Source: an optimization exercise on an open RTL-to-GDS flow (aim: small area). Production flows keep margins and buffers that such runs may drop.
Where RTL was checked, it was by simulation tests only, not by an equivalence proof against the original.
Not every run is shown, and edits may drop behaviour that the tests do not exercise.
Only the layout flow was run in run 3; the RTL was not checked for function there.
Power is estimated from default activity; no workload was simulated.

### Close-up of the layout, run 1

Region (26, 107) to (56, 137) um. Cells in gray, sequential cells in the stronger gray; small squares are vias.
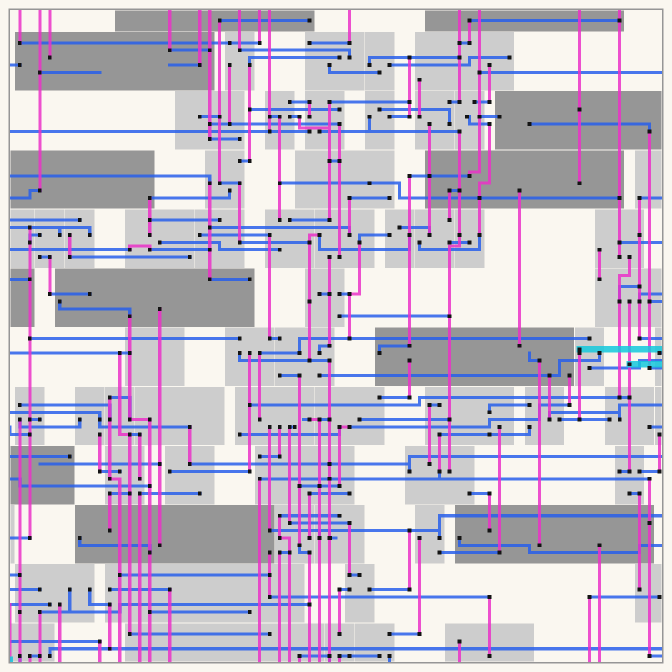
### PDN straps and rails, run 1

The bar under the picture is 50 um long. Pins as bars on the die edge.
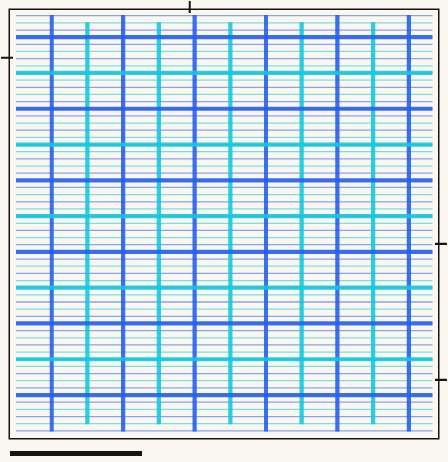
### IR drop over the die, run 1

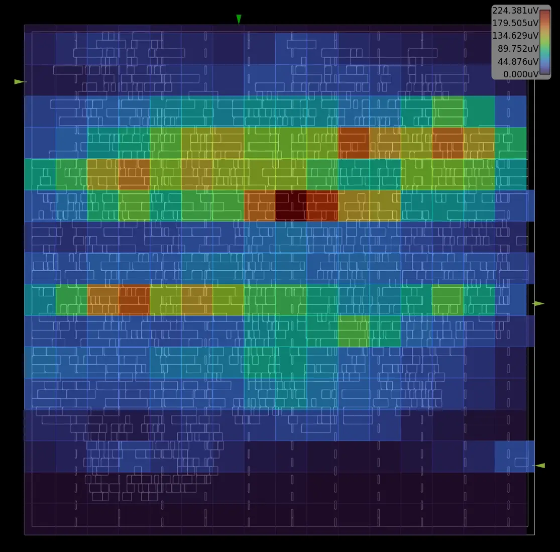
--- run.sh ---
#!/bin/bash
# synth_recipe.tcl (not shown) runs the flow's synth.tcl, then flattens the netlist and writes it again
# the make line also repeats each setting of config.mk as NAME=value (left out here)
make -C /OpenROAD-flow-scripts/flow DESIGN_CONFIG=/design/flow/config.mk WORK_HOME=/design/flow/orfs CLKGATE_MAP_FILE= SYNTH_SCRIPT=/design/flow/synth_recipe.tcl finish
--- config.mk ---
export PLATFORM = sky130hd
export DESIGN_NAME = pll_d
export DESIGN_NICKNAME = pll_d
export VERILOG_FILES = /design/flow/design.v
export SDC_FILE = /design/flow/constraint.sdc
export NUM_CORES = 4
export LEC_CHECK = 0
export CAP_MARGIN = 20
export CORE_MARGIN = 2
export CORE_UTILIZATION = 40
export SLEW_MARGIN = 20
--- constraint.sdc ---
create_clock -name core_clock -period 6.0 [get_ports {Clock}]
set_input_delay 1.2000 -clock core_clock [delete_from_list [all_inputs] [get_ports {Clock}]]
set_output_delay 1.2000 -clock core_clock [all_outputs]
set_load 0.01 [all_outputs]
--- design.v ---
module pfd (
	output logic first_second, timeout, ready,
	output logic [16-1:0] diff_1, diff_2, f_out,
	input f_1, f_2,
	input Clock, nReset
);
logic [16-1:0] counter_1, counter_2, f_count;
logic [1:0] state, state2;
logic [16:0] timeout_counter;
always_ff @(posedge Clock, negedge nReset)
	if(~nReset)
	begin
		first_second <= 0;
		counter_1 <= 0;
		counter_2 <= 0;
		f_out <= 0;
		f_count <= 0;
		ready <= 0;
		diff_1 <= 0;
		diff_2 <= 0;
		state <= 0;
		state2 <= 0;
		timeout_counter <= 0;
	end
	else
	begin
		case(state2)
		0: if(f_1)
			begin
			f_count <= 0;
			state2 <= 1;
			end
		1: if(f_1 == 0) begin
			f_out <= f_count;
			state2 <= 0;
			end
			else
			if(f_count < 2**16-2)
				f_count <= f_count + 1;
		default: state2 <= 0;
		endcase
		case(state)
		0: begin
			if(f_1 ^ f_2)
				begin
				if(f_1)
					first_second <= 0;
				else
					first_second <= 1;
				ready <= 0;
				state <= 1;
				counter_1 <= 0;
				counter_2 <= 0;
				timeout_counter <= 0;
				end
			end
		1: begin
			timeout_counter <= timeout_counter + 1;
			if(f_1 & ~f_2)
				if(counter_1 < 2**16-2)
					counter_1 <= counter_1 + 1;
			if(f_2 & ~f_1)
				if(counter_2 < 2**16-2)
					counter_2 <= counter_2 + 1;
			if(f_1 == 0 & f_2 == 0)
				begin
				diff_1 <= counter_1;
				diff_2 <= counter_2;
				ready <= 1;
				state <= 0;
				end
			if(timeout_counter >= (2**16-2))
				state <= 2;
			end
		2: begin
			if(f_1 == 0 & f_2 == 0)
				begin
				diff_1 <= counter_1;
				diff_2 <= counter_2;
				ready <= 0;
				state <= 0;
				end
			end
		default: state <= 0;
		endcase
	end
assign timeout = (state == 2);
endmodule
module freq_gen(
	output logic f_out,
	input first_second, timeout, ready,
	input [16-1:0] diff_1, diff_2, f_in,
	input Clock, nReset
	);
logic [1:0] state;
logic skip;
logic [16:0] counter, difference;
always_ff @(posedge Clock, negedge nReset)
	if(~nReset)
	begin
		counter <= 0;
		difference <= 0;
		skip <= 0;
		state <= 0;
	end
	else
	begin
		if(timeout) begin
			difference <= 0;
			counter <= 0;
		end
		if(ready)
			skip <= !skip;
		if(ready) begin
			if(diff_1 + diff_2 > 0)
				if(skip)
					if(first_second)
						difference <= diff_1+1;
					else
						difference <= -diff_1-1;
				else
					if(first_second)
						difference <= diff_1;
					else
						difference <= -diff_1;
			else
				difference <= 0;
			end
		case(state)
		0: begin
				if(counter >= f_in)
					begin
					counter <= 0;
					state <= 1;
					end
				else
					counter <= counter + 1;
			end
		1: begin
				if(counter >= f_in + difference)
					begin
					counter <= 0;
					state <= 0;
					end
				else
					counter <= counter + 1;
			end
		default: state <= 0;
		endcase
	end
always_comb
begin
f_out = (state == 0);
end
endmodule
module pll_d(
	output logic freq_synced,
	input freq_in,
	input Clock, nReset
	);
wire first_second, timeout, ready;
wire [16-1:0] diff_1, diff_2, f_out;
pfd p0(
	.first_second, .timeout, .ready,
	.diff_1, .diff_2, .f_out,
	.f_1(freq_in), .f_2(freq_synced),
	.Clock, .nReset
);
freq_gen f0(.f_out(freq_synced),
	.first_second, .timeout, .ready,
	.diff_1, .diff_2, .f_in(f_out),
	.Clock, .nReset
	);
endmodule
==> notes.md, run 1 <==
Setup crit end kind=flop; most used routing layer=met2; synth cell count leaders=dfrtp_1, nand2_1, ha_1, o21ai_0, nor2_1; TritonCTS clock tree=yes; fin crit share=67.16%; TritonRoute pass-1 iters=5; synthesis-stage register bit count=154; CTS buffer count=17; FF-to-FF End=f0.counter[0]$_DFF_PN0_; row count=58; synth warn=2; Synth Instances=1110; clock buf count=17; Die X=162.6 um; # DRC=0; number of synthesized flops with an enable pin=0; leading area contributor after synthesis=dfrtp_1; Iteration-0 DRC Markers=456; Netlist cell types=70; drt via density=5.532; postcts setup bufs=0; Total Die Area=0.02645 mm^2; Final WS setup=1971 ps; layout buffering overhead excluding clock cells=0.9690%; Avg WL per Cell=16.11 um; met1 Use GR=24.61%; Setup CP Type=reg -> reg; leakage power=4.871 nW; ant diodes=0; TAP cells=330; count leader, synth=dfrtp_1; Synth Area per Inst=9.070 um^2; Hold Buf Count CTS=0; Hold Startpoint=f0.difference[0]$_DFFE_PN0P_; Synth Net Count=1197; routability cong.=0.8440; Slew @ Worst Pin=1002 ps; largest registers=f0.counter (17), f0.difference (17), p0.timeout_counter (17); FF-to-FF Start=p0.f_out[0]$_DFFE_PN0P_; dpl ws=1797 ps; Tmin final=4030 ps; Detailed Place HPWL=16.98 mm; vias in the first global route=7911; Compound-Gate Fraction of Synth Area=17.08%; I/O pin count=4; multi-input logic area=0.005807 mm^2; share of the synthesized area in the top cell type=38.28%; Area-dominant class=multi-input combinational cells; post-synthesis xor/xnor area fraction=7.221%; Final TNS setup=0 ps; hold endpoint=f0.difference[0]$_DFFE_PN0P_; sequential cell power=1.40 mW; Layout Nets=1187; initial antenna violation count=0; status=timing/DRC/antenna clean; Critical Path Start Type=flop; total congestion overflow=0; Highest Signal Layer=met4; CP endpoint=f0.counter[0]$_DFF_PN0_; met3 Use GR=2.928%; worst r2r path cells=16; Largest Pwr Group=combinational cells; fin. max-slew vios=0; WL met3=510 um; final instance area=0.01098 mm^2; Hold Path Depth=2; Non-Filler Instances=1443; H-Tree Depth=4; PortBufs=3; CP delay by family, top=compound AO/OA/AOI/OAI gates; CP max-delay cell=fa_1; first-pass GRT wire length=39.74 mm; Worst VDD drop=0.0002111 V; Power Total=3.918 mW; Final clock-cell share=5.404%; RSZ-0062 raised after global routing=false; Post-Synth Adder-Cell Area=10.59%; Comb power=1.45 mW; sequential power share=35.8%; CP peak stage delay=400 ps; Critical Path AT=4360 ps; Root Driver=clkbuf_16; FF+latch area=0.003854 mm^2; Initial Util=40.33%; Main synth FF type=dfrtp_1; mapped cell area=0.01007 mm^2; multi-input logic portion of the cell area=52.91%; CP required=6330 ps; most common cell after layout, fill and taps aside=dfrtp_1; Max Freq=248.2 MHz; maxcap violations=0; wire length on met2=11.32 mm; Critical Path Start=p0.f_out[0]$_DFFE_PN0P_; multiplexer share of the synthesized area=3.679%; P_clk=1.07 mW; max_slew headroom=33.21%; Fillers=2452; Area contributors post-synth=dfrtp_1, ha_1, nand2_1; die height=162.6 um; Crit path depth=16; commonest non-fill, non-tap cells in the layout=dfrtp_1, nand2_1, ha_1, o21ai_0, nor2_1; WP buf/inv=2; clk buf depth=2; Post-synth ARST share=100.0%; R2R Setup Slk=1970 ps; Vias=7982; largest family of logic cells by synthesized area=simple AND/OR/NAND/NOR gates; post-route ant nets=0; Multi-In Gates=860; switching part of the total=39.70%; clock share of power=27.3%; critical-path maximum fanout=18; GRT Total Usage=18.50%; clk sink count=154; core area=0.02496 mm^2; post-route core utilization=43.97%; skew final=14.99 ps; number of logic inverters in the finished layout=54; worst skew pair latency=430 ps; Seq/total area=35.11%; Simple-Gate Fraction of Synth Area=19.07%; FFs & Latches=154; WHS=490.1 ps; DP Cell Count=1410; sequential-to-total area share from yosys stat=38.28%; layout cell share with drive strength beyond 1=8.356%; Metal-1 WL=10.98 mm; crit-path cells=ha_1 > inv_1 > fa_1 > nor2b_1 > o21ai_0 > a21boi_0 > o211ai_1 > a31oi_1 > nor4b_1 > nor4_1 > ha_1 > a2111o_1 > nor3_1 > a31oi_1 > buf_4 > o32ai_1; Final Hold Viols=0; final setup fails=0; GR met2 Demand/Resource=31.33%; Gate power share=36.9%; area post-placement=0.01037 mm^2; post-CTS sizing=0; Non-CTS buffers=13; Routed WL=23.25 mm; largest net degree at the start of global routing=100; Reg clk slew, reported paths=70 ps; Hold Path Class=reg -> reg; Layout area overhead=9.023%
Notes on 'Close-up of the layout' above:
legend:
  M2:
    color: magenta
  M1:
    color: blue
  M3:
    color: cyan
sequential cells in the window: 8
most frequent: nand2_1 (11), dfrtp_1 (8), nor2_1 (5)
netlist names of flops here include: p0.timeout_counter (4), p0.counter_1 (2)
cells with their middle in the window: 61

Notes on 'PDN straps and rails' above:
legend:
  VSS:
    color: blue
  VDD:
    color: cyan
met1 rails: 59
met5 straps: 11
rows: 58
signal pins: 4

Notes on 'IR drop over the die' above:
Psw: 1.555 mW
Pwr per Cell Area: 357.0 mW/mm^2
Pint: 2.363 mW

==> run 1 -> run 2 <==
==> design.v (replaced) <==
module pfd (
	output logic first_second, timeout, ready, nz, measuring,
	output logic [16-1:0] counter_1, f_out,
	input f_1, f_2,
	input Clock, nReset
);
logic [16-1:0] f_count, tc;
logic state2, st1, st2;
wire both_low = ~f_1 & ~f_2;
wire entry    = ~st1 & ~st2 & (f_1 ^ f_2);
wire hit      = (tc == 16'h0001);
always_ff @(posedge Clock, negedge nReset)
	if(~nReset)
	begin
		state2 <= 0;
		f_out <= 0;
		st1 <= 0;
		st2 <= 0;
		ready <= 0;
	end
	else
	begin
		if(~state2)
		begin
			if(f_1)
				state2 <= 1;
		end
		else if(~f_1)
		begin
			f_out <= f_count;
			state2 <= 0;
		end
		if(st1)
		begin
			st1 <= ~hit & ~both_low;
			st2 <= hit;
			ready <= both_low;
		end
		else if(st2)
		begin
			if(both_low)
			begin
				st2 <= 0;
				ready <= 0;
			end
		end
		else if(f_1 ^ f_2)
		begin
			st1 <= 1;
			ready <= 0;
		end
	end
always_ff @(posedge Clock)
begin
	if(~state2)
		f_count <= 0;
	else if(~&f_count[16-1:1])
		f_count <= f_count + 1;
	if(entry)
	begin
		first_second <= f_2;
		counter_1 <= 0;
		nz <= 0;
	end
	else if(st1)
	begin
		if(f_1 & ~f_2)
			counter_1 <= counter_1 + 1;
		if(f_1 ^ f_2)
			nz <= 1;
	end
	if(st1)
		tc <= {~tc[0], tc[15], tc[14] ^ ~tc[0], tc[13] ^ ~tc[0], tc[12], tc[11] ^ ~tc[0], tc[10:1]};
	else
		tc <= 0;
end
assign timeout = st2;
assign measuring = st1;
endmodule
module freq_gen(
	output logic f_out,
	input first_second, timeout, ready, nz, measuring,
	input [16-1:0] diff_1, f_in,
	input Clock, nReset
	);
logic state, skip, dzero, fsd;
logic [16-1:0] dcopy;
logic [16:0] counter;
wire use_d = state & ~dzero;
wire [16:0] x = {~fsd, dcopy ^ {16{~fsd}}} & {(16+1){use_d}};
wire cin = use_d & (skip ^ fsd);
wire [16:0] threshold = {1'b0, f_in} + x + cin;
wire ge = counter >= threshold;
always_ff @(posedge Clock, negedge nReset)
	if(~nReset)
	begin
		counter <= 0;
		skip <= 0;
		dzero <= 1;
		state <= 0;
	end
	else
	begin
		if(ready)
		begin
			skip <= ~skip;
			dzero <= ~nz;
		end
		else if(timeout)
			dzero <= 1;
		if(ge)
		begin
			counter <= 0;
			state <= ~state;
		end
		else
			counter <= counter + 1;
	end
always_ff @(posedge Clock)
	if(~measuring)
	begin
		dcopy <= diff_1;
		fsd <= first_second;
	end
assign f_out = ~state;
endmodule
module pll_d(
	output logic freq_synced,
	input freq_in,
	input Clock, nReset
	);
wire first_second, timeout, ready, nz, measuring;
wire [16-1:0] counter_1, f_out;
pfd p0(
	.first_second, .timeout, .ready, .nz, .measuring,
	.counter_1, .f_out,
	.f_1(freq_in), .f_2(freq_synced),
	.Clock, .nReset
);
freq_gen f0(.f_out(freq_synced),
	.first_second, .timeout, .ready, .nz, .measuring,
	.diff_1(counter_1), .f_in(f_out),
	.Clock, .nReset
	);
endmodule
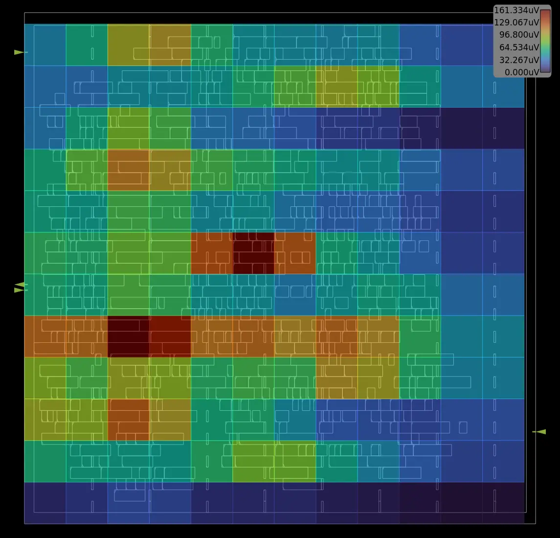
*IR drop over the die, run 2*
Pwr per Cell Area: 380.0 mW/mm^2
Psw: 0.8046 mW
Power Total: 2.340 mW

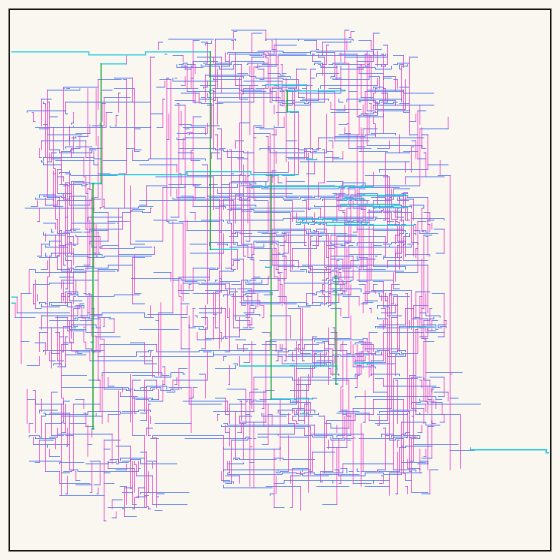
*Signal wires by layer, run 2*
legend:
  M4:
    color: green
    wire_length: 208 um
  M3:
    color: cyan
    wire_length: 309 um
  M1:
    color: blue
    wire_length: 5210 um
  M2:
    color: magenta
    wire_length: 5060 um

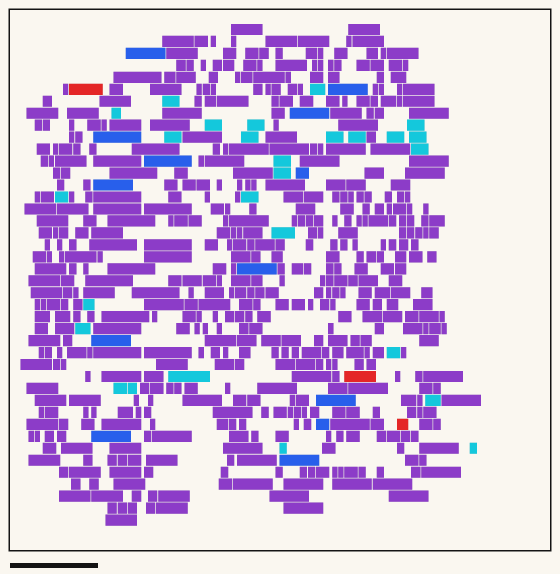
*Cell sizes after repair, run 2*
The bar under the picture is 20 um long.
legend:
  x2:
    color: cyan
    cells: 27
    share: 4.7%
    most_used: mux2_2
  x6 and larger:
    color: blue
    cells: 13
    share: 2.2%
    most_used: clkbuf_16
  x3 and x4:
    color: red
    cells: 3
    share: 0.52%
  x1 and smaller:
    color: purple
    cells: 535
    share: 93%
    most_used: nor2_1

==> run 2 against run 1 <==
  * Clock power fell by 41%
  * Utilization rose by 0.57 points
  * Combinational power fell by 51%
  * Die area fell by 43%
  * Cell count fell by 47%
  * Synthesized cell count fell by 48%
  * Global-route usage fell by 2.7 points
  * Non-clock buffer count fell by 9
  * Power fell by 40%
  * Largest power group is now registers
  * Highest routed layer unchanged
==> notes.md, run 2 <==
Initial Util=40.79% (+0.47 points); Hold Startpoint=p0.nz$_SDFFE_PP0P_; count leader, synth=nor2_1; commonest non-fill, non-tap cells in the layout=nor2_1, dfxtp_1, xor2_1, dfrtp_1; Non-CTS buffers=4 (-9); I/O pin count=4 (unchanged); Layout area overhead=9.184%; share of the synthesized area in the top cell type=17.39% (-21 points); Tmin final=4557 ps (+527.5 ps); largest net degree at the start of global routing=41 (-59%); Gate power share=30.1% (-6.8 points); GRT Total Usage=15.80% (-2.7 points); sequential power share=43.1% (+7.3 points); H-Tree Depth=3 (-1); worst skew pair latency=350 ps (-80 ps); dpl ws=1196 ps (-600.7 ps); Final WS setup=1443 ps (-527.5 ps); first-pass GRT wire length=18.70 mm (-53%); post-synthesis xor/xnor area fraction=10.71% (+3.5 points); Critical Path Start=f0.fsd$_DFFE_PN_; layout buffering overhead excluding clock cells=0.5282% (-0.44 points); CP endpoint=f0.counter[5]$_DFF_PN0_; FF-to-FF End=f0.counter[5]$_DFF_PN0_; Hold Path Class=reg -> reg; die height=122.7 um (-25%); Layout Nets=615 (-48%); RSZ-0062 raised after global routing=false; sequential cell power=1.01 mW (-28%); vias in the first global route=3883 (-51%); WL met3=308 um (-40%); wire length on met2=5.057 mm (-55%); DP Cell Count=742 (-47%); multi-input logic area=0.002979 mm^2 (-49%); P_clk=0.628 mW (-41%); Area-dominant class=multi-input combinational cells; Iteration-0 DRC Markers=179 (-61%); Pint=1.536 mW (-35%); met1 Use GR=21.07% (-3.5 points); post-route ant nets=0 (unchanged); layout cell share with drive strength beyond 1=7.439% (-0.92 points); number of logic inverters in the finished layout=22 (-59%); Synth Instances=572 (-48%); Max Freq=219.4 MHz (-12%); number of synthesized flops with an enable pin=18 (+18); sequential-to-total area share from yosys stat=44.74% (+6.5 points); final setup fails=0 (unchanged); clk sink count=107 (-31%); Compound-Gate Fraction of Synth Area=9.650% (-7.4 points); FFs & Latches=107 (-31%); WHS=398.9 ps (-91.23 ps); CTS buffer count=9 (-8); FF+latch area=0.002524 mm^2 (-35%); CP max-delay cell=edfxtp_1; fin. max-slew vios=0 (unchanged); PortBufs=3 (unchanged); initial antenna violation count=0 (unchanged); FF-to-FF Start=f0.fsd$_DFFE_PN_; row count=43 (-26%); Synth Area per Inst=9.861 um^2 (+8.7%); largest family of logic cells by synthesized area=simple AND/OR/NAND/NOR gates; skew final=6.968 ps (-8.025 ps); CP delay by family, top=adder cells; Setup crit end kind=flop; max_slew headroom=39.64% (+6.4 points); Multi-In Gates=429 (-50%); crit-path cells=xnor2_1 > nand2_1 > fa_1 > fa_1 > nor2b_1 > o2111ai_1 > nand4_1 > a21oi_1 > xor2_1 > ha_1 > and3_1 > nand4_1 > a211oi_4 > nor3_1; Setup CP Type=reg -> reg; Root Driver=clkbuf_16; postcts setup bufs=0 (unchanged); multiplexer share of the synthesized area=3.505% (-0.17 points); Fillers=1312 (-46%); critical-path maximum fanout=20 (+2); Post-synth ARST share=37.38% (-63 points); TritonCTS clock tree=yes; Critical Path AT=4760 ps (+400 ps); Reg clk slew, reported paths=70 ps (about the same); Non-Filler Instances=758 (-47%); Seq/total area=40.98% (+5.9 points); Comb power=0.705 mW (-51%); Post-Synth Adder-Cell Area=8.917% (-1.7 points); GR met2 Demand/Resource=24.76% (-6.6 points); status=timing/DRC/antenna clean; synthesis-stage register bit count=107 (-31%); fin crit share=75.95% (+8.8 points); Total Die Area=0.01507 mm^2 (-43%); Final Hold Viols=0 (unchanged); drt via density=5.239 (-5.3%); worst r2r path cells=14 (-2); Netlist cell types=58 (-17%); met3 Use GR=2.788% (-0.14 points); leakage power=2.532 nW (-48%); Highest Signal Layer=met4; Crit path depth=14 (-2); Routed WL=10.79 mm (-54%); Slew @ Worst Pin=905.5 ps (-96.40 ps); Simple-Gate Fraction of Synth Area=19.85% (+0.79 points); Largest Pwr Group=registers; post-CTS sizing=0 (unchanged); synth cell count leaders=nor2_1, dfxtp_1, dfrtp_1, xor2_1; multi-input logic portion of the cell area=48.37% (-4.5 points); total congestion overflow=0 (unchanged); R2R Setup Slk=1440 ps (-530 ps); final instance area=0.006158 mm^2 (-44%); hold endpoint=f0.dzero$_DFFE_PN1P_; Area contributors post-synth=dfxtp_1, dfrtp_1, edfxtp_1; post-route core utilization=44.54% (+0.57 points); Detailed Place HPWL=8.102 mm (-52%); maxcap violations=0 (unchanged); Final clock-cell share=5.120% (-0.28 points); most common cell after layout, fill and taps aside=nor2_1; Hold Buf Count CTS=0 (unchanged); ant diodes=0 (unchanged); Die X=122.7 um (-25%); Metal-1 WL=5.214 mm (-53%); TAP cells=180 (-45%); synth warn=2 (unchanged); # DRC=0 (unchanged); clk buf depth=2 (unchanged); Main synth FF type=dfxtp_1; area post-placement=0.005836 mm^2 (-44%); Avg WL per Cell=14.23 um (-12%); CP required=6200 ps (-130 ps); clock buf count=10 (-7); Final TNS setup=0 ps (unchanged); Hold Path Depth=1 (-1); mapped cell area=0.005640 mm^2 (-44%); WP buf/inv=0 (-2); leading area contributor after synthesis=dfxtp_1; most used routing layer=met2; TritonRoute pass-1 iters=4 (-1); core area=0.01383 mm^2 (-45%); Critical Path Start Type=flop
==> run 2 -> run 3 <==
--- a/design.v
+++ b/design.v
@@ -11,2 +11,16 @@
 wire hit      = (tc == 16'h0001);
+logic [16-1:0] f_count_inc, counter_1_inc;
+always_comb
+begin
+	logic a, b;
+	a = 1;
+	b = 1;
+	for(int i = 0; i < 16; i++)
+	begin
+		f_count_inc[i] = f_count[i] ^ a;
+		a = a & f_count[i];
+		counter_1_inc[i] = counter_1[i] ^ b;
+		b = b & counter_1[i];
+	end
+end
 always_ff @(posedge Clock, negedge nReset)
@@ -57,3 +71,3 @@
 	else if(~&f_count[16-1:1])
-		f_count <= f_count + 1;
+		f_count <= f_count_inc;
 	if(entry)
@@ -67,3 +81,3 @@
 		if(f_1 & ~f_2)
-			counter_1 <= counter_1 + 1;
+			counter_1 <= counter_1_inc;
 		if(f_1 ^ f_2)
@@ -91,4 +105,22 @@
 wire cin = use_d & (skip ^ fsd);
-wire [16:0] threshold = {1'b0, f_in} + x + cin;
-wire ge = counter >= threshold;
+logic [16:0] threshold, counter_inc;
+logic ge;
+always_comb
+begin
+	logic c, g, ci;
+	c = cin;
+	g = 1;
+	ci = 1;
+	for(int i = 0; i <= 16; i++)
+	begin
+		logic a;
+		a = (i < 16) ? f_in[i] : 1'b0;
+		threshold[i] = a ^ x[i] ^ c;
+		c = (a & x[i]) | (c & (a ^ x[i]));
+		g = (counter[i] & ~threshold[i]) | (counter[i] & g) | (~threshold[i] & g);
+		counter_inc[i] = counter[i] ^ ci;
+		ci = ci & counter[i];
+	end
+	ge = g;
+end
 always_ff @(posedge Clock, negedge nReset)
@@ -116,3 +148,3 @@
 		else
-			counter <= counter + 1;
+			counter <= counter_inc;
 	end
--- a/config.mk
+++ b/config.mk
@@ -9,3 +9,7 @@
 export CORE_MARGIN = 2
-export CORE_UTILIZATION = 40
+export CORE_UTILIZATION = 70
+export CTS_BUF_LIST = sky130_fd_sc_hd__clkbuf_8
+export CTS_CLUSTER_DIAMETER = 100
+export CTS_CLUSTER_SIZE = 40
+export PLACE_DENSITY = 0.85
 export SLEW_MARGIN = 20
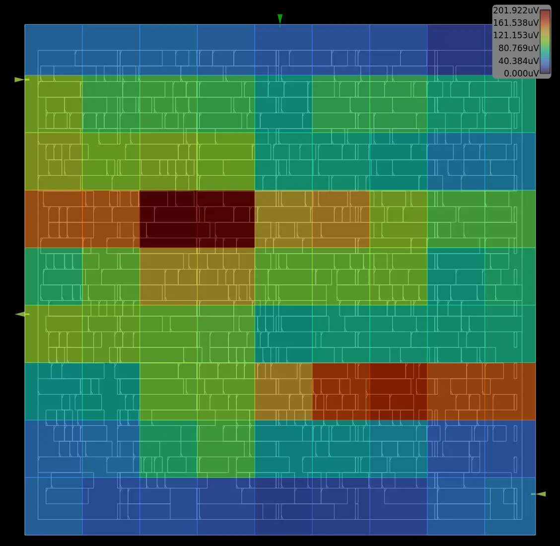
*IR drop over the die, run 3*
Psw: 0.7427 mW
Pint: 1.388 mW
Pwr per Cell Area: 382.2 mW/mm^2
Power Total: 2.131 mW

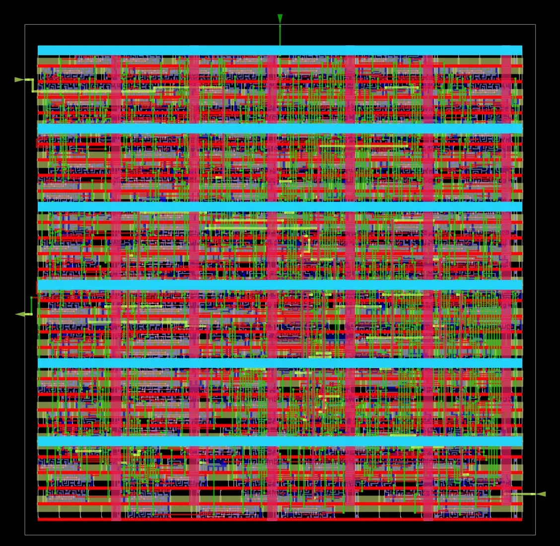
*Full-chip view from the flow's report step, run 3*
Routed WL: 8.936 mm
Die X: 88.82 um

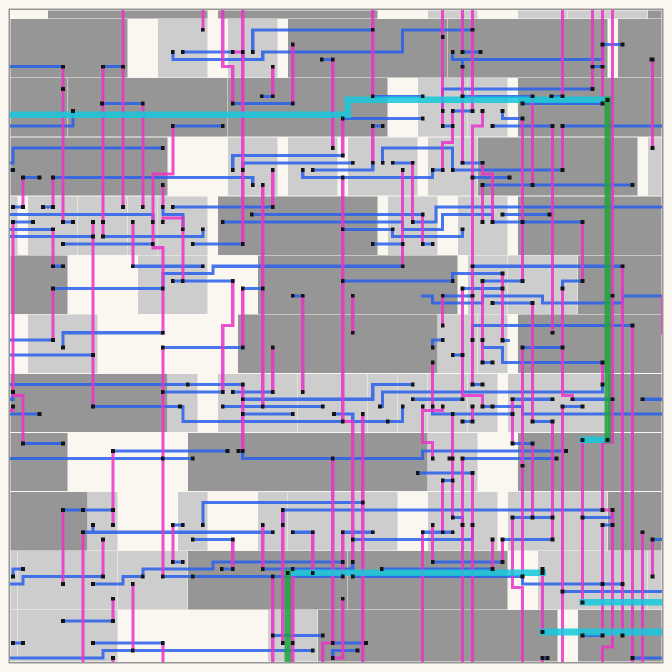
*Close-up of the layout, run 3*
Region (7, 52) to (37, 82) um. Cells in gray, sequential cells in the stronger gray; small squares are vias.
legend:
  M4:
    color: green
  M3:
    color: cyan
  M2:
    color: magenta
  M1:
    color: blue
netlist names of flops here include: p0.tc (11), f0.dcopy (2)
most frequent: dfxtp_1 (13), and2_1 (8), nand2_1 (5)
cells with their middle in the window: 59
sequential cells in the window: 19

==> run 3 against run 2 <==
  * Now fails the layout checks on negative setup slack
  * Clock skew rose by 7.3 ps
  * Non-clock buffer count is 23 higher
  * Via count is 21% lower
  * Clock power shrank 34%
  * First-iteration DRC count is 1.1% higher
  * Critical path depth increased by 13
  * Utilization is 37 points higher
  * Area after synthesis fell by 11%
  * Setup slack worse by 3100 ps
  * Cell count is 27% lower
  * Power fell by 8.9%
  * Die area decreased by 48%
  * Critical endpoint is now f0.counter[0]$_DFF_PN0_
  * Largest power group unchanged
  * Highest routed layer unchanged
==> notes.md, run 3 <==
status=finished with violations; SO Faults=negative setup slack; Initial Util=73.32% (+33 points); Total Die Area=0.007889 mm^2 (-48%); # DRC=0 (unchanged); Max Freq=130.8 MHz (-40%); multi-input logic portion of the cell area=44.25% (-4.1 points); synth cell count leaders=dfxtp_1, ha_1, dfrtp_1, nand2_1, and2_1; Simple-Gate Fraction of Synth Area=13.09% (-6.8 points); post-CTS sizing=7 (+7); Critical Path AT=7950 ps (+3190 ps); TritonCTS clock tree=yes; initial antenna violation count=0 (unchanged); Hold Path Class=reg -> reg; FFs & Latches=107 (unchanged); Layout area overhead=10.71%; Hold Startpoint=p0.nz$_SDFFE_PP0P_; number of logic inverters in the finished layout=16 (-27%); sequential cell power=0.969 mW (-4%); drt via density=5.619 (+7.3%); skew final=14.24 ps (+7.269 ps); Root Driver=clkbuf_8; Final TNS setup=-29220 ps (-29220 ps); FF-to-FF End=f0.counter[0]$_DFF_PN0_; core area=0.006869 mm^2 (-50%); Worst VDD drop=0.0003094 V; GRT Total Usage=25.38% (+9.6 points); Final WS setup=-1647 ps (-3090 ps); Final clock-cell share=3.434% (-1.7 points); Gate power share=35.0% (+4.9 points); Setup CP Type=reg -> reg; count leader, synth=dfxtp_1; switching part of the total=34.85%; Critical Path Start=f0.fsd$_DFFE_PN_; max_slew headroom=40.73% (+1.1 points); postcts setup bufs=2 (+2); area post-placement=0.005323 mm^2 (-8.8%); Hold Path Depth=1 (unchanged); Avg WL per Cell=16.07 um (+13%); CP max-delay cell=fa_1; wire length on met2=4.550 mm (-10%); Non-CTS buffers=27 (+23); first-pass GRT wire length=14.71 mm (-21%); synth warn=2 (unchanged); Largest Register=f0.counter; synthesis-stage register bit count=107 (unchanged); Hold Buf Count CTS=0 (unchanged); post-route core utilization=81.17% (+37 points); Reg clk slew, reported paths=100 ps (+30 ps); critical-path maximum fanout=13 (-35%); sequential power share=45.5% (+2.4 points); Comb power=0.745 mW (+5.7%); maxcap violations=0 (unchanged); CP endpoint=f0.counter[0]$_DFF_PN0_; CTS buffer count=9 (unchanged); Compound-Gate Fraction of Synth Area=7.975% (-1.7 points); Fillers=391 (-70%); commonest non-fill, non-tap cells in the layout=dfxtp_1, ha_1, dfrtp_1, nand2_1, and2_1; Crit path depth=27 (+13); layout cell share with drive strength beyond 1=19.35% (+12 points); Main synth FF type=dfxtp_1; R2R Setup Slk=-1650 ps (-3090 ps); max reg flops=17; leading area contributor after synthesis=dfxtp_1; multiplexer share of the synthesized area=3.776% (+0.27 points); Largest Pwr Group=registers; fin crit share=127.4% (+51 points); most used routing layer=met2; layout buffering overhead excluding clock cells=3.815% (+3.3 points); clock buf count=9 (-1); Layout Nets=519 (-16%); worst skew pair latency=370 ps (+20 ps); most common cell after layout, fill and taps aside=dfxtp_1; multi-input logic area=0.002467 mm^2 (-17%); WP buf/inv=4 (+4); Seq/total area=45.26% (+4.3 points); Critical Path Start Type=flop; met3 Use GR=5.504% (+2.7 points); WHS=454.1 ps (+55.22 ps); CP required=6300 ps (+100 ps); leakage power=2.625 nW (+3.7%); share of the synthesized area in the top cell type=19.48% (+2.1 points); Slew @ Worst Pin=889.1 ps (-16.35 ps); H-Tree Depth=3 (unchanged); clock share of power=19.6%; clk sink count=107 (unchanged); FF+latch area=0.002524 mm^2 (unchanged); total congestion overflow=0 (unchanged); FF-to-FF Start=f0.fsd$_DFFE_PN_; Area contributors post-synth=dfxtp_1, dfrtp_1, ha_1; P_clk=0.417 mW (-34%); met1 Use GR=30.84% (+9.8 points); dpl ws=-1422 ps (-2618 ps); row count=30 (-30%); worst r2r path cells=27 (+13); PortBufs=3 (unchanged); routability cong.=0.8061; GR met2 Demand/Resource=43.35% (+19 points); Synth Net Count=495; Iteration-0 DRC Markers=181 (+1.1%); CP delay by family, top=adder cells; Tmin final=7647 ps (+3090 ps); clk buf depth=2 (unchanged); post-route ant nets=0 (unchanged); Post-Synth Adder-Cell Area=17.96% (+9.0 points); Vias=3124; RSZ-0062 raised after global routing=true; Synth Area per Inst=11.68 um^2 (+18%); Metal-1 WL=3.850 mm (-26%); Netlist cell types=50 (-14%); Final Hold Viols=0 (unchanged); Post-synth ARST share=37.38% (unchanged); Non-Filler Instances=556 (-27%); post-synthesis xor/xnor area fraction=4.696% (-6.0 points); CP peak stage delay=510 ps; ant diodes=0 (unchanged); Area-dominant class=sequential cells; hold endpoint=f0.dzero$_DFFE_PN1P_; Detailed Place HPWL=6.428 mm (-21%); TAP cells=96 (-47%); WL met3=234 um (-24%); vias in the first global route=3091 (-20%); largest net degree at the start of global routing=41 (unchanged); mapped cell area=0.005036 mm^2 (-11%); fin. max-slew vios=0 (unchanged); largest family of logic cells by synthesized area=adder cells; I/O pin count=4 (unchanged); Setup crit end kind=flop; sequential-to-total area share from yosys stat=50.11% (+5.4 points); Synth Instances=431 (-25%); TritonRoute pass-1 iters=4 (unchanged); final instance area=0.005575 mm^2 (-9.5%); cell mode on critical path=fa_2; Multi-In Gates=294 (-31%); Highest Signal Layer=met4; final setup fails=18 (+18); number of synthesized flops with an enable pin=18 (unchanged); DP Cell Count=538 (-27%)
==> run 3 -> run 4 <==
--- a/design.v
+++ b/design.v
@@ -2,3 +2,3 @@
 	output logic first_second, timeout, ready, nz, measuring,
-	output logic [16-1:0] counter_1, f_out,
+	output logic [16-1:0] counter_1, f_out, f_out_next,
 	input f_1, f_2,
@@ -11,2 +11,3 @@
 wire hit      = (tc == 16'h0001);
+assign f_out_next = (state2 & ~f_1) ? f_count : f_out;
 logic [16-1:0] f_count_inc, counter_1_inc;
@@ -15,4 +16,4 @@
 	logic a, b;
-	a = 1;
-	b = 1;
+	a = ~&f_count[16-1:1];
+	b = f_1 & ~f_2 & ~st2;
 	for(int i = 0; i < 16; i++)
@@ -42,6 +43,4 @@
 		else if(~f_1)
-		begin
-			f_out <= f_count;
 			state2 <= 0;
-		end
+		f_out <= f_out_next;
 		if(st1)
@@ -70,3 +69,3 @@
 		f_count <= 0;
-	else if(~&f_count[16-1:1])
+	else
 		f_count <= f_count_inc;
@@ -78,7 +77,6 @@
 	end
-	else if(st1)
-	begin
-		if(f_1 & ~f_2)
-			counter_1 <= counter_1_inc;
-		if(f_1 ^ f_2)
+	else
+	begin
+		counter_1 <= counter_1_inc;
+		if(st1 & (f_1 ^ f_2))
 			nz <= 1;
@@ -96,6 +94,7 @@
 	input first_second, timeout, ready, nz, measuring,
-	input [16-1:0] diff_1, f_in,
+	input [16-1:0] diff_1, f_in, f_in_next,
 	input Clock, nReset
 	);
-logic state, skip, dzero, fsd;
+localparam LO = 8;
+logic state, skip, dzero, fsd, c_lo;
 logic [16-1:0] dcopy;
@@ -105,2 +104,18 @@
 wire cin = use_d & (skip ^ fsd);
+wire [16-1:0] dcopy_next = measuring ? dcopy : diff_1;
+wire fsd_next = measuring ? fsd : first_second;
+wire skip_next = ready ? ~skip : skip;
+logic c_lo_next;
+always_comb
+begin
+	logic c;
+	c = skip_next ^ fsd_next;
+	for(int i = 0; i < LO; i++)
+	begin
+		logic b;
+		b = dcopy_next[i] ^ ~fsd_next;
+		c = (f_in_next[i] & b) | (f_in_next[i] & c) | (b & c);
+	end
+	c_lo_next = c;
+end
 logic [16:0] threshold, counter_inc;
@@ -109,7 +124,15 @@
 begin
-	logic c, g, ci;
+	logic c, g, gt, ge1, ci;
 	c = cin;
 	g = 1;
-	ci = 1;
-	for(int i = 0; i <= 16; i++)
+	for(int i = 0; i < LO; i++)
+	begin
+		threshold[i] = f_in[i] ^ x[i] ^ c;
+		c = (f_in[i] & x[i]) | (c & (f_in[i] ^ x[i]));
+		g = (counter[i] & ~threshold[i]) | (counter[i] & g) | (~threshold[i] & g);
+	end
+	c = use_d & c_lo;
+	gt = 0;
+	ge1 = 1;
+	for(int i = LO; i <= 16; i++)
 	begin
@@ -119,3 +142,9 @@
 		c = (a & x[i]) | (c & (a ^ x[i]));
-		g = (counter[i] & ~threshold[i]) | (counter[i] & g) | (~threshold[i] & g);
+		gt = (counter[i] & ~threshold[i]) | (counter[i] & gt) | (~threshold[i] & gt);
+		ge1 = (counter[i] & ~threshold[i]) | (counter[i] & ge1) | (~threshold[i] & ge1);
+	end
+	ge = g ? ge1 : gt;
+	ci = 1;
+	for(int i = 0; i <= 16; i++)
+	begin
 		counter_inc[i] = counter[i] ^ ci;
@@ -123,3 +152,2 @@
 	end
-	ge = g;
 end
@@ -135,7 +163,5 @@
 	begin
+		skip <= skip_next;
 		if(ready)
-		begin
-			skip <= ~skip;
 			dzero <= ~nz;
-		end
 		else if(timeout)
@@ -151,7 +177,7 @@
 always_ff @(posedge Clock)
-	if(~measuring)
-	begin
-		dcopy <= diff_1;
-		fsd <= first_second;
-	end
+begin
+	dcopy <= dcopy_next;
+	fsd <= fsd_next;
+	c_lo <= c_lo_next;
+end
 assign f_out = ~state;
@@ -164,6 +190,6 @@
 wire first_second, timeout, ready, nz, measuring;
-wire [16-1:0] counter_1, f_out;
+wire [16-1:0] counter_1, f_out, f_out_next;
 pfd p0(
 	.first_second, .timeout, .ready, .nz, .measuring,
-	.counter_1, .f_out,
+	.counter_1, .f_out, .f_out_next,
 	.f_1(freq_in), .f_2(freq_synced),
@@ -173,3 +199,3 @@
 	.first_second, .timeout, .ready, .nz, .measuring,
-	.diff_1(counter_1), .f_in(f_out),
+	.diff_1(counter_1), .f_in(f_out), .f_in_next(f_out_next),
 	.Clock, .nReset
--- a/config.mk
+++ b/config.mk
@@ -9,6 +9,5 @@
 export CORE_MARGIN = 2
-export CORE_UTILIZATION = 70
-export CTS_BUF_LIST = sky130_fd_sc_hd__clkbuf_8
-export CTS_CLUSTER_DIAMETER = 100
-export CTS_CLUSTER_SIZE = 40
+export CORE_UTILIZATION = 75
+export CTS_CLUSTER_DIAMETER = 150
+export CTS_CLUSTER_SIZE = 30
 export PLACE_DENSITY = 0.85
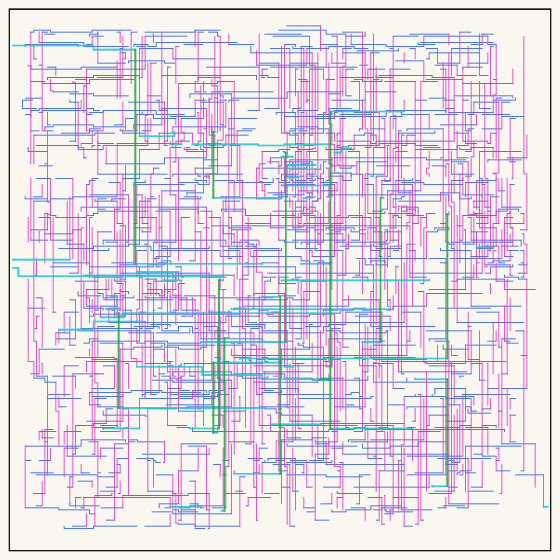
*Signal wires by layer, run 4*
legend:
  M4:
    color: green
    wire_length: 307 um
  M2:
    color: magenta
    wire_length: 5080 um
  M3:
    color: cyan
    wire_length: 483 um
  M1:
    color: blue
    wire_length: 4250 um

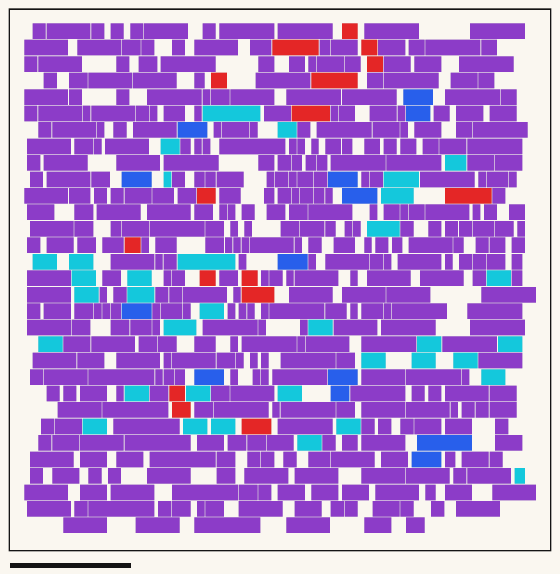
*Cell sizes after repair, run 4*
The bar under the picture is 20 um long.
legend:
  x2:
    color: cyan
    cells: 35
    share: 7.1%
    most_used: mux2_2
  x1 and smaller:
    color: purple
    cells: 428
    share: 87%
    most_used: dfxtp_1
  x6 and larger:
    color: blue
    cells: 13
    share: 2.6%
    most_used: clkbuf_8
  x3 and x4:
    color: red
    cells: 16
    share: 3.3%
    most_used: buf_4

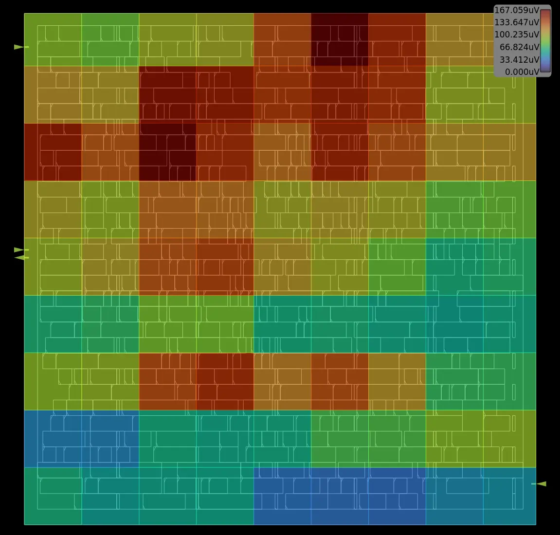
*IR drop over the die, run 4*
Psw: 0.9357 mW
Pwr per Cell Area: 410.5 mW/mm^2
Pint: 1.445 mW

==> run 4 against run 3 <==
  * The run now finishes clean
  * Via count increased by 10%
  * First-iteration DRC count increased by 59%
  * Sequential share of layout area decreased by 2.9 points
  * Critical path type unchanged
  * Count of clock-buffer cells in the layout increased by 2
  * Worst hold slack got worse by 16 ps
  * Utilization increased by 0.11 points
  * Wire length increased by 13%
  * Critical endpoint is now f0.counter[3]$_DFF_PN0_
==> notes.md, run 4 <==
drt via density=5.841 (+4.0%); Iteration-0 DRC Markers=287 (+59%); max reg flops=17 (unchanged); leading area contributor after synthesis=dfxtp_1; Final Hold Viols=0 (unchanged); synth warn=2 (unchanged); Routed WL=10.12 mm (+13%); FFs & Latches=108 (+0.93%); largest family of logic cells by synthesized area=adder cells; count leader, synth=dfxtp_1; clock share of power=18.7% (-0.9 points); worst r2r path cells=22 (-19%); GRT Total Usage=27.78% (+2.4 points); CP max-delay cell=fa_1; most used routing layer=met2; met3 Use GR=8.403% (+2.9 points); initial antenna violation count=0 (unchanged); layout buffering overhead excluding clock cells=1.467% (-2.3 points); Metal-1 WL=4.254 mm (+10%); Multi-In Gates=328 (+12%); Area-dominant class=multi-input combinational cells; Final clock-cell share=3.559% (+0.13 points); area post-placement=0.005554 mm^2 (+4.3%); Area contributors post-synth=dfxtp_1, dfrtp_1, ha_1; FF+latch area=0.002455 mm^2 (-2.7%); Synth Instances=480 (+11%); Largest Pwr Group=registers; cell mode on critical path=fa_1; Compound-Gate Fraction of Synth Area=8.326% (+0.35 points); Final WS setup=339.4 ps (+1986 ps); CP endpoint=f0.counter[3]$_DFF_PN0_; Simple-Gate Fraction of Synth Area=14.54% (+1.4 points); post-route ant nets=0 (unchanged); critical-path maximum fanout=15 (+2); final setup fails=0 (-18); status=timing/DRC/antenna clean; Synth Net Count=545 (+10%); row count=31 (+3.3%); Comb power=0.947 mW (+27%); Max Freq=176.7 MHz (+35%); CP required=6300 ps (about the same); Die X=89.17 um (+0.39%); Tmin final=5661 ps (-1986 ps); share of the synthesized area in the top cell type=21.71% (+2.2 points); largest net degree at the start of global routing=41 (unchanged); Hold Path Class=reg -> reg; TritonCTS clock tree=yes; DP Cell Count=572 (+6.3%); total congestion overflow=0 (unchanged); Root Driver=clkbuf_8; post-CTS sizing=1 (-6); RSZ-0062 raised after global routing=false; Gate power share=39.8% (+4.8 points); Fillers=449 (+15%); Setup CP Type=reg -> reg; Post-Synth Adder-Cell Area=17.53% (-0.44 points); Avg WL per Cell=17.12 um (+6.5%); CP delay by family, top=adder cells; core area=0.007137 mm^2 (+3.9%); Total Die Area=0.007951 mm^2 (+0.79%); Largest Register=f0.counter; clk sink count=108 (+0.93%); TAP cells=99 (+3.1%); CP peak stage delay=570 ps (+60 ps); switching part of the total=39.30% (+4.4 points); multi-input logic area=0.002821 mm^2 (+14%); Crit path depth=22 (-19%); Hold Startpoint=p0.nz$_SDFFE_PP0P_; Critical Path Start Type=flop; Hold Path Depth=1 (unchanged); fin. max-slew vios=0 (unchanged); wire length on met2=5.076 mm (+12%); Vias=3452 (+10%); most common cell after layout, fill and taps aside=dfxtp_1; I/O pin count=4 (unchanged); sequential cell power=0.988 mW (+2%); Reg clk slew, reported paths=100 ps (about the same); routability cong.=0.8942 (+11%)
==> run 4 -> run 5 <==
--- a/config.mk
+++ b/config.mk
@@ -9,6 +9,3 @@
 export CORE_MARGIN = 2
-export CORE_UTILIZATION = 75
-export CTS_CLUSTER_DIAMETER = 150
-export CTS_CLUSTER_SIZE = 30
-export PLACE_DENSITY = 0.85
+export CORE_UTILIZATION = 60
 export SLEW_MARGIN = 20
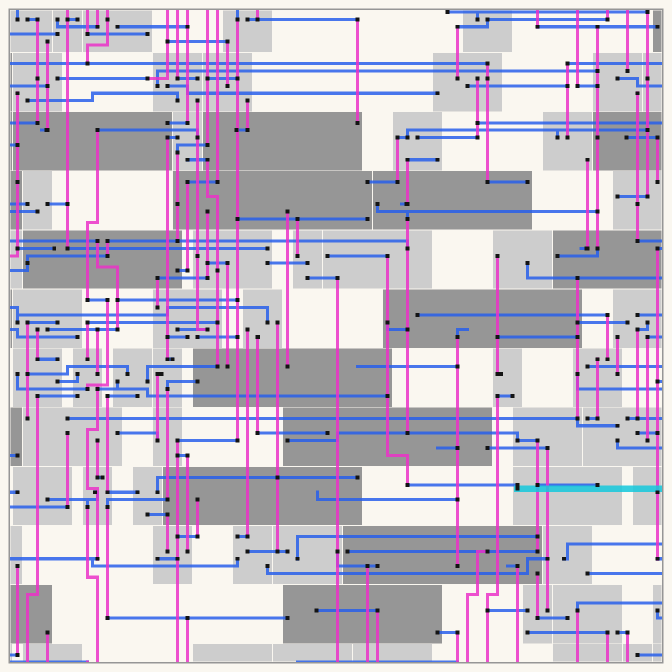
*Close-up of the layout, run 5*
Region (10, 59) to (40, 89) um. Cells in gray, sequential cells in the stronger gray; small squares are vias.
legend:
  M3:
    color: cyan
  M1:
    color: blue
  M2:
    color: magenta
most frequent: and2_1 (7), dfxtp_1 (6), dfrtp_1 (5)
netlist names of flops here include: p0.tc (5)
sequential cells in the window: 12
cells with their middle in the window: 55

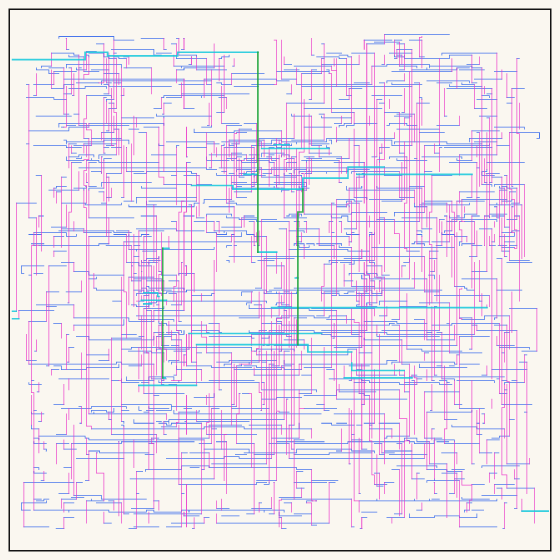
*Signal wires by layer, run 5*
legend:
  M2:
    color: magenta
    wire_length: 4720 um
  M1:
    color: blue
    wire_length: 4620 um
  M4:
    color: green
    wire_length: 90.0 um
  M3:
    color: cyan
    wire_length: 276 um

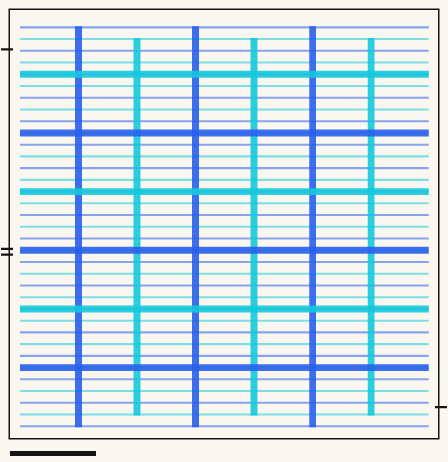
*PDN straps and rails, run 5*
The bar under the picture is 20 um long. Pins as bars on the die edge.
legend:
  VDD:
    color: cyan
  VSS:
    color: blue
met4 straps: 6
rows: 34
signal pins: 4
met1 rails: 35

==> run 5 against run 4 <==
  * Global-route usage fell by 6.2 points
  * Highest routed layer unchanged
  * Sequential power decreased by 2%
  * Setup slack gained 58 ps
  * Clock skew up 5.8 ps
  * Clock power decreased by 6.7%
  * Largest cell class unchanged
  * Area after synthesis is the same
  * Critical path depth down 2
==> notes.md, run 5 <==
Synth Area per Inst=11.33 um^2; area post-placement=0.005573 mm^2 (+0.34%); Setup CP Type=reg -> reg; vias in the first global route=3375; multi-input logic portion of the cell area=48.72%; Hold Startpoint=p0.nz$_SDFFE_PP0P_; Hold Path Class=reg -> reg; CP peak stage delay=560 ps (about the same); Area-dominant class=multi-input combinational cells; Detailed Place HPWL=7.501 mm; met3 Use GR=4.638% (-3.8 points); R2R Setup Slk=400 ps; worst r2r path cells=20 (-9.1%); Psw=0.8887 mW (-5.0%); die height=99.22 um; FFs & Latches=108 (unchanged); FF+latch area=0.002454 mm^2 (about the same); fin crit share=93.38%; Gate power share=39.0% (-0.8 points); initial antenna violation count=0 (unchanged); TritonCTS clock tree=yes; max reg flops=17 (unchanged); Pwr per Cell Area=394.6 mW/mm^2 (-3.9%); Fillers=719 (+60%); final instance area=0.005758 mm^2; Crit path depth=20 (-9.1%); clk buf depth=2; switching part of the total=39.12% (-0.18 points); # DRC=0; Largest Pwr Group=registers; largest family of logic cells by synthesized area=adder cells; DP Cell Count=582 (+1.7%); fin. max-slew vios=0 (unchanged); Hold Path Depth=1 (unchanged); Final clock-cell share=3.216% (-0.34 points); CP endpoint=f0.counter[16]$_DFF_PN0_; Tmin final=5603 ps (-58.02 ps); critical-path maximum fanout=17 (+2); Iteration-0 DRC Markers=131 (-54%); Area contributors post-synth=dfxtp_1, dfrtp_1, ha_1; routability cong.=0.8651 (-3.3%); Critical Path Start Type=flop; share of the synthesized area in the top cell type=21.71% (unchanged); sequential cell power=0.970 mW (-2%); Vias=3324 (-3.7%); Largest Register=f0.counter; commonest non-fill, non-tap cells in the layout=dfxtp_1, ha_1, dfrtp_1, nor2_1, and2_1; skew final=18.89 ps; cell mode on critical path=fa_1; Max Freq=178.5 MHz (+1.0%); most used routing layer=met2; Seq/total area=42.61%; Root Driver=clkbuf_8; Final WS setup=397.4 ps (+58.02 ps); synth warn=2 (unchanged); clk sink count=108 (unchanged); count leader, synth=dfxtp_1; core area=0.008763 mm^2 (+23%); Final Hold Viols=0 (unchanged); Setup crit end kind=flop; FF-to-FF Start=f0.dzero$_DFFE_PN1P_; Avg WL per Cell=16.23 um (-5.2%); Routed WL=9.703 mm (-4.1%); Die X=99.22 um (+11%); Reg clk slew, reported paths=100 ps (about the same); RSZ-0062 raised after global routing=false; Simple-Gate Fraction of Synth Area=14.54% (unchanged); Main synth FF type=dfxtp_1; CP delay by family, top=adder cells; Post-Synth Adder-Cell Area=17.53% (unchanged); leading area contributor after synthesis=dfxtp_1; layout buffering overhead excluding clock cells=1.217% (-0.25 points); Multi-In Gates=328 (unchanged); sequential power share=42.7%; Power Total=2.272 mW; multi-input logic area=0.002805 mm^2 (-0.58%); Synth Instances=480 (unchanged); clock share of power=18.3% (-0.4 points); H-Tree Depth=3; Layout Nets=550; WL met3=275 um; final setup fails=0 (unchanged); post-synthesis xor/xnor area fraction=5.313%; synthesis-stage register bit count=108; post-route ant nets=0 (unchanged); row count=34 (+9.7%); Total Die Area=0.009845 mm^2 (+24%); wire length on met2=4.719 mm (-7.0%); CP required=6210 ps (-90 ps); drt via density=5.559 (-4.8%); number of synthesized flops with an enable pin=9; total congestion overflow=0 (unchanged); status=timing/DRC/antenna clean; worst skew pair latency=370 ps; leakage power=2.783 nW; Compound-Gate Fraction of Synth Area=8.326% (unchanged); Synth Net Count=545 (unchanged); most common cell after layout, fill and taps aside=dfxtp_1; Metal-1 WL=4.618 mm (+8.6%); post-CTS sizing=0 (-1); hold endpoint=f0.dzero$_DFFE_PN1P_; largest net degree at the start of global routing=41 (unchanged); I/O pin count=4 (unchanged); Comb power=0.887 mW (-6.3%); Hold Buf Count CTS=0; TAP cells=108 (+9.1%); Pint=1.383 mW (-4.3%); CP max-delay cell=dfstp_2; GRT Total Usage=21.60% (-6.2 points); CTS buffer count=9
==> run 5 -> run 6 <==
--- a/design.v
+++ b/design.v
@@ -102,5 +102,5 @@
 wire use_d = state & ~dzero;
-wire [16:0] x = {~fsd, dcopy ^ {16{~fsd}}} & {(16+1){use_d}};
+wire [16:0] x = {~fsd, dcopy} & {(16+1){use_d}};
 wire cin = use_d & (skip ^ fsd);
-wire [16-1:0] dcopy_next = measuring ? dcopy : diff_1;
+wire [16-1:0] dcopy_next = measuring ? dcopy : diff_1 ^ {16{~first_second}};
 wire fsd_next = measuring ? fsd : first_second;
@@ -115,3 +115,3 @@
 		logic b;
-		b = dcopy_next[i] ^ ~fsd_next;
+		b = dcopy_next[i];
 		c = (f_in_next[i] & b) | (f_in_next[i] & c) | (b & c);
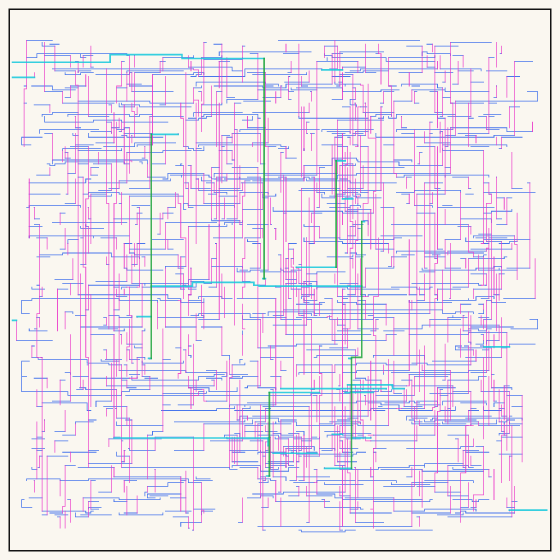
*Signal wires by layer, run 6*
legend:
  M4:
    color: green
    wire_length: 160 um
  M3:
    color: cyan
    wire_length: 215 um
  M2:
    color: magenta
    wire_length: 4070 um
  M1:
    color: blue
    wire_length: 4490 um

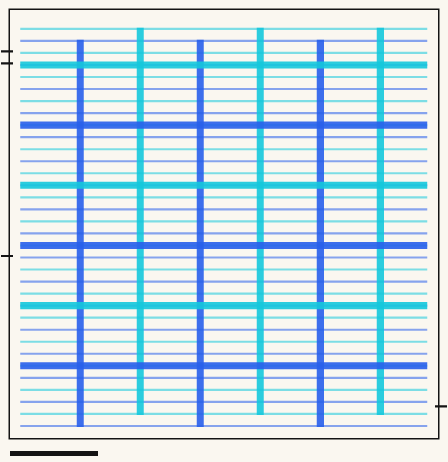
*PDN straps and rails, run 6*
The bar under the picture is 20 um long. Pins as bars on the die edge.
legend:
  VDD:
    color: cyan
  VSS:
    color: blue
met5 straps: 6
met4 straps: 6
rows: 33
met1 rails: 34

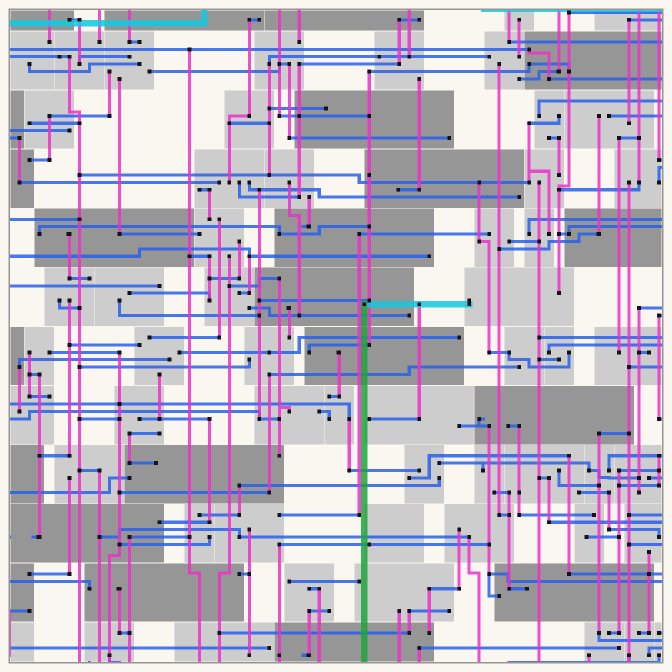
*Close-up of the layout, run 6*
Region (9, 58) to (39, 88) um. Cells in gray, sequential cells in the stronger gray; small squares are vias.
legend:
  M2:
    color: magenta
  M1:
    color: blue
  M3:
    color: cyan
  M4:
    color: green
most frequent: dfxtp_1 (14), and2_1 (10)
netlist names of flops here include: p0.tc (8), f0.dcopy (4), p0.counter_1 (2)
sequential cells in the window: 14
cells with their middle in the window: 63

==> run 6 against run 5 <==
  * Count of clock-buffer cells in the layout is 2 lower
  * Still clean
  * Critical endpoint is now f0.counter[15]$_DFF_PN0_
  * Via count down 5.4%
  * Sequential share of layout area up 2.2 points
  * Wire length shrank 7.9%
  * Non-clock buffer count is the same
  * Worst hold slack improved by 4.3 ps
  * Register-to-register slack worse by 20 ps
  * First-iteration DRC count down 27%
  * Combinational power decreased by about 20%
  * Flip-flop and latch count unchanged
  * Utilization grew 0.61 points
  * Area after synthesis fell by 5.1%
==> notes.md, run 6 <==
post-synthesis xor/xnor area fraction=4.752% (-0.56 points); hold endpoint=f0.dzero$_DFFE_PN1P_; Power Total=2.120 mW (-6.7%); Fillers=693 (-3.6%); cell mode on critical path=fa_1; Setup CP Type=reg -> reg; sequential power share=47.1% (+4.4 points); wire length on met2=4.067 mm (-14%); H-Tree Depth=3 (unchanged); Comb power=0.706 mW (-20%); Pint=1.351 mW (-2.3%); Area-dominant class=multi-input combinational cells; worst skew pair latency=370 ps (about the same); share of the synthesized area in the top cell type=22.88% (+1.2 points); CP required=6260 ps (+50 ps); Synth Instances=464 (-3.3%); TAP cells=105 (-2.8%); Hold Buf Count CTS=0 (unchanged); multiplexer share of the synthesized area=1.745%; fin. max-slew vios=0 (unchanged); Multi-In Gates=310 (-5.5%); Post-Synth Adder-Cell Area=18.86% (+1.3 points); number of synthesized flops with an enable pin=9 (unchanged); multi-input logic portion of the cell area=46.01% (-2.7 points); CP delay by family, top=adder cells; post-route ant nets=0 (unchanged); Largest Pwr Group=registers; total congestion overflow=0 (unchanged); CP max-delay cell=fa_1; synthesis-stage register bit count=108 (unchanged); # DRC=0 (unchanged); Synth Area per Inst=11.12 um^2 (-1.9%); Routed WL=8.932 mm (-7.9%); post-CTS sizing=0 (unchanged); Compound-Gate Fraction of Synth Area=10.25% (+1.9 points); Simple-Gate Fraction of Synth Area=13.16% (-1.4 points); status=timing/DRC/antenna clean; Die X=96.75 um (-2.5%); DP Cell Count=564 (-3.1%); Psw=0.7684 mW (-14%); layout buffering overhead excluding clock cells=1.279% (+0.063 points); Critical Path Start Type=flop; Detailed Place HPWL=6.780 mm (-9.6%); synth cell count leaders=dfxtp_1, ha_1, dfrtp_1, nand2_1, and2_1; FF+latch area=0.002454 mm^2 (unchanged); clk buf depth=2 (unchanged); drt via density=5.422 (-2.4%); FF-to-FF Start=f0.state$_DFFE_PN0P_; Setup crit end kind=flop; dpl ws=422.3 ps; fin crit share=93.67% (+0.29 points); Tmin final=5620 ps (+17.41 ps); Root Driver=clkbuf_8; multi-input logic area=0.002520 mm^2 (-10%); Non-CTS buffers=9; CTS buffer count=9 (unchanged); met1 Use GR=30.13%; clk sink count=108 (unchanged); most used routing layer=met2; Final Hold Viols=0 (unchanged); Synth Net Count=529 (-2.9%); Crit path depth=19 (-5.0%); Largest Register=f0.counter; row count=33 (-2.9%); Final TNS setup=0 ps; leakage power=2.562 nW (-7.9%); most common cell after layout, fill and taps aside=dfxtp_1; Reg clk slew, reported paths=100 ps (about the same); synth warn=2 (unchanged); core area=0.008258 mm^2 (-5.8%); vias in the first global route=3168 (-6.1%); leading area contributor after synthesis=dfxtp_1; Area contributors post-synth=dfxtp_1, dfrtp_1, ha_1; final instance area=0.005477 mm^2 (-4.9%); Main synth FF type=dfxtp_1; critical-path maximum fanout=8 (-9); switching part of the total=36.25% (-2.9 points); maxcap violations=0; WHS=429.4 ps; Final WS setup=380.0 ps (-17.41 ps); Hold Path Class=reg -> reg; Final clock-cell share=3.313% (+0.097 points); largest family of logic cells by synthesized area=adder cells; count leader, synth=dfxtp_1; Hold Startpoint=p0.nz$_SDFFE_PP0P_; Avg WL per Cell=15.40 um (-5.1%); commonest non-fill, non-tap cells in the layout=dfxtp_1, ha_1, dfrtp_1, nand2_1, and2_1; Total Die Area=0.009360 mm^2 (-4.9%); P_clk=0.414 mW; final setup fails=0 (unchanged); die height=96.75 um (-2.5%); Iteration-0 DRC Markers=96 (-27%); FFs & Latches=108 (unchanged); initial antenna violation count=0 (unchanged); CP endpoint=f0.counter[15]$_DFF_PN0_; CP peak stage delay=460 ps (-100 ps); Gate power share=33.3% (-5.7 points); R2R Setup Slk=380 ps (-20 ps); Max Freq=177.9 MHz (-0.31%); TritonCTS clock tree=yes; RSZ-0062 raised after global routing=false; sequential cell power=0.999 mW (+3.0%); Pwr per Cell Area=387.0 mW/mm^2 (-1.9%); met3 Use GR=3.107% (-1.5 points); largest net degree at the start of global routing=41 (unchanged); max reg flops=17 (unchanged); worst r2r path cells=19 (-5.0%); area post-placement=0.005293 mm^2 (-5.0%); Hold Path Depth=1 (unchanged); sequential-to-total area share from yosys stat=47.54%; Layout Nets=535 (-2.7%); WL met3=215 um (-22%); Seq/total area=44.80% (+2.2 points); routability cong.=0.8532 (-1.4%); GRT Total Usage=20.65% (-0.95 points); clock share of power=19.5% (+1.2 points); Vias=3145 (-5.4%); skew final=10.23 ps (-8.652 ps); Metal-1 WL=4.489 mm (-2.8%); I/O pin count=4 (unchanged)
==> run 6 -> run 7 <==
--- a/design.v
+++ b/design.v
@@ -15,10 +15,12 @@
 begin
-	logic a, b;
-	a = ~&f_count[16-1:1];
-	b = f_1 & ~f_2 & ~st2;
+	logic a, b, ea, eb;
+	ea = ~&f_count[16-1:1];
+	eb = f_1 & ~f_2 & ~st2;
+	a = 1;
+	b = 1;
 	for(int i = 0; i < 16; i++)
 	begin
-		f_count_inc[i] = f_count[i] ^ a;
+		f_count_inc[i] = f_count[i] ^ (ea & a);
 		a = a & f_count[i];
-		counter_1_inc[i] = counter_1[i] ^ b;
+		counter_1_inc[i] = counter_1[i] ^ (eb & b);
 		b = b & counter_1[i];
@@ -156,3 +158,2 @@
 	begin
-		counter <= 0;
 		skip <= 0;
@@ -169,8 +170,3 @@
 		if(ge)
-		begin
-			counter <= 0;
 			state <= ~state;
-		end
-		else
-			counter <= counter_inc;
 	end
@@ -178,2 +174,3 @@
 begin
+	counter <= ge ? '0 : counter_inc;
 	dcopy <= dcopy_next;
==> flow/run.sh (new file) <==
#!/bin/bash
# The standard layout, with clock tree synthesis told not to add dummy loads
# (cells that only balance the clock tree's load and drive nothing).
set -euo pipefail
export CTS_ARGS="-sink_clustering_enable -repair_clock_nets -dont_use_dummy_load"
bash standard.sh > standard.log 2>&1
==> standard.sh (new file) <==
#!/bin/bash
# synth_recipe.tcl (not shown) runs the flow's synth.tcl, then flattens the netlist and writes it again
# the make line also repeats each setting of config.mk as NAME=value (left out here)
make -C /OpenROAD-flow-scripts/flow DESIGN_CONFIG=/design/flow/config.mk WORK_HOME=/design/flow/orfs CLKGATE_MAP_FILE= SYNTH_SCRIPT=/design/flow/synth_recipe.tcl "${@:-finish}"
removed: run.sh
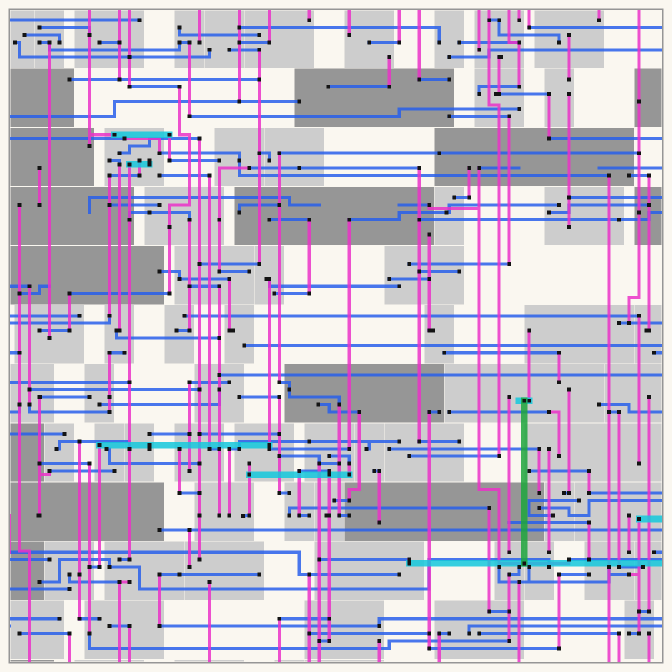
*Close-up of the layout, run 7*
Region (9, 57) to (39, 87) um. Cells in gray, sequential cells in the stronger gray; small squares are vias.
legend:
  M4:
    color: green
  M3:
    color: cyan
  M1:
    color: blue
  M2:
    color: magenta
netlist names of flops here include: p0.f_out (5), f0.dcopy (2)
sequential cells in the window: 8
cells with their middle in the window: 67
most frequent: inv_1 (14), mux2i_1 (9)

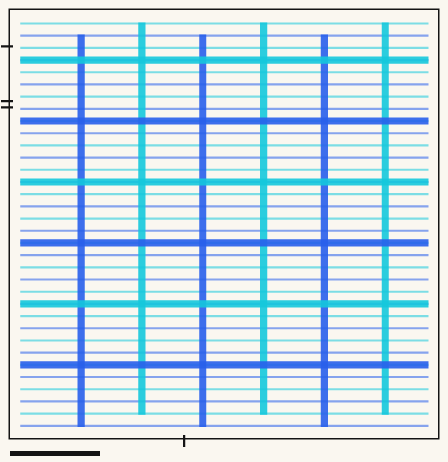
*PDN straps and rails, run 7*
The bar under the picture is 20 um long. Pins as bars on the die edge.
legend:
  VSS:
    color: blue
  VDD:
    color: cyan
met4 straps: 6
met1 rails: 34

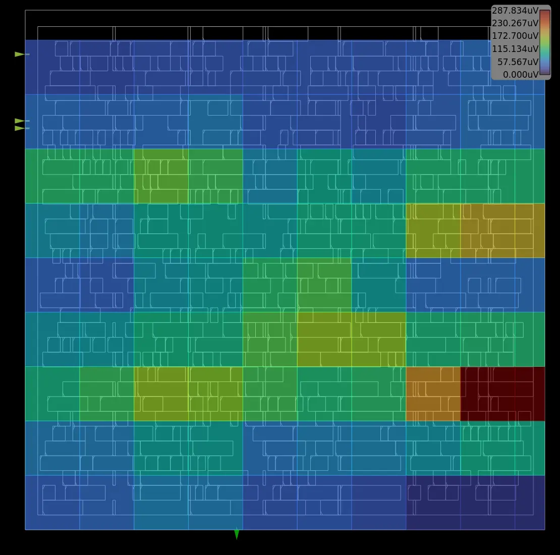
*IR drop over the die, run 7*
Psw: 0.6732 mW
Pint: 1.319 mW
Power Total: 1.992 mW

==> run 7 against run 6 <==
  * Still clean on timing, DRC and antenna
  * Register-to-register slack got worse by 20 ps
  * Global-route usage fell by 0.080 points
  * First-iteration DRC count rose by 20%
  * Power fell by 6.0%
  * Worst hold slack improved by 29 ps
  * Synthesized cell count rose by 4.5%
  * Final area fell by 3.9%
  * Largest cell class unchanged
  * Highest routed layer unchanged
==> notes.md, run 7 <==
Compound-Gate Fraction of Synth Area=5.207% (-5.0 points); FFs & Latches=108 (unchanged); routability cong.=0.7590 (-11%); Gate power share=31.9% (-1.4 points); leakage power=2.272 nW (-11%); met1 Use GR=28.17% (-2.0 points); Setup CP Type=reg -> reg; area post-placement=0.005136 mm^2 (-3.0%); P_clk=0.343 mW (-17%); Detailed Place HPWL=6.365 mm (-6.1%); Largest Pwr Group=registers; status=timing/DRC/antenna clean; Seq/total area=45.01% (+0.20 points); Main synth FF type=dfxtp_1; H-Tree Depth=3 (unchanged); switching part of the total=33.80% (-2.5 points); TAP cells=105 (unchanged); Iteration-0 DRC Markers=115 (+20%); leading area contributor after synthesis=dfxtp_1; Tmin final=5640 ps (+19.54 ps); final instance area=0.005263 mm^2 (-3.9%); clk buf depth=2 (unchanged); cell mode on critical path=fa_1; CP max-delay cell=fa_1; Largest Register=f0.counter; Die X=95.49 um (-1.3%); synth warn=2 (unchanged); Hold Buf Count CTS=0 (unchanged); sequential cell power=1.01 mW (about the same); die height=95.49 um (-1.3%); maxcap violations=0 (unchanged); worst skew pair latency=370 ps (about the same); multi-input logic area=0.002437 mm^2 (-3.3%); Hold Path Depth=1 (unchanged); Synth Net Count=522 (-1.3%); commonest non-fill, non-tap cells in the layout=dfxtp_1, and2_1, nand2_1, inv_1, xor2_1; GRT Total Usage=20.57% (-0.080 points); CP endpoint=f0.counter[15]$_SDFF_PP0_; CP peak stage delay=450 ps (about the same); max reg flops=17 (unchanged); post-synthesis xor/xnor area fraction=9.591% (+4.8 points); drt via density=5.207 (-4.0%); row count=33 (unchanged); layout buffering overhead excluding clock cells=0.9035% (-0.38 points); TritonCTS clock tree=yes; CP delay by family, top=adder cells; FF+latch area=0.002369 mm^2 (-3.5%); Hold Startpoint=f0.counter[0]$_SDFF_PP0_; Metal-1 WL=4.207 mm (-6.3%); sequential power share=50.8% (+3.7 points); Critical Path Start Type=flop; wire length on met2=3.863 mm (-5.0%); R2R Setup Slk=360 ps (-20 ps); largest net degree at the start of global routing=24 (-41%); skew final=35.41 ps (+25.17 ps); met3 Use GR=4.506% (+1.4 points); WL met3=220 um (+2.3%); multi-input logic portion of the cell area=46.31% (+0.30 points); Area contributors post-synth=dfxtp_1, dfrtp_1, and2_1; Pwr per Cell Area=378.5 mW/mm^2 (-2.2%); Synth Instances=485 (+4.5%); Synth Area per Inst=10.36 um^2 (-6.9%)
==> run 7 -> run 8 <==
--- a/config.mk
+++ b/config.mk
@@ -9,3 +9,4 @@
 export CORE_MARGIN = 2
-export CORE_UTILIZATION = 60
+export CORE_UTILIZATION = 80
+export PLACE_DENSITY = 0.9
 export SLEW_MARGIN = 20
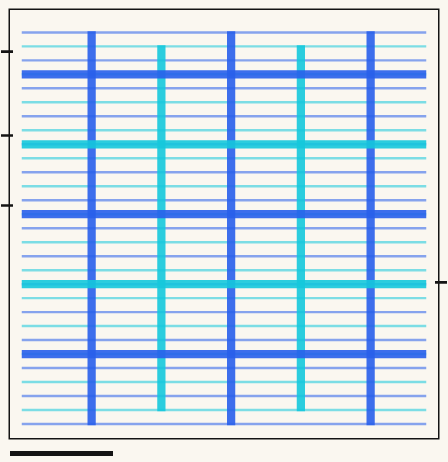
*PDN straps and rails, run 8*
The bar under the picture is 20 um long. Pins as bars on the die edge.
legend:
  VSS:
    color: blue
  VDD:
    color: cyan
met5 straps: 5
rows: 28
signal pins: 4
met4 straps: 5

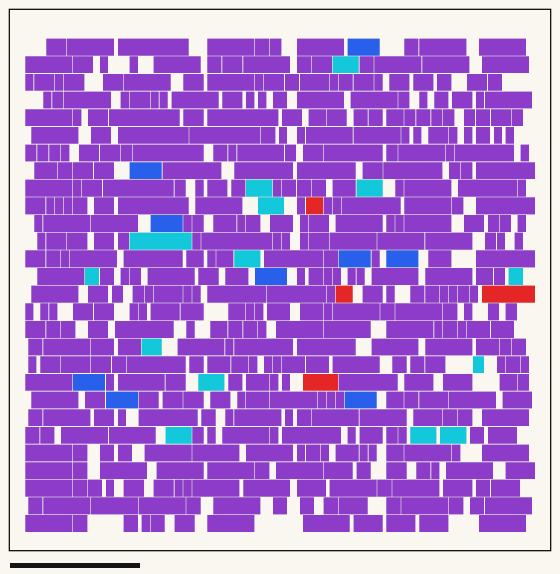
*Cell sizes after repair, run 8*
The bar under the picture is 20 um long.
legend:
  x3 and x4:
    color: red
    cells: 4
    share: 0.82%
    most_used: buf_4
  x6 and larger:
    color: blue
    cells: 9
    share: 1.8%
    most_used: clkbuf_8
  x1 and smaller:
    color: purple
    cells: 460
    share: 94%
    most_used: dfxtp_1
  x2:
    color: cyan
    cells: 14
    share: 2.9%
    most_used: maj3_2

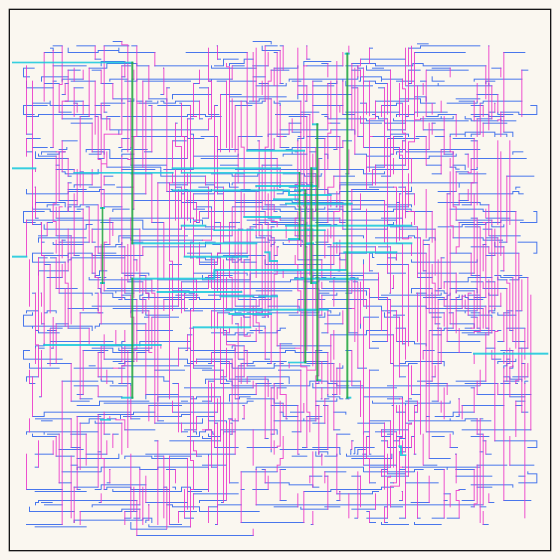
*Signal wires by layer, run 8*
legend:
  M1:
    color: blue
    wire_length: 3980 um
  M2:
    color: magenta
    wire_length: 4340 um
  M3:
    color: cyan
    wire_length: 368 um
  M4:
    color: green
    wire_length: 205 um

==> run 8 against run 7 <==
  * Still clean on timing, DRC and antenna
  * First-iteration DRC count rose to 2.5 times the previous value
  * Cell count fell by 5.2%
  * Setup slack got worse by 130 ps
  * Via count rose by 4.6%
  * Sequential share of layout area rose by 0.39 points
  * Wire length rose by 5.8%
  * Highest routed layer unchanged
==> notes.md, run 8 <==
TritonCTS clock tree=yes; Avg WL per Cell=15.83 um; Metal-1 WL=3.979 mm (-5.4%); sequential power share=51.0% (+0.2 points); Main synth FF type=dfxtp_1; Layout Nets=526; drt via density=5.749 (+10%); Hold Startpoint=p0.nz$_SDFFE_PP0P_; GRT Total Usage=27.90% (+7.3 points); max reg flops=17 (unchanged); layout buffering overhead excluding clock cells=0.7674% (-0.14 points); Tmin final=5774 ps (+134.7 ps); multiplexer share of the synthesized area=4.036%; Largest Pwr Group=registers; total congestion overflow=0; sequential-to-total area share from yosys stat=47.16%; Area contributors post-synth=dfxtp_1, dfrtp_1, and2_1; Crit path depth=20; post-synthesis xor/xnor area fraction=9.591% (unchanged); H-Tree Depth=3 (unchanged); Synth Area per Inst=10.36 um^2 (unchanged); Netlist cell types=47; CP required=6230 ps; # DRC=0; R2R Setup Slk=230 ps (-130 ps); CTS buffer count=9; leakage power=2.267 nW (-0.22%); FFs & Latches=108 (unchanged); Die X=83.24 um (-13%); fin crit share=96.24%; Simple-Gate Fraction of Synth Area=17.02%; wire length on met2=4.344 mm (+12%); Max Freq=173.2 MHz; Comb power=0.642 mW; CP peak stage delay=460 ps (about the same); largest family of logic cells by synthesized area=simple AND/OR/NAND/NOR gates; Detailed Place HPWL=6.672 mm (+4.8%); P_clk=0.345 mW (about the same); Psw=0.7008 mW (+4.1%); TritonRoute pass-1 iters=5; FF+latch area=0.002369 mm^2 (unchanged); Pint=1.316 mW (-0.23%); row count=28 (-15%); Worst VDD drop=0.0003715 V; initial antenna violation count=0; post-route core utilization=87.09%; die height=83.24 um (-13%); worst skew pair latency=370 ps (about the same); Vias=3231; crit-path cells=inv_1 > nor2_1 > nand2_1 > fa_1 > fa_1 > fa_1 > fa_1 > fa_1 > inv_1 > fa_1 > inv_1 > fa_1 > inv_1 > fa_1 > nand2b_1 > maj3_1 > and4_1 > a21oi_1 > mux2i_4 > and2_1; Reg clk slew, reported paths=80 ps; sequential cell power=1.03 mW (about the same); Multi-In Gates=324; FF-to-FF Start=f0.state$_DFFE_PN0P_; Power Total=2.016 mW (+1.2%); Final TNS setup=0 ps; clk sink count=108; leading area contributor after synthesis=dfxtp_1; final instance area=0.005218 mm^2 (-0.86%); Compound-Gate Fraction of Synth Area=5.207% (unchanged); Synth Instances=485 (unchanged); fin. max-slew vios=0; GR met2 Demand/Resource=46.92%; Setup CP Type=reg -> reg; status=timing/DRC/antenna clean; CP endpoint=f0.counter[4]$_SDFF_PP0_; Hold Buf Count CTS=0 (unchanged); worst r2r path cells=20; Area-dominant class=multi-input combinational cells; core area=0.005991 mm^2; TAP cells=75 (-29%); cell mode on critical path=fa_1; CP max-delay cell=fa_1; PortBufs=3; largest net degree at the start of global routing=24 (unchanged); Final Hold Viols=0; Synth Net Count=522 (unchanged); Critical Path AT=6000 ps; clk buf depth=2 (unchanged); multi-input logic area=0.002437 mm^2 (unchanged); FF-to-FF End=f0.counter[4]$_SDFF_PP0_; maxcap violations=0 (unchanged); ant diodes=0; multi-input logic portion of the cell area=46.71% (+0.40 points); final setup fails=0; number of logic inverters in the finished layout=41; area post-placement=0.005096 mm^2 (-0.78%); Gate power share=31.9% (about the same); hold endpoint=f0.dzero$_DFFE_PN1P_; Non-CTS buffers=5; synth warn=2 (unchanged); Iteration-0 DRC Markers=288 (+150%); Fillers=302; most common cell after layout, fill and taps aside=dfxtp_1; met1 Use GR=36.51% (+8.3 points); postcts setup bufs=0; switching part of the total=34.76% (+0.96 points); WHS=424.1 ps; Seq/total area=45.40% (+0.39 points); most used routing layer=met2; Root Driver=clkbuf_8; RSZ-0062 raised after global routing=false; Pwr per Cell Area=386.5 mW/mm^2 (+2.1%); DP Cell Count=553; critical-path maximum fanout=18; Post-synth ARST share=21.30%; routability cong.=0.9009 (+19%); met3 Use GR=6.163% (+1.7 points); Routed WL=8.896 mm; synthesis-stage register bit count=108; Largest Register=f0.counter; WL met3=367 um (+67%); Total Die Area=0.006928 mm^2; Final clock-cell share=2.374%; CP delay by family, top=adder cells; skew final=32.98 ps (-2.431 ps); Critical Path Start Type=flop; Non-Filler Instances=562; dpl ws=280.0 ps; Critical Path Start=f0.state$_DFFE_PN0P_; commonest non-fill, non-tap cells in the layout=dfxtp_1, and2_1, nand2_1, inv_1, xor2_1; clock buf count=9; Initial Util=83.83%; Hold Path Depth=1 (unchanged)
==> run 8 -> run 9 <==
--- a/config.mk
+++ b/config.mk
@@ -9,4 +9,4 @@
 export CORE_MARGIN = 2
-export CORE_UTILIZATION = 80
-export PLACE_DENSITY = 0.9
+export CORE_UTILIZATION = 70
+export PLACE_DENSITY = 0.8
 export SLEW_MARGIN = 20
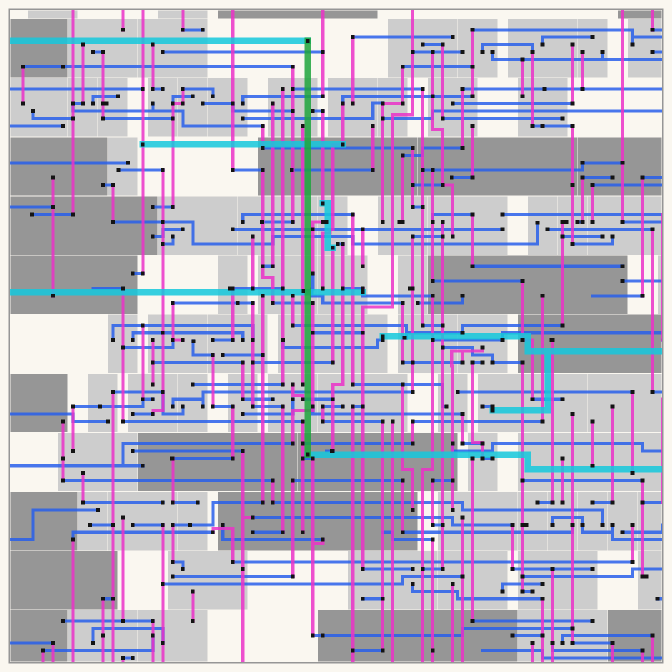
*Close-up of the layout, run 9*
Region (7, 52) to (37, 82) um. Cells in gray, sequential cells in the stronger gray; small squares are vias.
legend:
  M4:
    color: green
  M3:
    color: cyan
  M2:
    color: magenta
  M1:
    color: blue
sequential cells in the window: 11
netlist names of flops here include: f0.dcopy (3), p0.f_count (3), p0.f_out (3)
most frequent: inv_1 (13), mux2i_1 (8)
cells with their middle in the window: 75

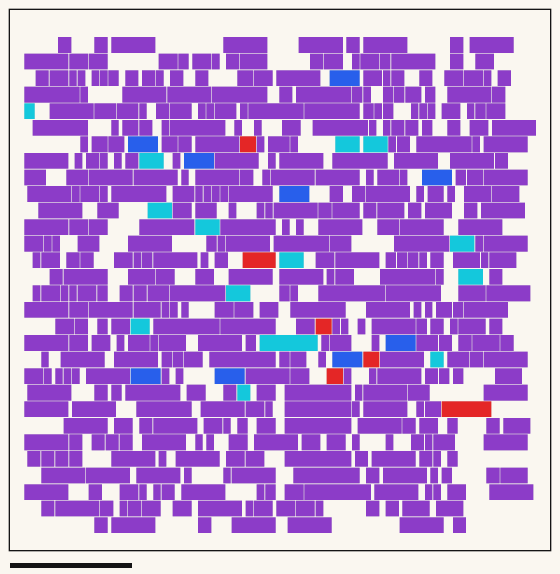
*Cell sizes after repair, run 9*
The bar under the picture is 20 um long.
legend:
  x3 and x4:
    color: red
    cells: 6
    share: 1.2%
    most_used: buf_4
  x2:
    color: cyan
    cells: 14
    share: 2.9%
    most_used: maj3_2
  x6 and larger:
    color: blue
    cells: 9
    share: 1.8%
    most_used: clkbuf_8
  x1 and smaller:
    color: purple
    cells: 460
    share: 94%
    most_used: dfxtp_1

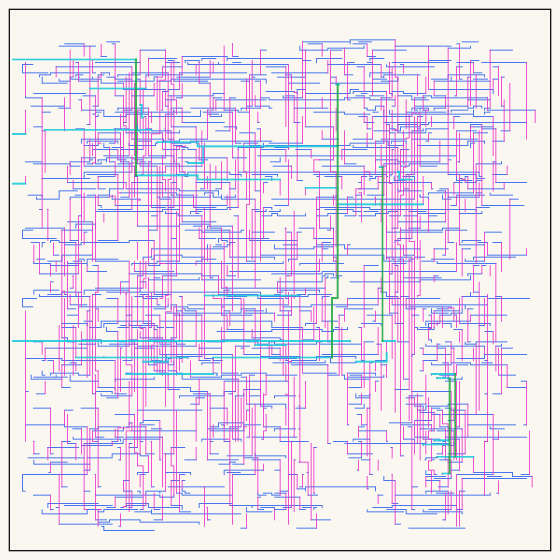
*Signal wires by layer, run 9*
legend:
  M2:
    color: magenta
    wire_length: 3900 um
  M3:
    color: cyan
    wire_length: 297 um
  M1:
    color: blue
    wire_length: 4070 um
  M4:
    color: green
    wire_length: 123 um

==> run 9 against run 8 <==
  * Fmax is 4.1% higher
  * Utilization is 11 points lower
  * Non-clock buffer count is 2 higher
  * Worst hold slack better by 2.7 ps
  * Sequential share of layout area is 0.36 points lower
  * Area after synthesis stayed put
  * Count of clock-buffer cells in the layout stayed put
  * Critical path type unchanged
  * Still clean
  * Largest cell class unchanged
  * Setup slack better by 230 ps
  * Global-route usage is 4.4 points lower
  * Via count is 2.7% lower
==> notes.md, run 9 <==
sequential-to-total area share from yosys stat=47.16% (unchanged); post-route ant nets=0; WL met3=297 um (-19%); WHS=426.9 ps (+2.737 ps); crit-path cells=inv_1 > nor2_1 > nand2_1 > fa_1 > fa_1 > fa_1 > fa_1 > fa_1 > inv_1 > fa_1 > inv_1 > fa_1 > inv_1 > fa_1 > nand2b_1 > maj3_1 > and4_1 > a21oi_1 > mux2i_4 > and2_1; Simple-Gate Fraction of Synth Area=17.02% (unchanged); Post-Synth Adder-Cell Area=12.63%; ant diodes=0 (unchanged); drt via density=5.376 (-6.5%); TAP cells=96 (+28%); Iteration-0 DRC Markers=141 (-51%); Critical Path Start=f0.state$_DFFE_PN0P_; multiplexer share of the synthesized area=4.036% (unchanged); vias in the first global route=2986; synth warn=2 (unchanged); Largest Register=f0.counter; die height=88.71 um (+6.6%); Vias=3145 (-2.7%); CP peak stage delay=450 ps (about the same); status=timing/DRC/antenna clean; fin. max-slew vios=0 (unchanged); Total Die Area=0.007869 mm^2 (+14%); Slew @ Worst Pin=929.9 ps; layout buffering overhead excluding clock cells=1.047% (+0.28 points); sequential cell power=1.01 mW (about the same); FF-to-FF End=f0.counter[11]$_SDFF_PP0_; Critical Path AT=5780 ps (-220 ps); Hold Path Class=reg -> reg; P_clk=0.343 mW (about the same); FFs & Latches=108 (unchanged); Avg WL per Cell=14.34 um (-9.4%); wire length on met2=3.898 mm (-10%); layout cell share with drive strength beyond 1=5.930%; TritonCTS clock tree=yes; H-Tree Depth=3 (unchanged); critical-path maximum fanout=18 (unchanged); CP delay by family, top=adder cells; GRT Total Usage=23.54% (-4.4 points); maxcap violations=0 (unchanged); Hold Startpoint=p0.nz$_SDFFE_PP0P_; clock buf count=9 (unchanged); FF+latch area=0.002369 mm^2 (unchanged); Post-synth ARST share=21.30% (unchanged); clk buf depth=2 (unchanged); Final Hold Viols=0 (unchanged); max_slew headroom=38.00%; CP required=6240 ps (about the same); multi-input logic portion of the cell area=46.35% (-0.37 points); TritonRoute pass-1 iters=6 (+1); Metal-1 WL=4.072 mm (+2.3%); post-route core utilization=76.56% (-11 points); number of synthesized flops with an enable pin=9; Pint=1.321 mW (+0.42%); Synth Net Count=522 (unchanged); Compound-Gate Fraction of Synth Area=5.207% (unchanged); Worst VDD drop=0.0002463 V (-34%); post-CTS sizing=0; Non-CTS buffers=7 (+2); mapped cell area=0.005022 mm^2; postcts setup bufs=0 (unchanged); initial antenna violation count=0 (unchanged); leading area contributor after synthesis=dfxtp_1; most used routing layer=met2; Main synth FF type=dfxtp_1; multi-input logic area=0.002437 mm^2 (unchanged); FF-to-FF Start=f0.state$_DFFE_PN0P_; PortBufs=3 (unchanged); Hold Path Depth=1 (unchanged); Non-Filler Instances=585 (+4.1%); Hold Buf Count CTS=0 (unchanged); R2R Setup Slk=450 ps (+230 ps); Power Total=2.006 mW (-0.50%); I/O pin count=4; Layout Nets=528 (+0.38%); dpl ws=398.0 ps (+118.0 ps); met1 Use GR=32.84% (-3.7 points); synthesis-stage register bit count=108 (unchanged); Detailed Place HPWL=6.274 mm (-6.0%); Synth Area per Inst=10.36 um^2 (unchanged); DP Cell Count=576 (+4.2%); switching part of the total=34.15% (-0.60 points); CTS buffer count=9 (unchanged); Max Freq=180.3 MHz (+4.1%); synth cell count leaders=dfxtp_1, and2_1, nand2_1, inv_1; Seq/total area=45.04% (-0.36 points); Setup crit end kind=flop; Reg clk slew, reported paths=90 ps (about the same); Psw=0.6852 mW (-2.2%); count leader, synth=dfxtp_1; Routed WL=8.390 mm (-5.7%); area post-placement=0.005140 mm^2 (+0.86%); worst r2r path cells=20 (unchanged); CP endpoint=f0.counter[11]$_SDFF_PP0_; max reg flops=17 (unchanged); share of the synthesized area in the top cell type=30.29%; Initial Util=73.11% (-11 points); Tmin final=5545 ps (-228.8 ps); Pwr per Cell Area=381.5 mW/mm^2 (-1.3%); # DRC=0 (unchanged); largest family of logic cells by synthesized area=simple AND/OR/NAND/NOR gates; Highest Signal Layer=met4; row count=30 (+7.1%); skew final=42.16 ps (+9.182 ps); number of logic inverters in the finished layout=41 (unchanged); GR met2 Demand/Resource=37.04% (-9.9 points); Comb power=0.651 mW (+1%); Final TNS setup=0 ps (unchanged); commonest non-fill, non-tap cells in the layout=dfxtp_1, and2_1, nand2_1, inv_1, xor2_1; Final WS setup=454.6 ps; Die X=88.71 um (+6.6%); WP buf/inv=4; sequential power share=50.5% (-0.5 points); met3 Use GR=6.437% (+0.27 points); Crit path depth=20 (unchanged); worst skew pair latency=370 ps (about the same); clock share of power=17.1%; leakage power=2.277 nW (+0.44%); Setup CP Type=reg -> reg; Gate power share=32.4% (+0.5 points); Netlist cell types=47 (unchanged); Layout area overhead=4.708%; Critical Path Start Type=flop; first-pass GRT wire length=14.01 mm; post-synthesis xor/xnor area fraction=9.591% (unchanged); Root Driver=clkbuf_8; most common cell after layout, fill and taps aside=dfxtp_1; Area-dominant class=multi-input combinational cells; Fillers=493 (+63%); CP max-delay cell=fa_1; core area=0.006869 mm^2 (+15%); hold endpoint=f0.dzero$_DFFE_PN1P_; clk sink count=108 (unchanged); final instance area=0.005259 mm^2 (+0.79%); cell mode on critical path=fa_1; Final clock-cell share=2.355% (-0.019 points); Multi-In Gates=324 (unchanged); RSZ-0062 raised after global routing=false; routability cong.=0.8196 (-9.0%); total congestion overflow=0 (unchanged); fin crit share=92.42% (-3.8 points); Largest Pwr Group=registers; Synth Instances=485 (unchanged); final setup fails=0 (unchanged); Area contributors post-synth=dfxtp_1, dfrtp_1, and2_1; largest net degree at the start of global routing=24 (unchanged)
==> run 9 -> run 10 <==
==> flow/run.sh (replaced) <==
#!/bin/bash
# The standard layout, with clock tree synthesis told not to add dummy loads
# (cells that only balance the clock tree's load and drive nothing) and to
# use larger sink clusters.
set -euo pipefail
export CTS_ARGS="-sink_clustering_enable -repair_clock_nets -dont_use_dummy_load -sink_clustering_size 60 -sink_clustering_max_diameter 300 -buf_list sky130_fd_sc_hd__clkbuf_16 -root_buf sky130_fd_sc_hd__clkbuf_16"
bash standard.sh > standard.log 2>&1
--- a/config.mk
+++ b/config.mk
@@ -9,4 +9,3 @@
 export CORE_MARGIN = 2
-export CORE_UTILIZATION = 70
-export PLACE_DENSITY = 0.8
+export CORE_UTILIZATION = 60
 export SLEW_MARGIN = 20
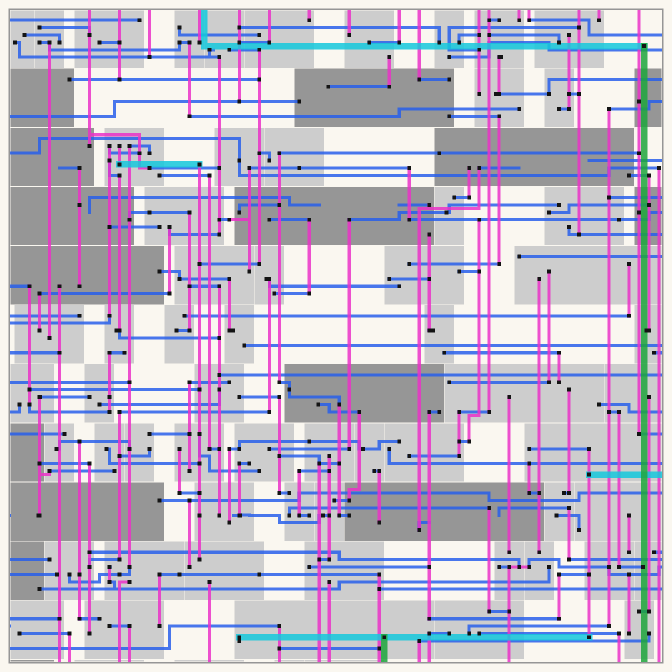
*Close-up of the layout, run 10*
Region (9, 57) to (39, 87) um. Cells in gray, sequential cells in the stronger gray; small squares are vias.
legend:
  M4:
    color: green
  M2:
    color: magenta
  M3:
    color: cyan
  M1:
    color: blue
cells with their middle in the window: 67
sequential cells in the window: 8
most frequent: inv_1 (14), mux2i_1 (9)
netlist names of flops here include: p0.f_out (5), f0.dcopy (2)

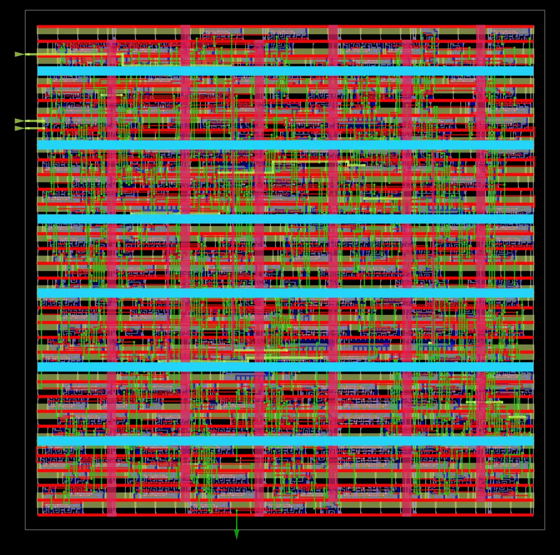
*Full-chip view from the flow's report step, run 10*
final instance area: 0.005364 mm^2
Die X: 95.49 um
Routed WL: 8.529 mm
Total Die Area: 0.009118 mm^2
post-route core utilization: 65.61%

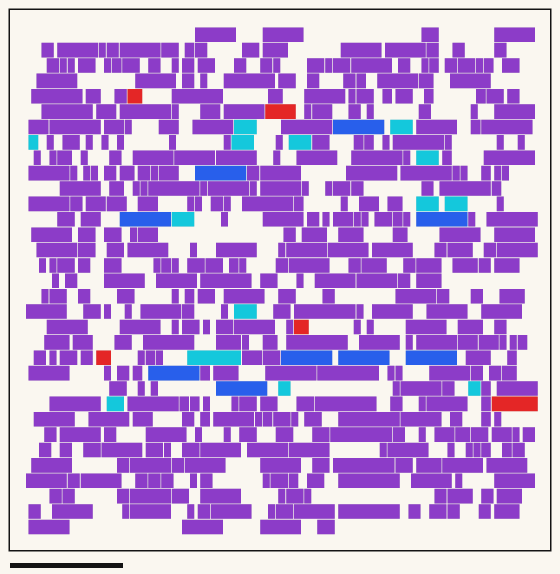
*Cell sizes after repair, run 10*
The bar under the picture is 20 um long.
legend:
  x3 and x4:
    color: red
    cells: 5
    share: 1.0%
    most_used: buf_4
  x6 and larger:
    color: blue
    cells: 9
    share: 1.8%
    most_used: clkbuf_16
  x1 and smaller:
    color: purple
    cells: 460
    share: 94%
    most_used: dfxtp_1
  x2:
    color: cyan
    cells: 14
    share: 2.9%
    most_used: maj3_2

==> run 10 against run 9 <==
  * Largest cell class unchanged
  * Utilization is 11 points lower
  * First-iteration DRC count shrank 36%
  * Power is 6.8% higher
  * Fmax is 2.3% lower
  * Area after synthesis did not move
  * Via count is 1.6% lower
  * Register-to-register slack worse by 130 ps
  * Sequential share of layout area is 0.88 points lower
  * Flip-flop and latch count stayed put
  * Worst hold slack better by 16 ps
  * Setup slack got worse by 130 ps
  * Critical path type unchanged
  * Critical path depth unchanged
==> notes.md, run 10 <==
status=timing/DRC/antenna clean; Final clock-cell share=4.199% (+1.8 points); worst skew pair latency=340 ps (-30 ps); drt via density=5.219 (-2.9%); GR met2 Demand/Resource=33.86% (-3.2 points); H-Tree Depth=3 (unchanged); Synth Net Count=522 (unchanged); Root Driver=clkbuf_16; Final WS setup=322.2 ps (-132.4 ps); Main synth FF type=dfxtp_1; Slew @ Worst Pin=848.8 ps (-81.08 ps); max reg flops=17 (unchanged); maxcap violations=0 (unchanged); synthesis-stage register bit count=108 (unchanged); area post-placement=0.005136 mm^2 (about the same); most used routing layer=met2; Synth Instances=485 (unchanged); Area-dominant class=multi-input combinational cells; TritonCTS clock tree=yes; clock buf count=9 (unchanged); Layout area overhead=6.801%; cell mode on critical path=fa_1; Tmin final=5678 ps (+132.4 ps); final setup fails=0 (unchanged); WL met3=154 um (-48%); largest net degree at the start of global routing=24 (unchanged); Post-synth ARST share=21.30% (unchanged); most common cell after layout, fill and taps aside=dfxtp_1; Max Freq=176.1 MHz (-2.3%); Avg WL per Cell=14.38 um (+0.29%); Power Total=2.143 mW (+6.8%); worst r2r path cells=20 (unchanged); layout cell share with drive strength beyond 1=5.738% (-0.19 points); clk buf depth=2 (unchanged); Vias=3095 (-1.6%); Highest Signal Layer=met4; sequential-to-total area share from yosys stat=47.16% (unchanged); Netlist cell types=47 (unchanged); Simple-Gate Fraction of Synth Area=17.02% (unchanged); Setup crit end kind=flop; fin crit share=94.63% (+2.2 points); Hold Path Depth=1 (unchanged); post-synthesis xor/xnor area fraction=9.591% (unchanged); total congestion overflow=0 (unchanged); Hold Startpoint=p0.nz$_SDFFE_PP0P_; Metal-1 WL=4.235 mm (+4.0%); number of logic inverters in the finished layout=41 (unchanged); initial antenna violation count=0 (unchanged); DP Cell Count=584 (+1.4%); Synth Area per Inst=10.36 um^2 (unchanged); dpl ws=337.7 ps (-60.35 ps); Initial Util=61.43% (-12 points); Final TNS setup=0 ps (unchanged); GRT Total Usage=21.08% (-2.5 points); layout buffering overhead excluding clock cells=0.8864% (-0.16 points); leakage power=2.318 nW (+1.8%); row count=33 (+10%); Hold Path Class=reg -> reg; multiplexer share of the synthesized area=4.036% (unchanged); RSZ-0062 raised after global routing=false; Compound-Gate Fraction of Synth Area=5.207% (unchanged); R2R Setup Slk=320 ps (-130 ps); Final Hold Viols=0 (unchanged); FFs & Latches=108 (unchanged); synth cell count leaders=dfxtp_1, and2_1, nand2_1, inv_1; switching part of the total=32.37% (-1.8 points); Psw=0.6938 mW (+1.3%); sequential cell power=1.01 mW (about the same); Largest Register=f0.counter; postcts setup bufs=0 (unchanged); CP peak stage delay=450 ps (about the same); multi-input logic portion of the cell area=45.44% (-0.91 points); Largest Pwr Group=registers; FF-to-FF Start=f0.state$_DFFE_PN0P_; multi-input logic area=0.002437 mm^2 (unchanged); core area=0.008175 mm^2 (+19%); largest family of logic cells by synthesized area=simple AND/OR/NAND/NOR gates; Layout Nets=527 (-0.19%); CP required=6210 ps (-30 ps); CTS buffer count=9 (unchanged); CP max-delay cell=fa_1; clk sink count=108 (unchanged); Area contributors post-synth=dfxtp_1, dfrtp_1, and2_1; Setup CP Type=reg -> reg; Gate power share=29.8% (-2.6 points); Detailed Place HPWL=6.365 mm (+1.4%); synth warn=2 (unchanged); FF-to-FF End=f0.counter[15]$_SDFF_PP0_; Comb power=0.638 mW (-2%); TAP cells=105 (+9.4%); post-CTS sizing=0 (unchanged); Post-Synth Adder-Cell Area=12.63% (unchanged); leading area contributor after synthesis=dfxtp_1; WP buf/inv=4 (unchanged); TritonRoute pass-1 iters=4 (-2); critical-path maximum fanout=18 (unchanged); mapped cell area=0.005022 mm^2 (unchanged); vias in the first global route=3007 (+0.70%); Hold Buf Count CTS=0 (unchanged); WHS=442.8 ps (+15.98 ps); Worst VDD drop=0.0003074 V (+25%); CP endpoint=f0.counter[15]$_SDFF_PP0_; met3 Use GR=4.980% (-1.5 points); Seq/total area=44.16% (-0.88 points); Non-CTS buffers=6 (-1); commonest non-fill, non-tap cells in the layout=dfxtp_1, and2_1, nand2_1, inv_1, xor2_1; ant diodes=0 (unchanged); # DRC=0 (unchanged); sequential power share=47.3% (-3.2 points); Non-Filler Instances=593 (+1.4%); FF+latch area=0.002369 mm^2 (unchanged); Critical Path Start=f0.state$_DFFE_PN0P_; PortBufs=3 (unchanged); wire length on met2=4.023 mm (+3.2%); P_clk=0.492 mW (+43%); routability cong.=0.7590 (-7.4%); fin. max-slew vios=0 (unchanged); crit-path cells=inv_1 > nor2_2 > nand2_1 > fa_1 > fa_1 > fa_1 > fa_1 > fa_1 > inv_1 > fa_1 > inv_1 > fa_1 > inv_1 > fa_1 > nand2b_1 > maj3_1 > and4_1 > a21oi_1 > mux2i_4 > and2_1; max_slew headroom=43.41% (+5.4 points); Pwr per Cell Area=399.6 mW/mm^2 (+4.7%); hold endpoint=f0.dzero$_DFFE_PN1P_; Critical Path AT=5890 ps (+110 ps); Pint=1.449 mW (+9.7%); Critical Path Start Type=flop; Reg clk slew, reported paths=80 ps (about the same); Multi-In Gates=324 (unchanged); I/O pin count=4 (unchanged); Iteration-0 DRC Markers=90 (-36%); met1 Use GR=28.57% (-4.3 points); share of the synthesized area in the top cell type=30.29% (unchanged); post-route ant nets=0 (unchanged); CP delay by family, top=adder cells; Fillers=687 (+39%); number of synthesized flops with an enable pin=9 (unchanged); Crit path depth=20 (unchanged); count leader, synth=dfxtp_1; clock share of power=22.9% (+5.8 points); skew final=23.74 ps (-18.42 ps); first-pass GRT wire length=14.54 mm (+3.7%)
==> run 10 -> run 11 <==
==> flow/run.sh (replaced) <==
#!/bin/bash
# The standard layout, with clock tree synthesis told not to add dummy loads
# (cells that only balance the clock tree's load and drive nothing) and to
# use larger sink clusters.
set -euo pipefail
export CTS_ARGS="-sink_clustering_enable -repair_clock_nets -dont_use_dummy_load -sink_clustering_size 30 -sink_clustering_max_diameter 200 -buf_list sky130_fd_sc_hd__clkbuf_8"
bash standard.sh > standard.log 2>&1
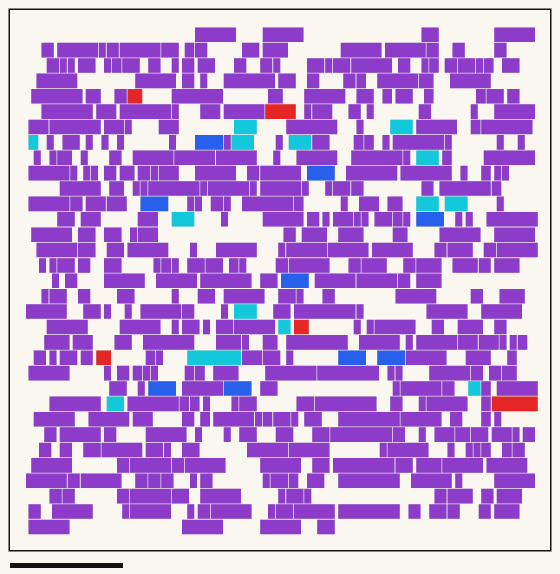
*Cell sizes after repair, run 11*
The bar under the picture is 20 um long.
legend:
  x2:
    color: cyan
    cells: 14
    share: 2.9%
    most_used: maj3_2
  x3 and x4:
    color: red
    cells: 5
    share: 1.0%
    most_used: buf_4
  x6 and larger:
    color: blue
    cells: 9
    share: 1.8%
    most_used: clkbuf_8
  x1 and smaller:
    color: purple
    cells: 460
    share: 94%
    most_used: dfxtp_1

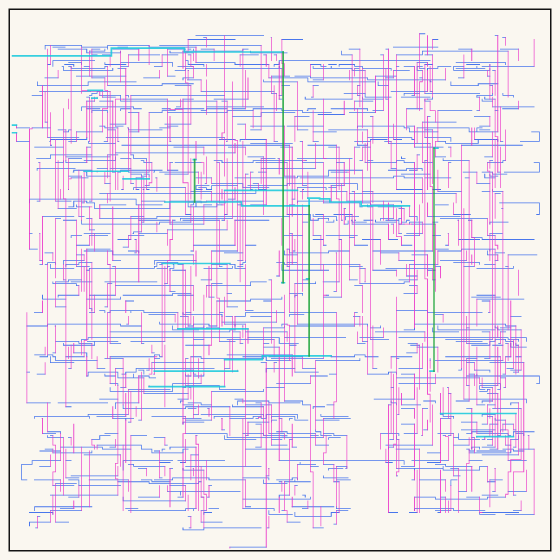
*Signal wires by layer, run 11*
legend:
  M3:
    color: cyan
    wire_length: 221 um
  M1:
    color: blue
    wire_length: 4210 um
  M4:
    color: green
    wire_length: 114 um
  M2:
    color: magenta
    wire_length: 3860 um

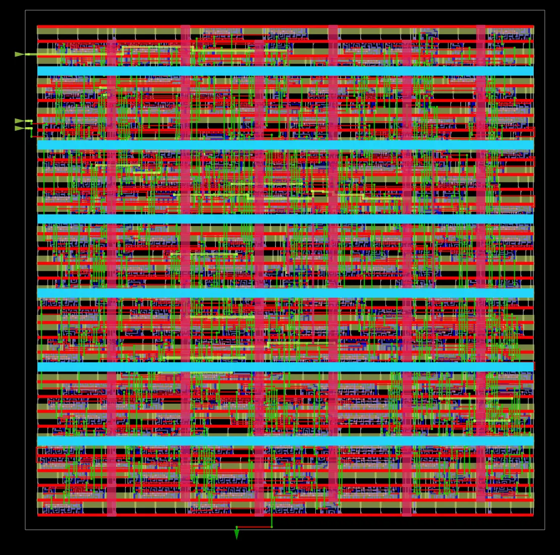
*Full-chip view from the flow's report step, run 11*
row count: 33
die height: 95.49 um
Routed WL: 8.406 mm
final instance area: 0.005263 mm^2
post-route core utilization: 64.37%

==> run 11 against run 10 <==
  * Worst hold slack better by 15 ps
  * Wire length is 1.4% lower
  * First-iteration DRC count rose by 28%
  * Synthesized cell count did not move
  * Global-route usage shrank 0.51 points
  * Cell count unchanged
  * Power is 7.1% lower
  * Sequential power about the same
  * Critical path type unchanged
  * Critical endpoint unchanged
  * Largest cell class unchanged
  * Largest power group unchanged
  * Highest routed layer unchanged
==> notes.md, run 11 <==
status=timing/DRC/antenna clean; multi-input logic portion of the cell area=46.31% (+0.88 points); WHS=458.0 ps (+15.14 ps); core area=0.008175 mm^2 (unchanged); GRT Total Usage=20.57% (-0.51 points); FFs & Latches=108 (unchanged); skew final=35.41 ps (+11.67 ps); Crit path depth=20 (unchanged); post-synthesis xor/xnor area fraction=9.591% (unchanged); drt via density=5.207 (-0.23%); Metal-1 WL=4.207 mm (-0.66%); Netlist cell types=47 (unchanged); Seq/total area=45.01% (+0.85 points); Final WS setup=360.5 ps (+38.25 ps); Vias=3088 (-0.23%); post-route ant nets=0 (unchanged); Final Hold Viols=0 (unchanged); leakage power=2.272 nW (-2.0%); I/O pin count=4 (unchanged); first-pass GRT wire length=14.27 mm (-1.9%); Hold Path Class=reg -> reg; Highest Signal Layer=met4; hold endpoint=f0.counter[0]$_SDFF_PP0_; Reg clk slew, reported paths=70 ps (about the same); clock buf count=9 (unchanged); Synth Net Count=522 (unchanged); Hold Path Depth=1 (unchanged); Initial Util=61.43% (unchanged); TritonCTS clock tree=yes; multiplexer share of the synthesized area=4.036% (unchanged); Total Die Area=0.009118 mm^2 (unchanged); met3 Use GR=4.506% (-0.47 points); Power Total=1.992 mW (-7.1%); Area-dominant class=multi-input combinational cells; DP Cell Count=584 (unchanged); commonest non-fill, non-tap cells in the layout=dfxtp_1, and2_1, nand2_1, inv_1, xor2_1; Max Freq=177.3 MHz (+0.68%); RSZ-0062 raised after global routing=false; H-Tree Depth=3 (unchanged); most common cell after layout, fill and taps aside=dfxtp_1; Pwr per Cell Area=378.5 mW/mm^2 (-5.3%); synthesis-stage register bit count=108 (unchanged); number of synthesized flops with an enable pin=9 (unchanged); Tmin final=5640 ps (-38.25 ps); # DRC=0 (unchanged); sequential-to-total area share from yosys stat=47.16% (unchanged); FF-to-FF Start=f0.state$_DFFE_PN0P_; dpl ws=337.7 ps (unchanged); Critical Path Start Type=flop; Avg WL per Cell=14.18 um (-1.4%); Largest Register=f0.counter; Final TNS setup=0 ps (unchanged); Iteration-0 DRC Markers=115 (+28%); CTS buffer count=9 (unchanged); CP max-delay cell=fa_1; crit-path cells=inv_1 > nor2_2 > nand2_1 > fa_1 > fa_1 > fa_1 > fa_1 > fa_1 > inv_1 > fa_1 > inv_1 > fa_1 > inv_1 > fa_1 > nand2b_1 > maj3_1 > and4_1 > a21oi_1 > mux2i_4 > and2_1; Hold Startpoint=f0.counter[0]$_SDFF_PP0_; synth cell count leaders=dfxtp_1, and2_1, nand2_1, inv_1; Main synth FF type=dfxtp_1; WP buf/inv=4 (unchanged); Worst VDD drop=0.0002300 V (-25%); initial antenna violation count=0 (unchanged); GR met2 Demand/Resource=33.27% (-0.59 points); layout buffering overhead excluding clock cells=0.9035% (+0.017 points); Critical Path AT=5870 ps (-20 ps); cell mode on critical path=fa_1; fin crit share=93.99% (-0.64 points); largest family of logic cells by synthesized area=simple AND/OR/NAND/NOR gates; Die X=95.49 um (unchanged); postcts setup bufs=0 (unchanged); max reg flops=17 (unchanged); post-CTS sizing=0 (unchanged); R2R Setup Slk=360 ps (+40 ps); Post-synth ARST share=21.30% (unchanged); clk buf depth=2 (unchanged); ant diodes=0 (unchanged); CP peak stage delay=450 ps (about the same); Gate power share=31.9% (+2.1 points); Synth Instances=485 (unchanged); wire length on met2=3.863 mm (-4.0%); Simple-Gate Fraction of Synth Area=17.02% (unchanged); PortBufs=3 (unchanged); worst skew pair latency=370 ps (+30 ps); area post-placement=0.005136 mm^2 (unchanged); switching part of the total=33.80% (+1.4 points); leading area contributor after synthesis=dfxtp_1; TAP cells=105 (unchanged); largest net degree at the start of global routing=24 (unchanged); Fillers=713 (+3.8%); clk sink count=108 (unchanged); Final clock-cell share=2.354% (-1.8 points); Pint=1.319 mW (-9.0%); Largest Pwr Group=registers; Layout area overhead=4.783%; multi-input logic area=0.002437 mm^2 (unchanged); worst r2r path cells=20 (unchanged); share of the synthesized area in the top cell type=30.29% (unchanged); mapped cell area=0.005022 mm^2 (unchanged); routability cong.=0.7590 (unchanged); Comb power=0.636 mW (about the same); CP delay by family, top=adder cells; Hold Buf Count CTS=0 (unchanged); layout cell share with drive strength beyond 1=5.738% (unchanged); sequential power share=50.8% (+3.5 points); Multi-In Gates=324 (unchanged); Non-Filler Instances=593 (unchanged); final setup fails=0 (unchanged); CP required=6230 ps (+20 ps); met1 Use GR=28.17% (-0.40 points); FF+latch area=0.002369 mm^2 (unchanged); Layout Nets=527 (unchanged); FF-to-FF End=f0.counter[15]$_SDFF_PP0_; P_clk=0.343 mW (-30%); max_slew headroom=42.08% (-1.3 points); Setup crit end kind=flop; critical-path maximum fanout=18 (unchanged); WL met3=220 um (+43%); maxcap violations=0 (unchanged); Non-CTS buffers=6 (unchanged); number of logic inverters in the finished layout=41 (unchanged); Compound-Gate Fraction of Synth Area=5.207% (unchanged); Area contributors post-synth=dfxtp_1, dfrtp_1, and2_1; Setup CP Type=reg -> reg; Slew @ Worst Pin=868.9 ps (+20.01 ps); Synth Area per Inst=10.36 um^2 (unchanged); Detailed Place HPWL=6.365 mm (unchanged); count leader, synth=dfxtp_1; most used routing layer=met2; total congestion overflow=0 (unchanged); Psw=0.6732 mW (-3.0%); TritonRoute pass-1 iters=4 (unchanged); Root Driver=clkbuf_8; sequential cell power=1.01 mW (about the same); fin. max-slew vios=0 (unchanged); Post-Synth Adder-Cell Area=12.63% (unchanged); vias in the first global route=2997 (-0.33%); CP endpoint=f0.counter[15]$_SDFF_PP0_; synth warn=2 (unchanged); clock share of power=17.2% (-5.7 points); Critical Path Start=f0.state$_DFFE_PN0P_
==> run 11 -> run 12 <==
==> run.sh (new file) <==
#!/bin/bash
# synth_recipe.tcl (not shown) runs the flow's synth.tcl, then flattens the netlist and writes it again
# the make line also repeats each setting of config.mk as NAME=value (left out here)
make -C /OpenROAD-flow-scripts/flow DESIGN_CONFIG=/design/flow/config.mk WORK_HOME=/design/flow/orfs CLKGATE_MAP_FILE= SYNTH_SCRIPT=/design/flow/synth_recipe.tcl finish
removed: flow/run.sh
removed: standard.sh
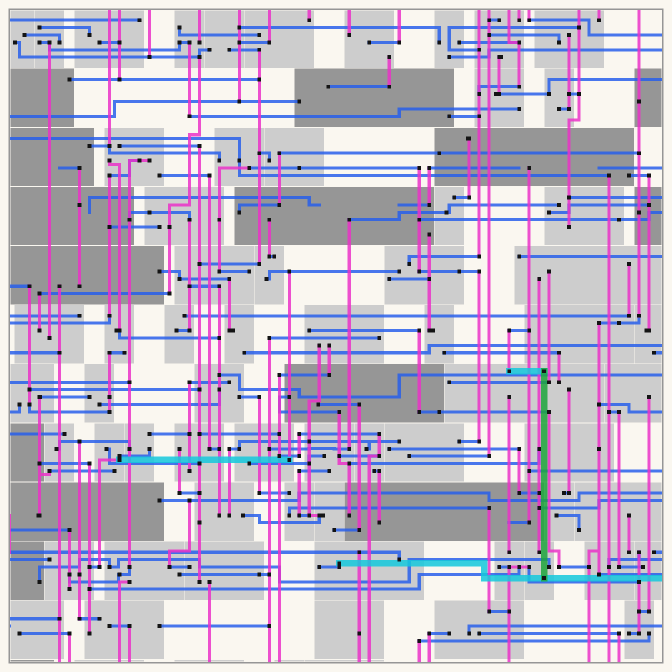
*Close-up of the layout, run 12*
Region (9, 57) to (39, 87) um. Cells in gray, sequential cells in the stronger gray; small squares are vias.
legend:
  M4:
    color: green
  M3:
    color: cyan
  M2:
    color: magenta
  M1:
    color: blue
most frequent: inv_1 (14), mux2i_1 (9)
cells with their middle in the window: 69
sequential cells in the window: 8
netlist names of flops here include: p0.f_out (5), f0.dcopy (2)

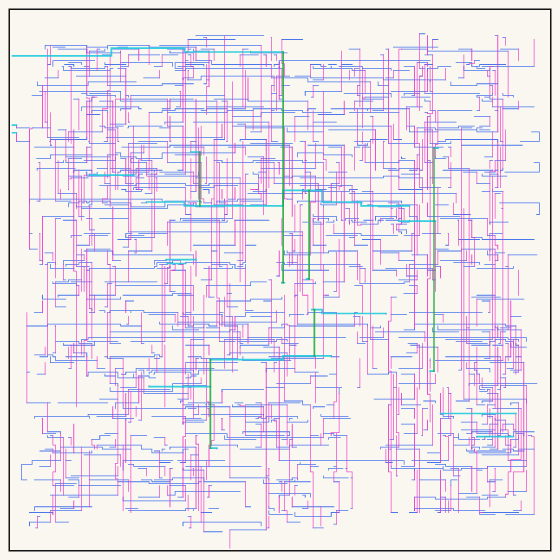
*Signal wires by layer, run 12*
legend:
  M3:
    color: cyan
    wire_length: 197 um
  M2:
    color: magenta
    wire_length: 3920 um
  M1:
    color: blue
    wire_length: 4220 um
  M4:
    color: green
    wire_length: 129 um

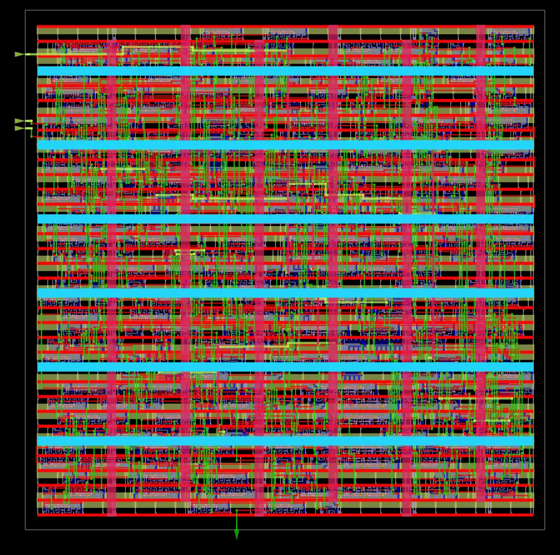
*Full-chip view from the flow's report step, run 12*
Routed WL: 8.471 mm
I/O pin count: 4

==> run 12 against run 11 <==
  * Still clean on timing, DRC and antenna
  * Flip-flop and latch count unchanged
  * First-iteration DRC count decreased by 7.8%
  * Global-route usage is 0.28 points higher
  * Combinational power hardly changed
  * Area after synthesis unchanged
  * Power rose by 4.8%
  * Wire length grew 0.77%
  * Synthesized cell count did not move
  * Setup slack improved by 5.9 ps
  * Clock skew is 22 ps lower
  * Highest routed layer unchanged
==> notes.md, run 12 <==
Slew @ Worst Pin=868.8 ps (-0.01276 ps); layout buffering overhead excluding clock cells=0.8910% (-0.012 points); Setup crit end kind=flop; Synth Area per Inst=10.36 um^2 (unchanged); number of synthesized flops with an enable pin=9 (unchanged); drt via density=5.162 (-0.88%); Die X=95.49 um (unchanged); share of the synthesized area in the top cell type=30.29% (unchanged); FF-to-FF Start=f0.state$_DFFE_PN0P_; cell mode on critical path=fa_1; multi-input logic area=0.002437 mm^2 (unchanged); Final clock-cell share=3.705% (+1.4 points); GR met2 Demand/Resource=33.74% (+0.47 points); TritonCTS clock tree=yes; DP Cell Count=584 (unchanged); leading area contributor after synthesis=dfxtp_1; Multi-In Gates=324 (unchanged); synth cell count leaders=dfxtp_1, and2_1, nand2_1, inv_1; CP peak stage delay=450 ps (about the same); Iteration-0 DRC Markers=106 (-7.8%); initial antenna violation count=0 (unchanged); hold endpoint=f0.dzero$_DFFE_PN1P_; Hold Path Depth=1 (unchanged); sequential cell power=1.01 mW (about the same); PortBufs=3 (unchanged); most common cell after layout, fill and taps aside=dfxtp_1; total congestion overflow=0 (unchanged); Detailed Place HPWL=6.365 mm (unchanged); critical-path maximum fanout=18 (unchanged); Worst VDD drop=0.0002298 V (about the same); Hold Path Class=reg -> reg; Critical Path AT=5900 ps (+30 ps); worst r2r path cells=20 (unchanged); Highest Signal Layer=met4; Post-synth ARST share=21.30% (unchanged); ant diodes=0 (unchanged); maxcap violations=0 (unchanged); Setup CP Type=reg -> reg; final setup fails=0 (unchanged); Main synth FF type=dfxtp_1; max reg flops=17 (unchanged); CP max-delay cell=fa_1; R2R Setup Slk=370 ps (about the same); dpl ws=337.7 ps (unchanged); P_clk=0.436 mW (+27%); Critical Path Start Type=flop; Total Die Area=0.009118 mm^2 (unchanged); Comb power=0.639 mW (about the same); post-CTS sizing=0 (unchanged); clk buf depth=2 (unchanged); Initial Util=61.43% (unchanged); met3 Use GR=4.743% (+0.24 points); largest net degree at the start of global routing=24 (unchanged); WL met3=197 um (-10%); Root Driver=clkbuf_8; sequential power share=48.5% (-2.3 points); synth warn=2 (unchanged); clock buf count=9 (unchanged); H-Tree Depth=3 (unchanged); GRT Total Usage=20.85% (+0.28 points); Post-Synth Adder-Cell Area=12.63% (unchanged); TritonRoute pass-1 iters=4 (unchanged); sequential-to-total area share from yosys stat=47.16% (unchanged); leakage power=2.310 nW (+1.7%); Power Total=2.087 mW (+4.8%); Netlist cell types=47 (unchanged); Layout Nets=527 (unchanged); multiplexer share of the synthesized area=4.036% (unchanged); status=timing/DRC/antenna clean; switching part of the total=35.38% (+1.6 points); max_slew headroom=42.08% (about the same); crit-path cells=inv_1 > nor2_2 > nand2_1 > fa_1 > fa_1 > fa_1 > fa_1 > fa_1 > inv_1 > fa_1 > inv_1 > fa_1 > inv_1 > fa_1 > nand2b_1 > maj3_1 > and4_1 > a21oi_1 > mux2i_4 > and2_1; Simple-Gate Fraction of Synth Area=17.02% (unchanged); first-pass GRT wire length=14.39 mm (+0.82%); worst skew pair latency=380 ps (about the same); Final TNS setup=0 ps (unchanged); Tmin final=5634 ps (-5.926 ps); Pwr per Cell Area=391.2 mW/mm^2 (+3.3%); count leader, synth=dfxtp_1; Vias=3097 (+0.29%); Critical Path Start=f0.state$_DFFE_PN0P_; area post-placement=0.005136 mm^2 (unchanged); postcts setup bufs=0 (unchanged); CP required=6270 ps (+40 ps); Reg clk slew, reported paths=110 ps (+40 ps); WHS=438.0 ps (-20.01 ps); multi-input logic portion of the cell area=45.67% (-0.64 points); CTS buffer count=9 (unchanged); fin crit share=93.89% (-0.099 points); skew final=13.57 ps (-21.84 ps); wire length on met2=3.924 mm (+1.6%); largest family of logic cells by synthesized area=simple AND/OR/NAND/NOR gates; Seq/total area=44.38% (-0.62 points); FF+latch area=0.002369 mm^2 (unchanged); Non-Filler Instances=600 (+1.2%); Hold Startpoint=p0.nz$_SDFFE_PP0P_; TAP cells=105 (unchanged); post-route ant nets=0 (unchanged); Psw=0.7386 mW (+9.7%); # DRC=0 (unchanged); Synth Instances=485 (unchanged); FFs & Latches=108 (unchanged); post-synthesis xor/xnor area fraction=9.591% (unchanged); Layout area overhead=6.253%; CP delay by family, top=adder cells; clk sink count=108 (unchanged); clock share of power=20.9% (+3.7 points); Non-CTS buffers=6 (unchanged); layout cell share with drive strength beyond 1=7.071% (+1.3 points); Final WS setup=366.4 ps (+5.926 ps); die height=95.49 um (unchanged); mapped cell area=0.005022 mm^2 (unchanged); synthesis-stage register bit count=108 (unchanged); core area=0.008175 mm^2 (unchanged); Compound-Gate Fraction of Synth Area=5.207% (unchanged); Gate power share=30.6% (-1.3 points); Synth Net Count=522 (unchanged); row count=33 (unchanged); routability cong.=0.7590 (unchanged); FF-to-FF End=f0.counter[15]$_SDFF_PP0_; fin. max-slew vios=0 (unchanged); commonest non-fill, non-tap cells in the layout=dfxtp_1, and2_1, nand2_1, inv_1, xor2_1; Final Hold Viols=0 (unchanged); vias in the first global route=3020 (+0.77%); met1 Use GR=28.15% (about the same); most used routing layer=met2
==> run 12 -> run 13 <==
==> flow/run.sh (new file) <==
#!/bin/bash
# The standard layout with two changes:
#  - after the standard synthesis, the combinational logic between its
#    flip-flops is mapped again by ABC for area (flow/reabc.tcl); every
#    flip-flop keeps its name and cell;
#  - clock tree synthesis adds no dummy loads (cells that only balance the
#    clock tree's load and drive nothing).
set -euo pipefail
export CTS_ARGS="-sink_clustering_enable -repair_clock_nets -dont_use_dummy_load"
RES=orfs/results/$FLOW_PLATFORM/pll_d/base
LIB=$FLOW_HOME/platforms/$FLOW_PLATFORM/lib/sky130_fd_sc_hd__tt_025C_1v80.lib
YOSYS=$(command -v yosys || echo "$FLOW_HOME/../tools/install/yosys/bin/yosys")

bash standard.sh synth > synth.log 2>&1
cp $RES/1_2_yosys.v standard_synth.v
python3 flow/mklib.py "$LIB" comb.lib > mklib.log 2>&1
LIB=$LIB RES=$RES COMBLIB=comb.lib TOP=$FLOW_TOP "$YOSYS" -c flow/reabc.tcl > reabc.log 2>&1
rm -f $RES/1_synth.odb $RES/1_synth.sdc
bash standard.sh > standard.log 2>&1
==> flow/mklib.py (new file) <==
#!/usr/bin/env python3
"""Write a copy of a Liberty file that keeps only its single-purpose
combinational cells: no flip-flops, latches or clock gates, and no full or
half adders (those stay as the standard synthesis placed them).
usage: mklib.py IN.lib OUT.lib"""
import re
import sys

src, dst = sys.argv[1], sys.argv[2]
s = open(src).read()
first = s.index('cell (')
head = s[:s.rfind('\n', 0, first) + 1]
cells = []
pos = first
while True:
    j = s.find('cell (', pos)
    if j < 0:
        break
    j = s.rfind('\n', 0, j) + 1
    k = s.index('{', j)
    depth, m = 1, k + 1
    while depth:
        c = s[m]
        if c == '{':
            depth += 1
        elif c == '}':
            depth -= 1
        m += 1
    cells.append(s[j:m])
    pos = m


def keep(cell):
    name = re.search(r'cell \("([^"]+)"', cell).group(1)
    if re.search(r'\b(ff|latch|statetable|clock_gating_integrated_cell)\b', cell):
        return False
    if re.search(r'__(fa|ha)_\d', name):
        return False
    return True


with open(dst, 'w') as f:
    f.write(head)
    for c in cells:
        if keep(c):
            f.write(c + '\n')
    f.write('}\n')
==> flow/reabc.tcl (new file) <==
# Re-map the combinational logic of the standard synthesis for area.
# Flip-flops (and the full/half adders) are left exactly as they are: only the
# logic between them is read as gates and mapped again by ABC.
yosys -import
set lib $::env(LIB)
set res $::env(RES)
read_verilog $res/1_2_yosys.v
read_liberty -lib $lib
read_liberty -overwrite -ignore_miss_func $::env(COMBLIB)
hierarchy -check -top $::env(TOP)
flatten
opt_clean
abc -liberty $lib -dont_use *lpflow* -dont_use *probe* -script "+strash;dc2;dch;amap;strash;dch;amap;"
opt_clean -purge
setundef -zero
hilomap -singleton -hicell sky130_fd_sc_hd__conb_1 HI -locell sky130_fd_sc_hd__conb_1 LO
splitnets
opt_clean -purge
insbuf -buf sky130_fd_sc_hd__buf_4 A X
yosys rename -enumerate -pattern reabc_%
read_liberty -lib -overwrite $lib
hierarchy -check -top $::env(TOP)
check -assert -mapped
stat -liberty $lib
write_verilog -noattr -nohex -nodec $res/1_2_yosys.v
==> standard.sh (new file) <==
#!/bin/bash
# synth_recipe.tcl (not shown) runs the flow's synth.tcl, then flattens the netlist and writes it again
# the make line also repeats each setting of config.mk as NAME=value (left out here)
make -C /OpenROAD-flow-scripts/flow DESIGN_CONFIG=/design/flow/config.mk WORK_HOME=/design/flow/orfs CLKGATE_MAP_FILE= SYNTH_SCRIPT=/design/flow/synth_recipe.tcl "${@:-finish}"
--- a/config.mk
+++ b/config.mk
@@ -9,3 +9,4 @@
 export CORE_MARGIN = 2
-export CORE_UTILIZATION = 60
+export CORE_UTILIZATION = 70
+export PLACE_DENSITY = 0.8
 export SLEW_MARGIN = 20
removed: run.sh
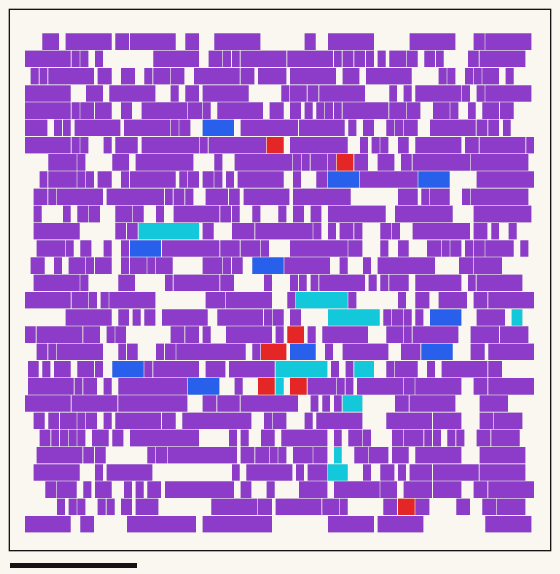
*Cell sizes after repair, run 13*
The bar under the picture is 20 um long.
legend:
  x6 and larger:
    color: blue
    cells: 10
    share: 2.0%
    most_used: clkbuf_8
  x1 and smaller:
    color: purple
    cells: 474
    share: 95%
    most_used: dfxtp_1
  x2:
    color: cyan
    cells: 10
    share: 2.0%
    most_used: fa_2
  x3 and x4:
    color: red
    cells: 7
    share: 1.4%
    most_used: buf_4

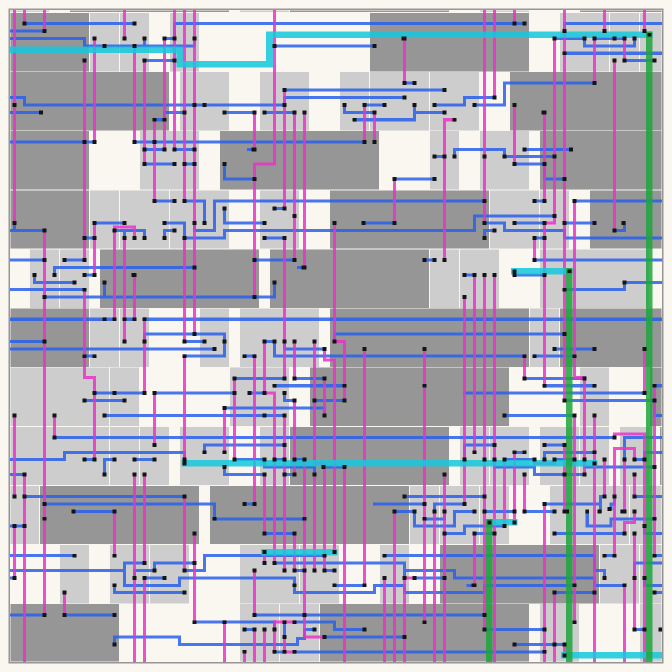
*Close-up of the layout, run 13*
Region (6, 49) to (36, 79) um. Cells in gray, sequential cells in the stronger gray; small squares are vias.
legend:
  M3:
    color: cyan
  M1:
    color: blue
  M2:
    color: magenta
  M4:
    color: green
netlist names of flops here include: p0.tc (8), p0.counter_1 (2)
cells with their middle in the window: 78
most frequent: clkinv_1 (14), nor2_1 (14), dfxtp_1 (12)
sequential cells in the window: 17

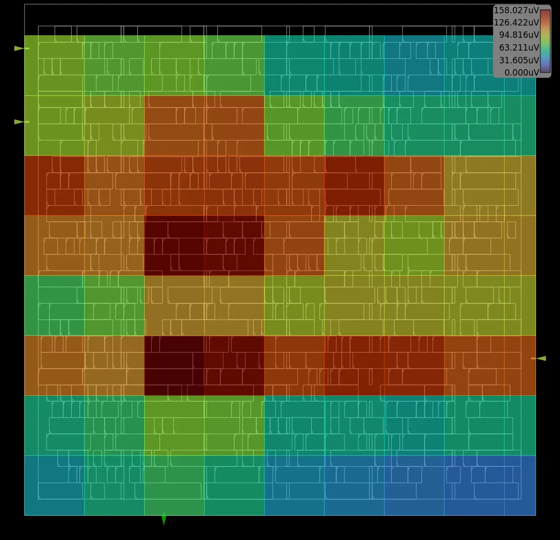
*IR drop over the die, run 13*
Pwr per Cell Area: 421.1 mW/mm^2
Power Total: 2.084 mW
Pint: 1.340 mW
Psw: 0.7443 mW

==> run 13 against run 12 <==
  * Global-route usage grew 5.9 points
  * Critical path depth grew 11
  * Count of clock-buffer cells in the layout is the same
  * Utilization grew 13 points
  * Still clean
  * Clock skew grew 20 ps
  * Fmax grew 2.5%
  * Synthesized cell count shrank 0.62%
  * Critical endpoint is now f0.counter[7]$_SDFF_PP0_
==> notes.md, run 13 <==
TritonRoute pass-1 iters=5 (+1); Layout area overhead=7.095%; Vias=3360 (+8.5%); FF-to-FF Start=f0.state$_DFFE_PN0P_; Layout Nets=540 (+2.5%); Setup crit end kind=flop; GR met2 Demand/Resource=42.47% (+8.7 points); drt via density=5.813 (+13%); Final Hold Viols=0 (unchanged); Hold Path Depth=2 (+1); Root Driver=clkbuf_8; commonest non-fill, non-tap cells in the layout=dfxtp_1, nor2_1, clkinv_1, nand2_1, a21oi_1; Synth Net Count=519 (-0.57%); Setup CP Type=reg -> reg; Critical Path Start=f0.state$_DFFE_PN0P_; clock share of power=16.4% (-4.5 points); Total Die Area=0.007267 mm^2 (-20%); Synth Instances=482 (-0.62%); row count=29 (-12%); multi-input logic area=0.002031 mm^2 (-17%); Final clock-cell share=2.503% (-1.2 points); FF-to-FF End=f0.counter[7]$_SDFF_PP0_; most used routing layer=met2; Slew @ Worst Pin=934.3 ps (+65.50 ps); Gate power share=34.3% (+3.7 points); worst r2r path cells=31 (+55%); max_slew headroom=37.33% (-4.8 points); Initial Util=72.77% (+11 points); max reg flops=17 (unchanged); Critical Path Start Type=flop; switching part of the total=35.72% (+0.34 points); clk buf depth=2 (unchanged); PortBufs=3 (unchanged); Final TNS setup=0 ps (unchanged); core area=0.006350 mm^2 (-22%); Worst VDD drop=0.0002762 V (+20%); Hold Path Class=reg -> reg; routability cong.=0.8742 (+15%); mapped cell area=0.004621 mm^2 (-8.0%); Iteration-0 DRC Markers=253 (+140%); worst skew pair latency=360 ps (-20 ps); WL met3=299 um (+52%); CTS buffer count=9 (unchanged); clk sink count=108 (unchanged); TAP cells=77 (-27%); post-CTS sizing=0 (unchanged); skew final=33.92 ps (+20.35 ps); clock buf count=9 (unchanged); R2R Setup Slk=510 ps (+140 ps); met1 Use GR=35.37% (+7.2 points); die height=85.25 um (-11%); I/O pin count=4 (unchanged); layout cell share with drive strength beyond 1=5.389% (-1.7 points); vias in the first global route=3273 (+8.4%); CP peak stage delay=400 ps (-50 ps); wire length on met2=4.172 mm (+6.3%); initial antenna violation count=0 (unchanged); postcts setup bufs=0 (unchanged); largest net degree at the start of global routing=35 (+46%); # DRC=0 (unchanged); Critical Path AT=5760 ps (-140 ps); multi-input logic portion of the cell area=41.04% (-4.6 points); most common cell after layout, fill and taps aside=dfxtp_1; Non-Filler Instances=578 (-3.7%); status=timing/DRC/antenna clean; FFs & Latches=108 (unchanged); sequential power share=49.3% (+0.8 points); post-route ant nets=0 (unchanged)

Re-timed with assumed drivers on the ports (clkbuf_16 on the clock, buf_2 on other inputs), run 13 has 0.506 ns of setup slack against 0.506 ns with ideal ports, and 0.506 ns once port delays also move by the mid clock arrival of 0.376 ns.
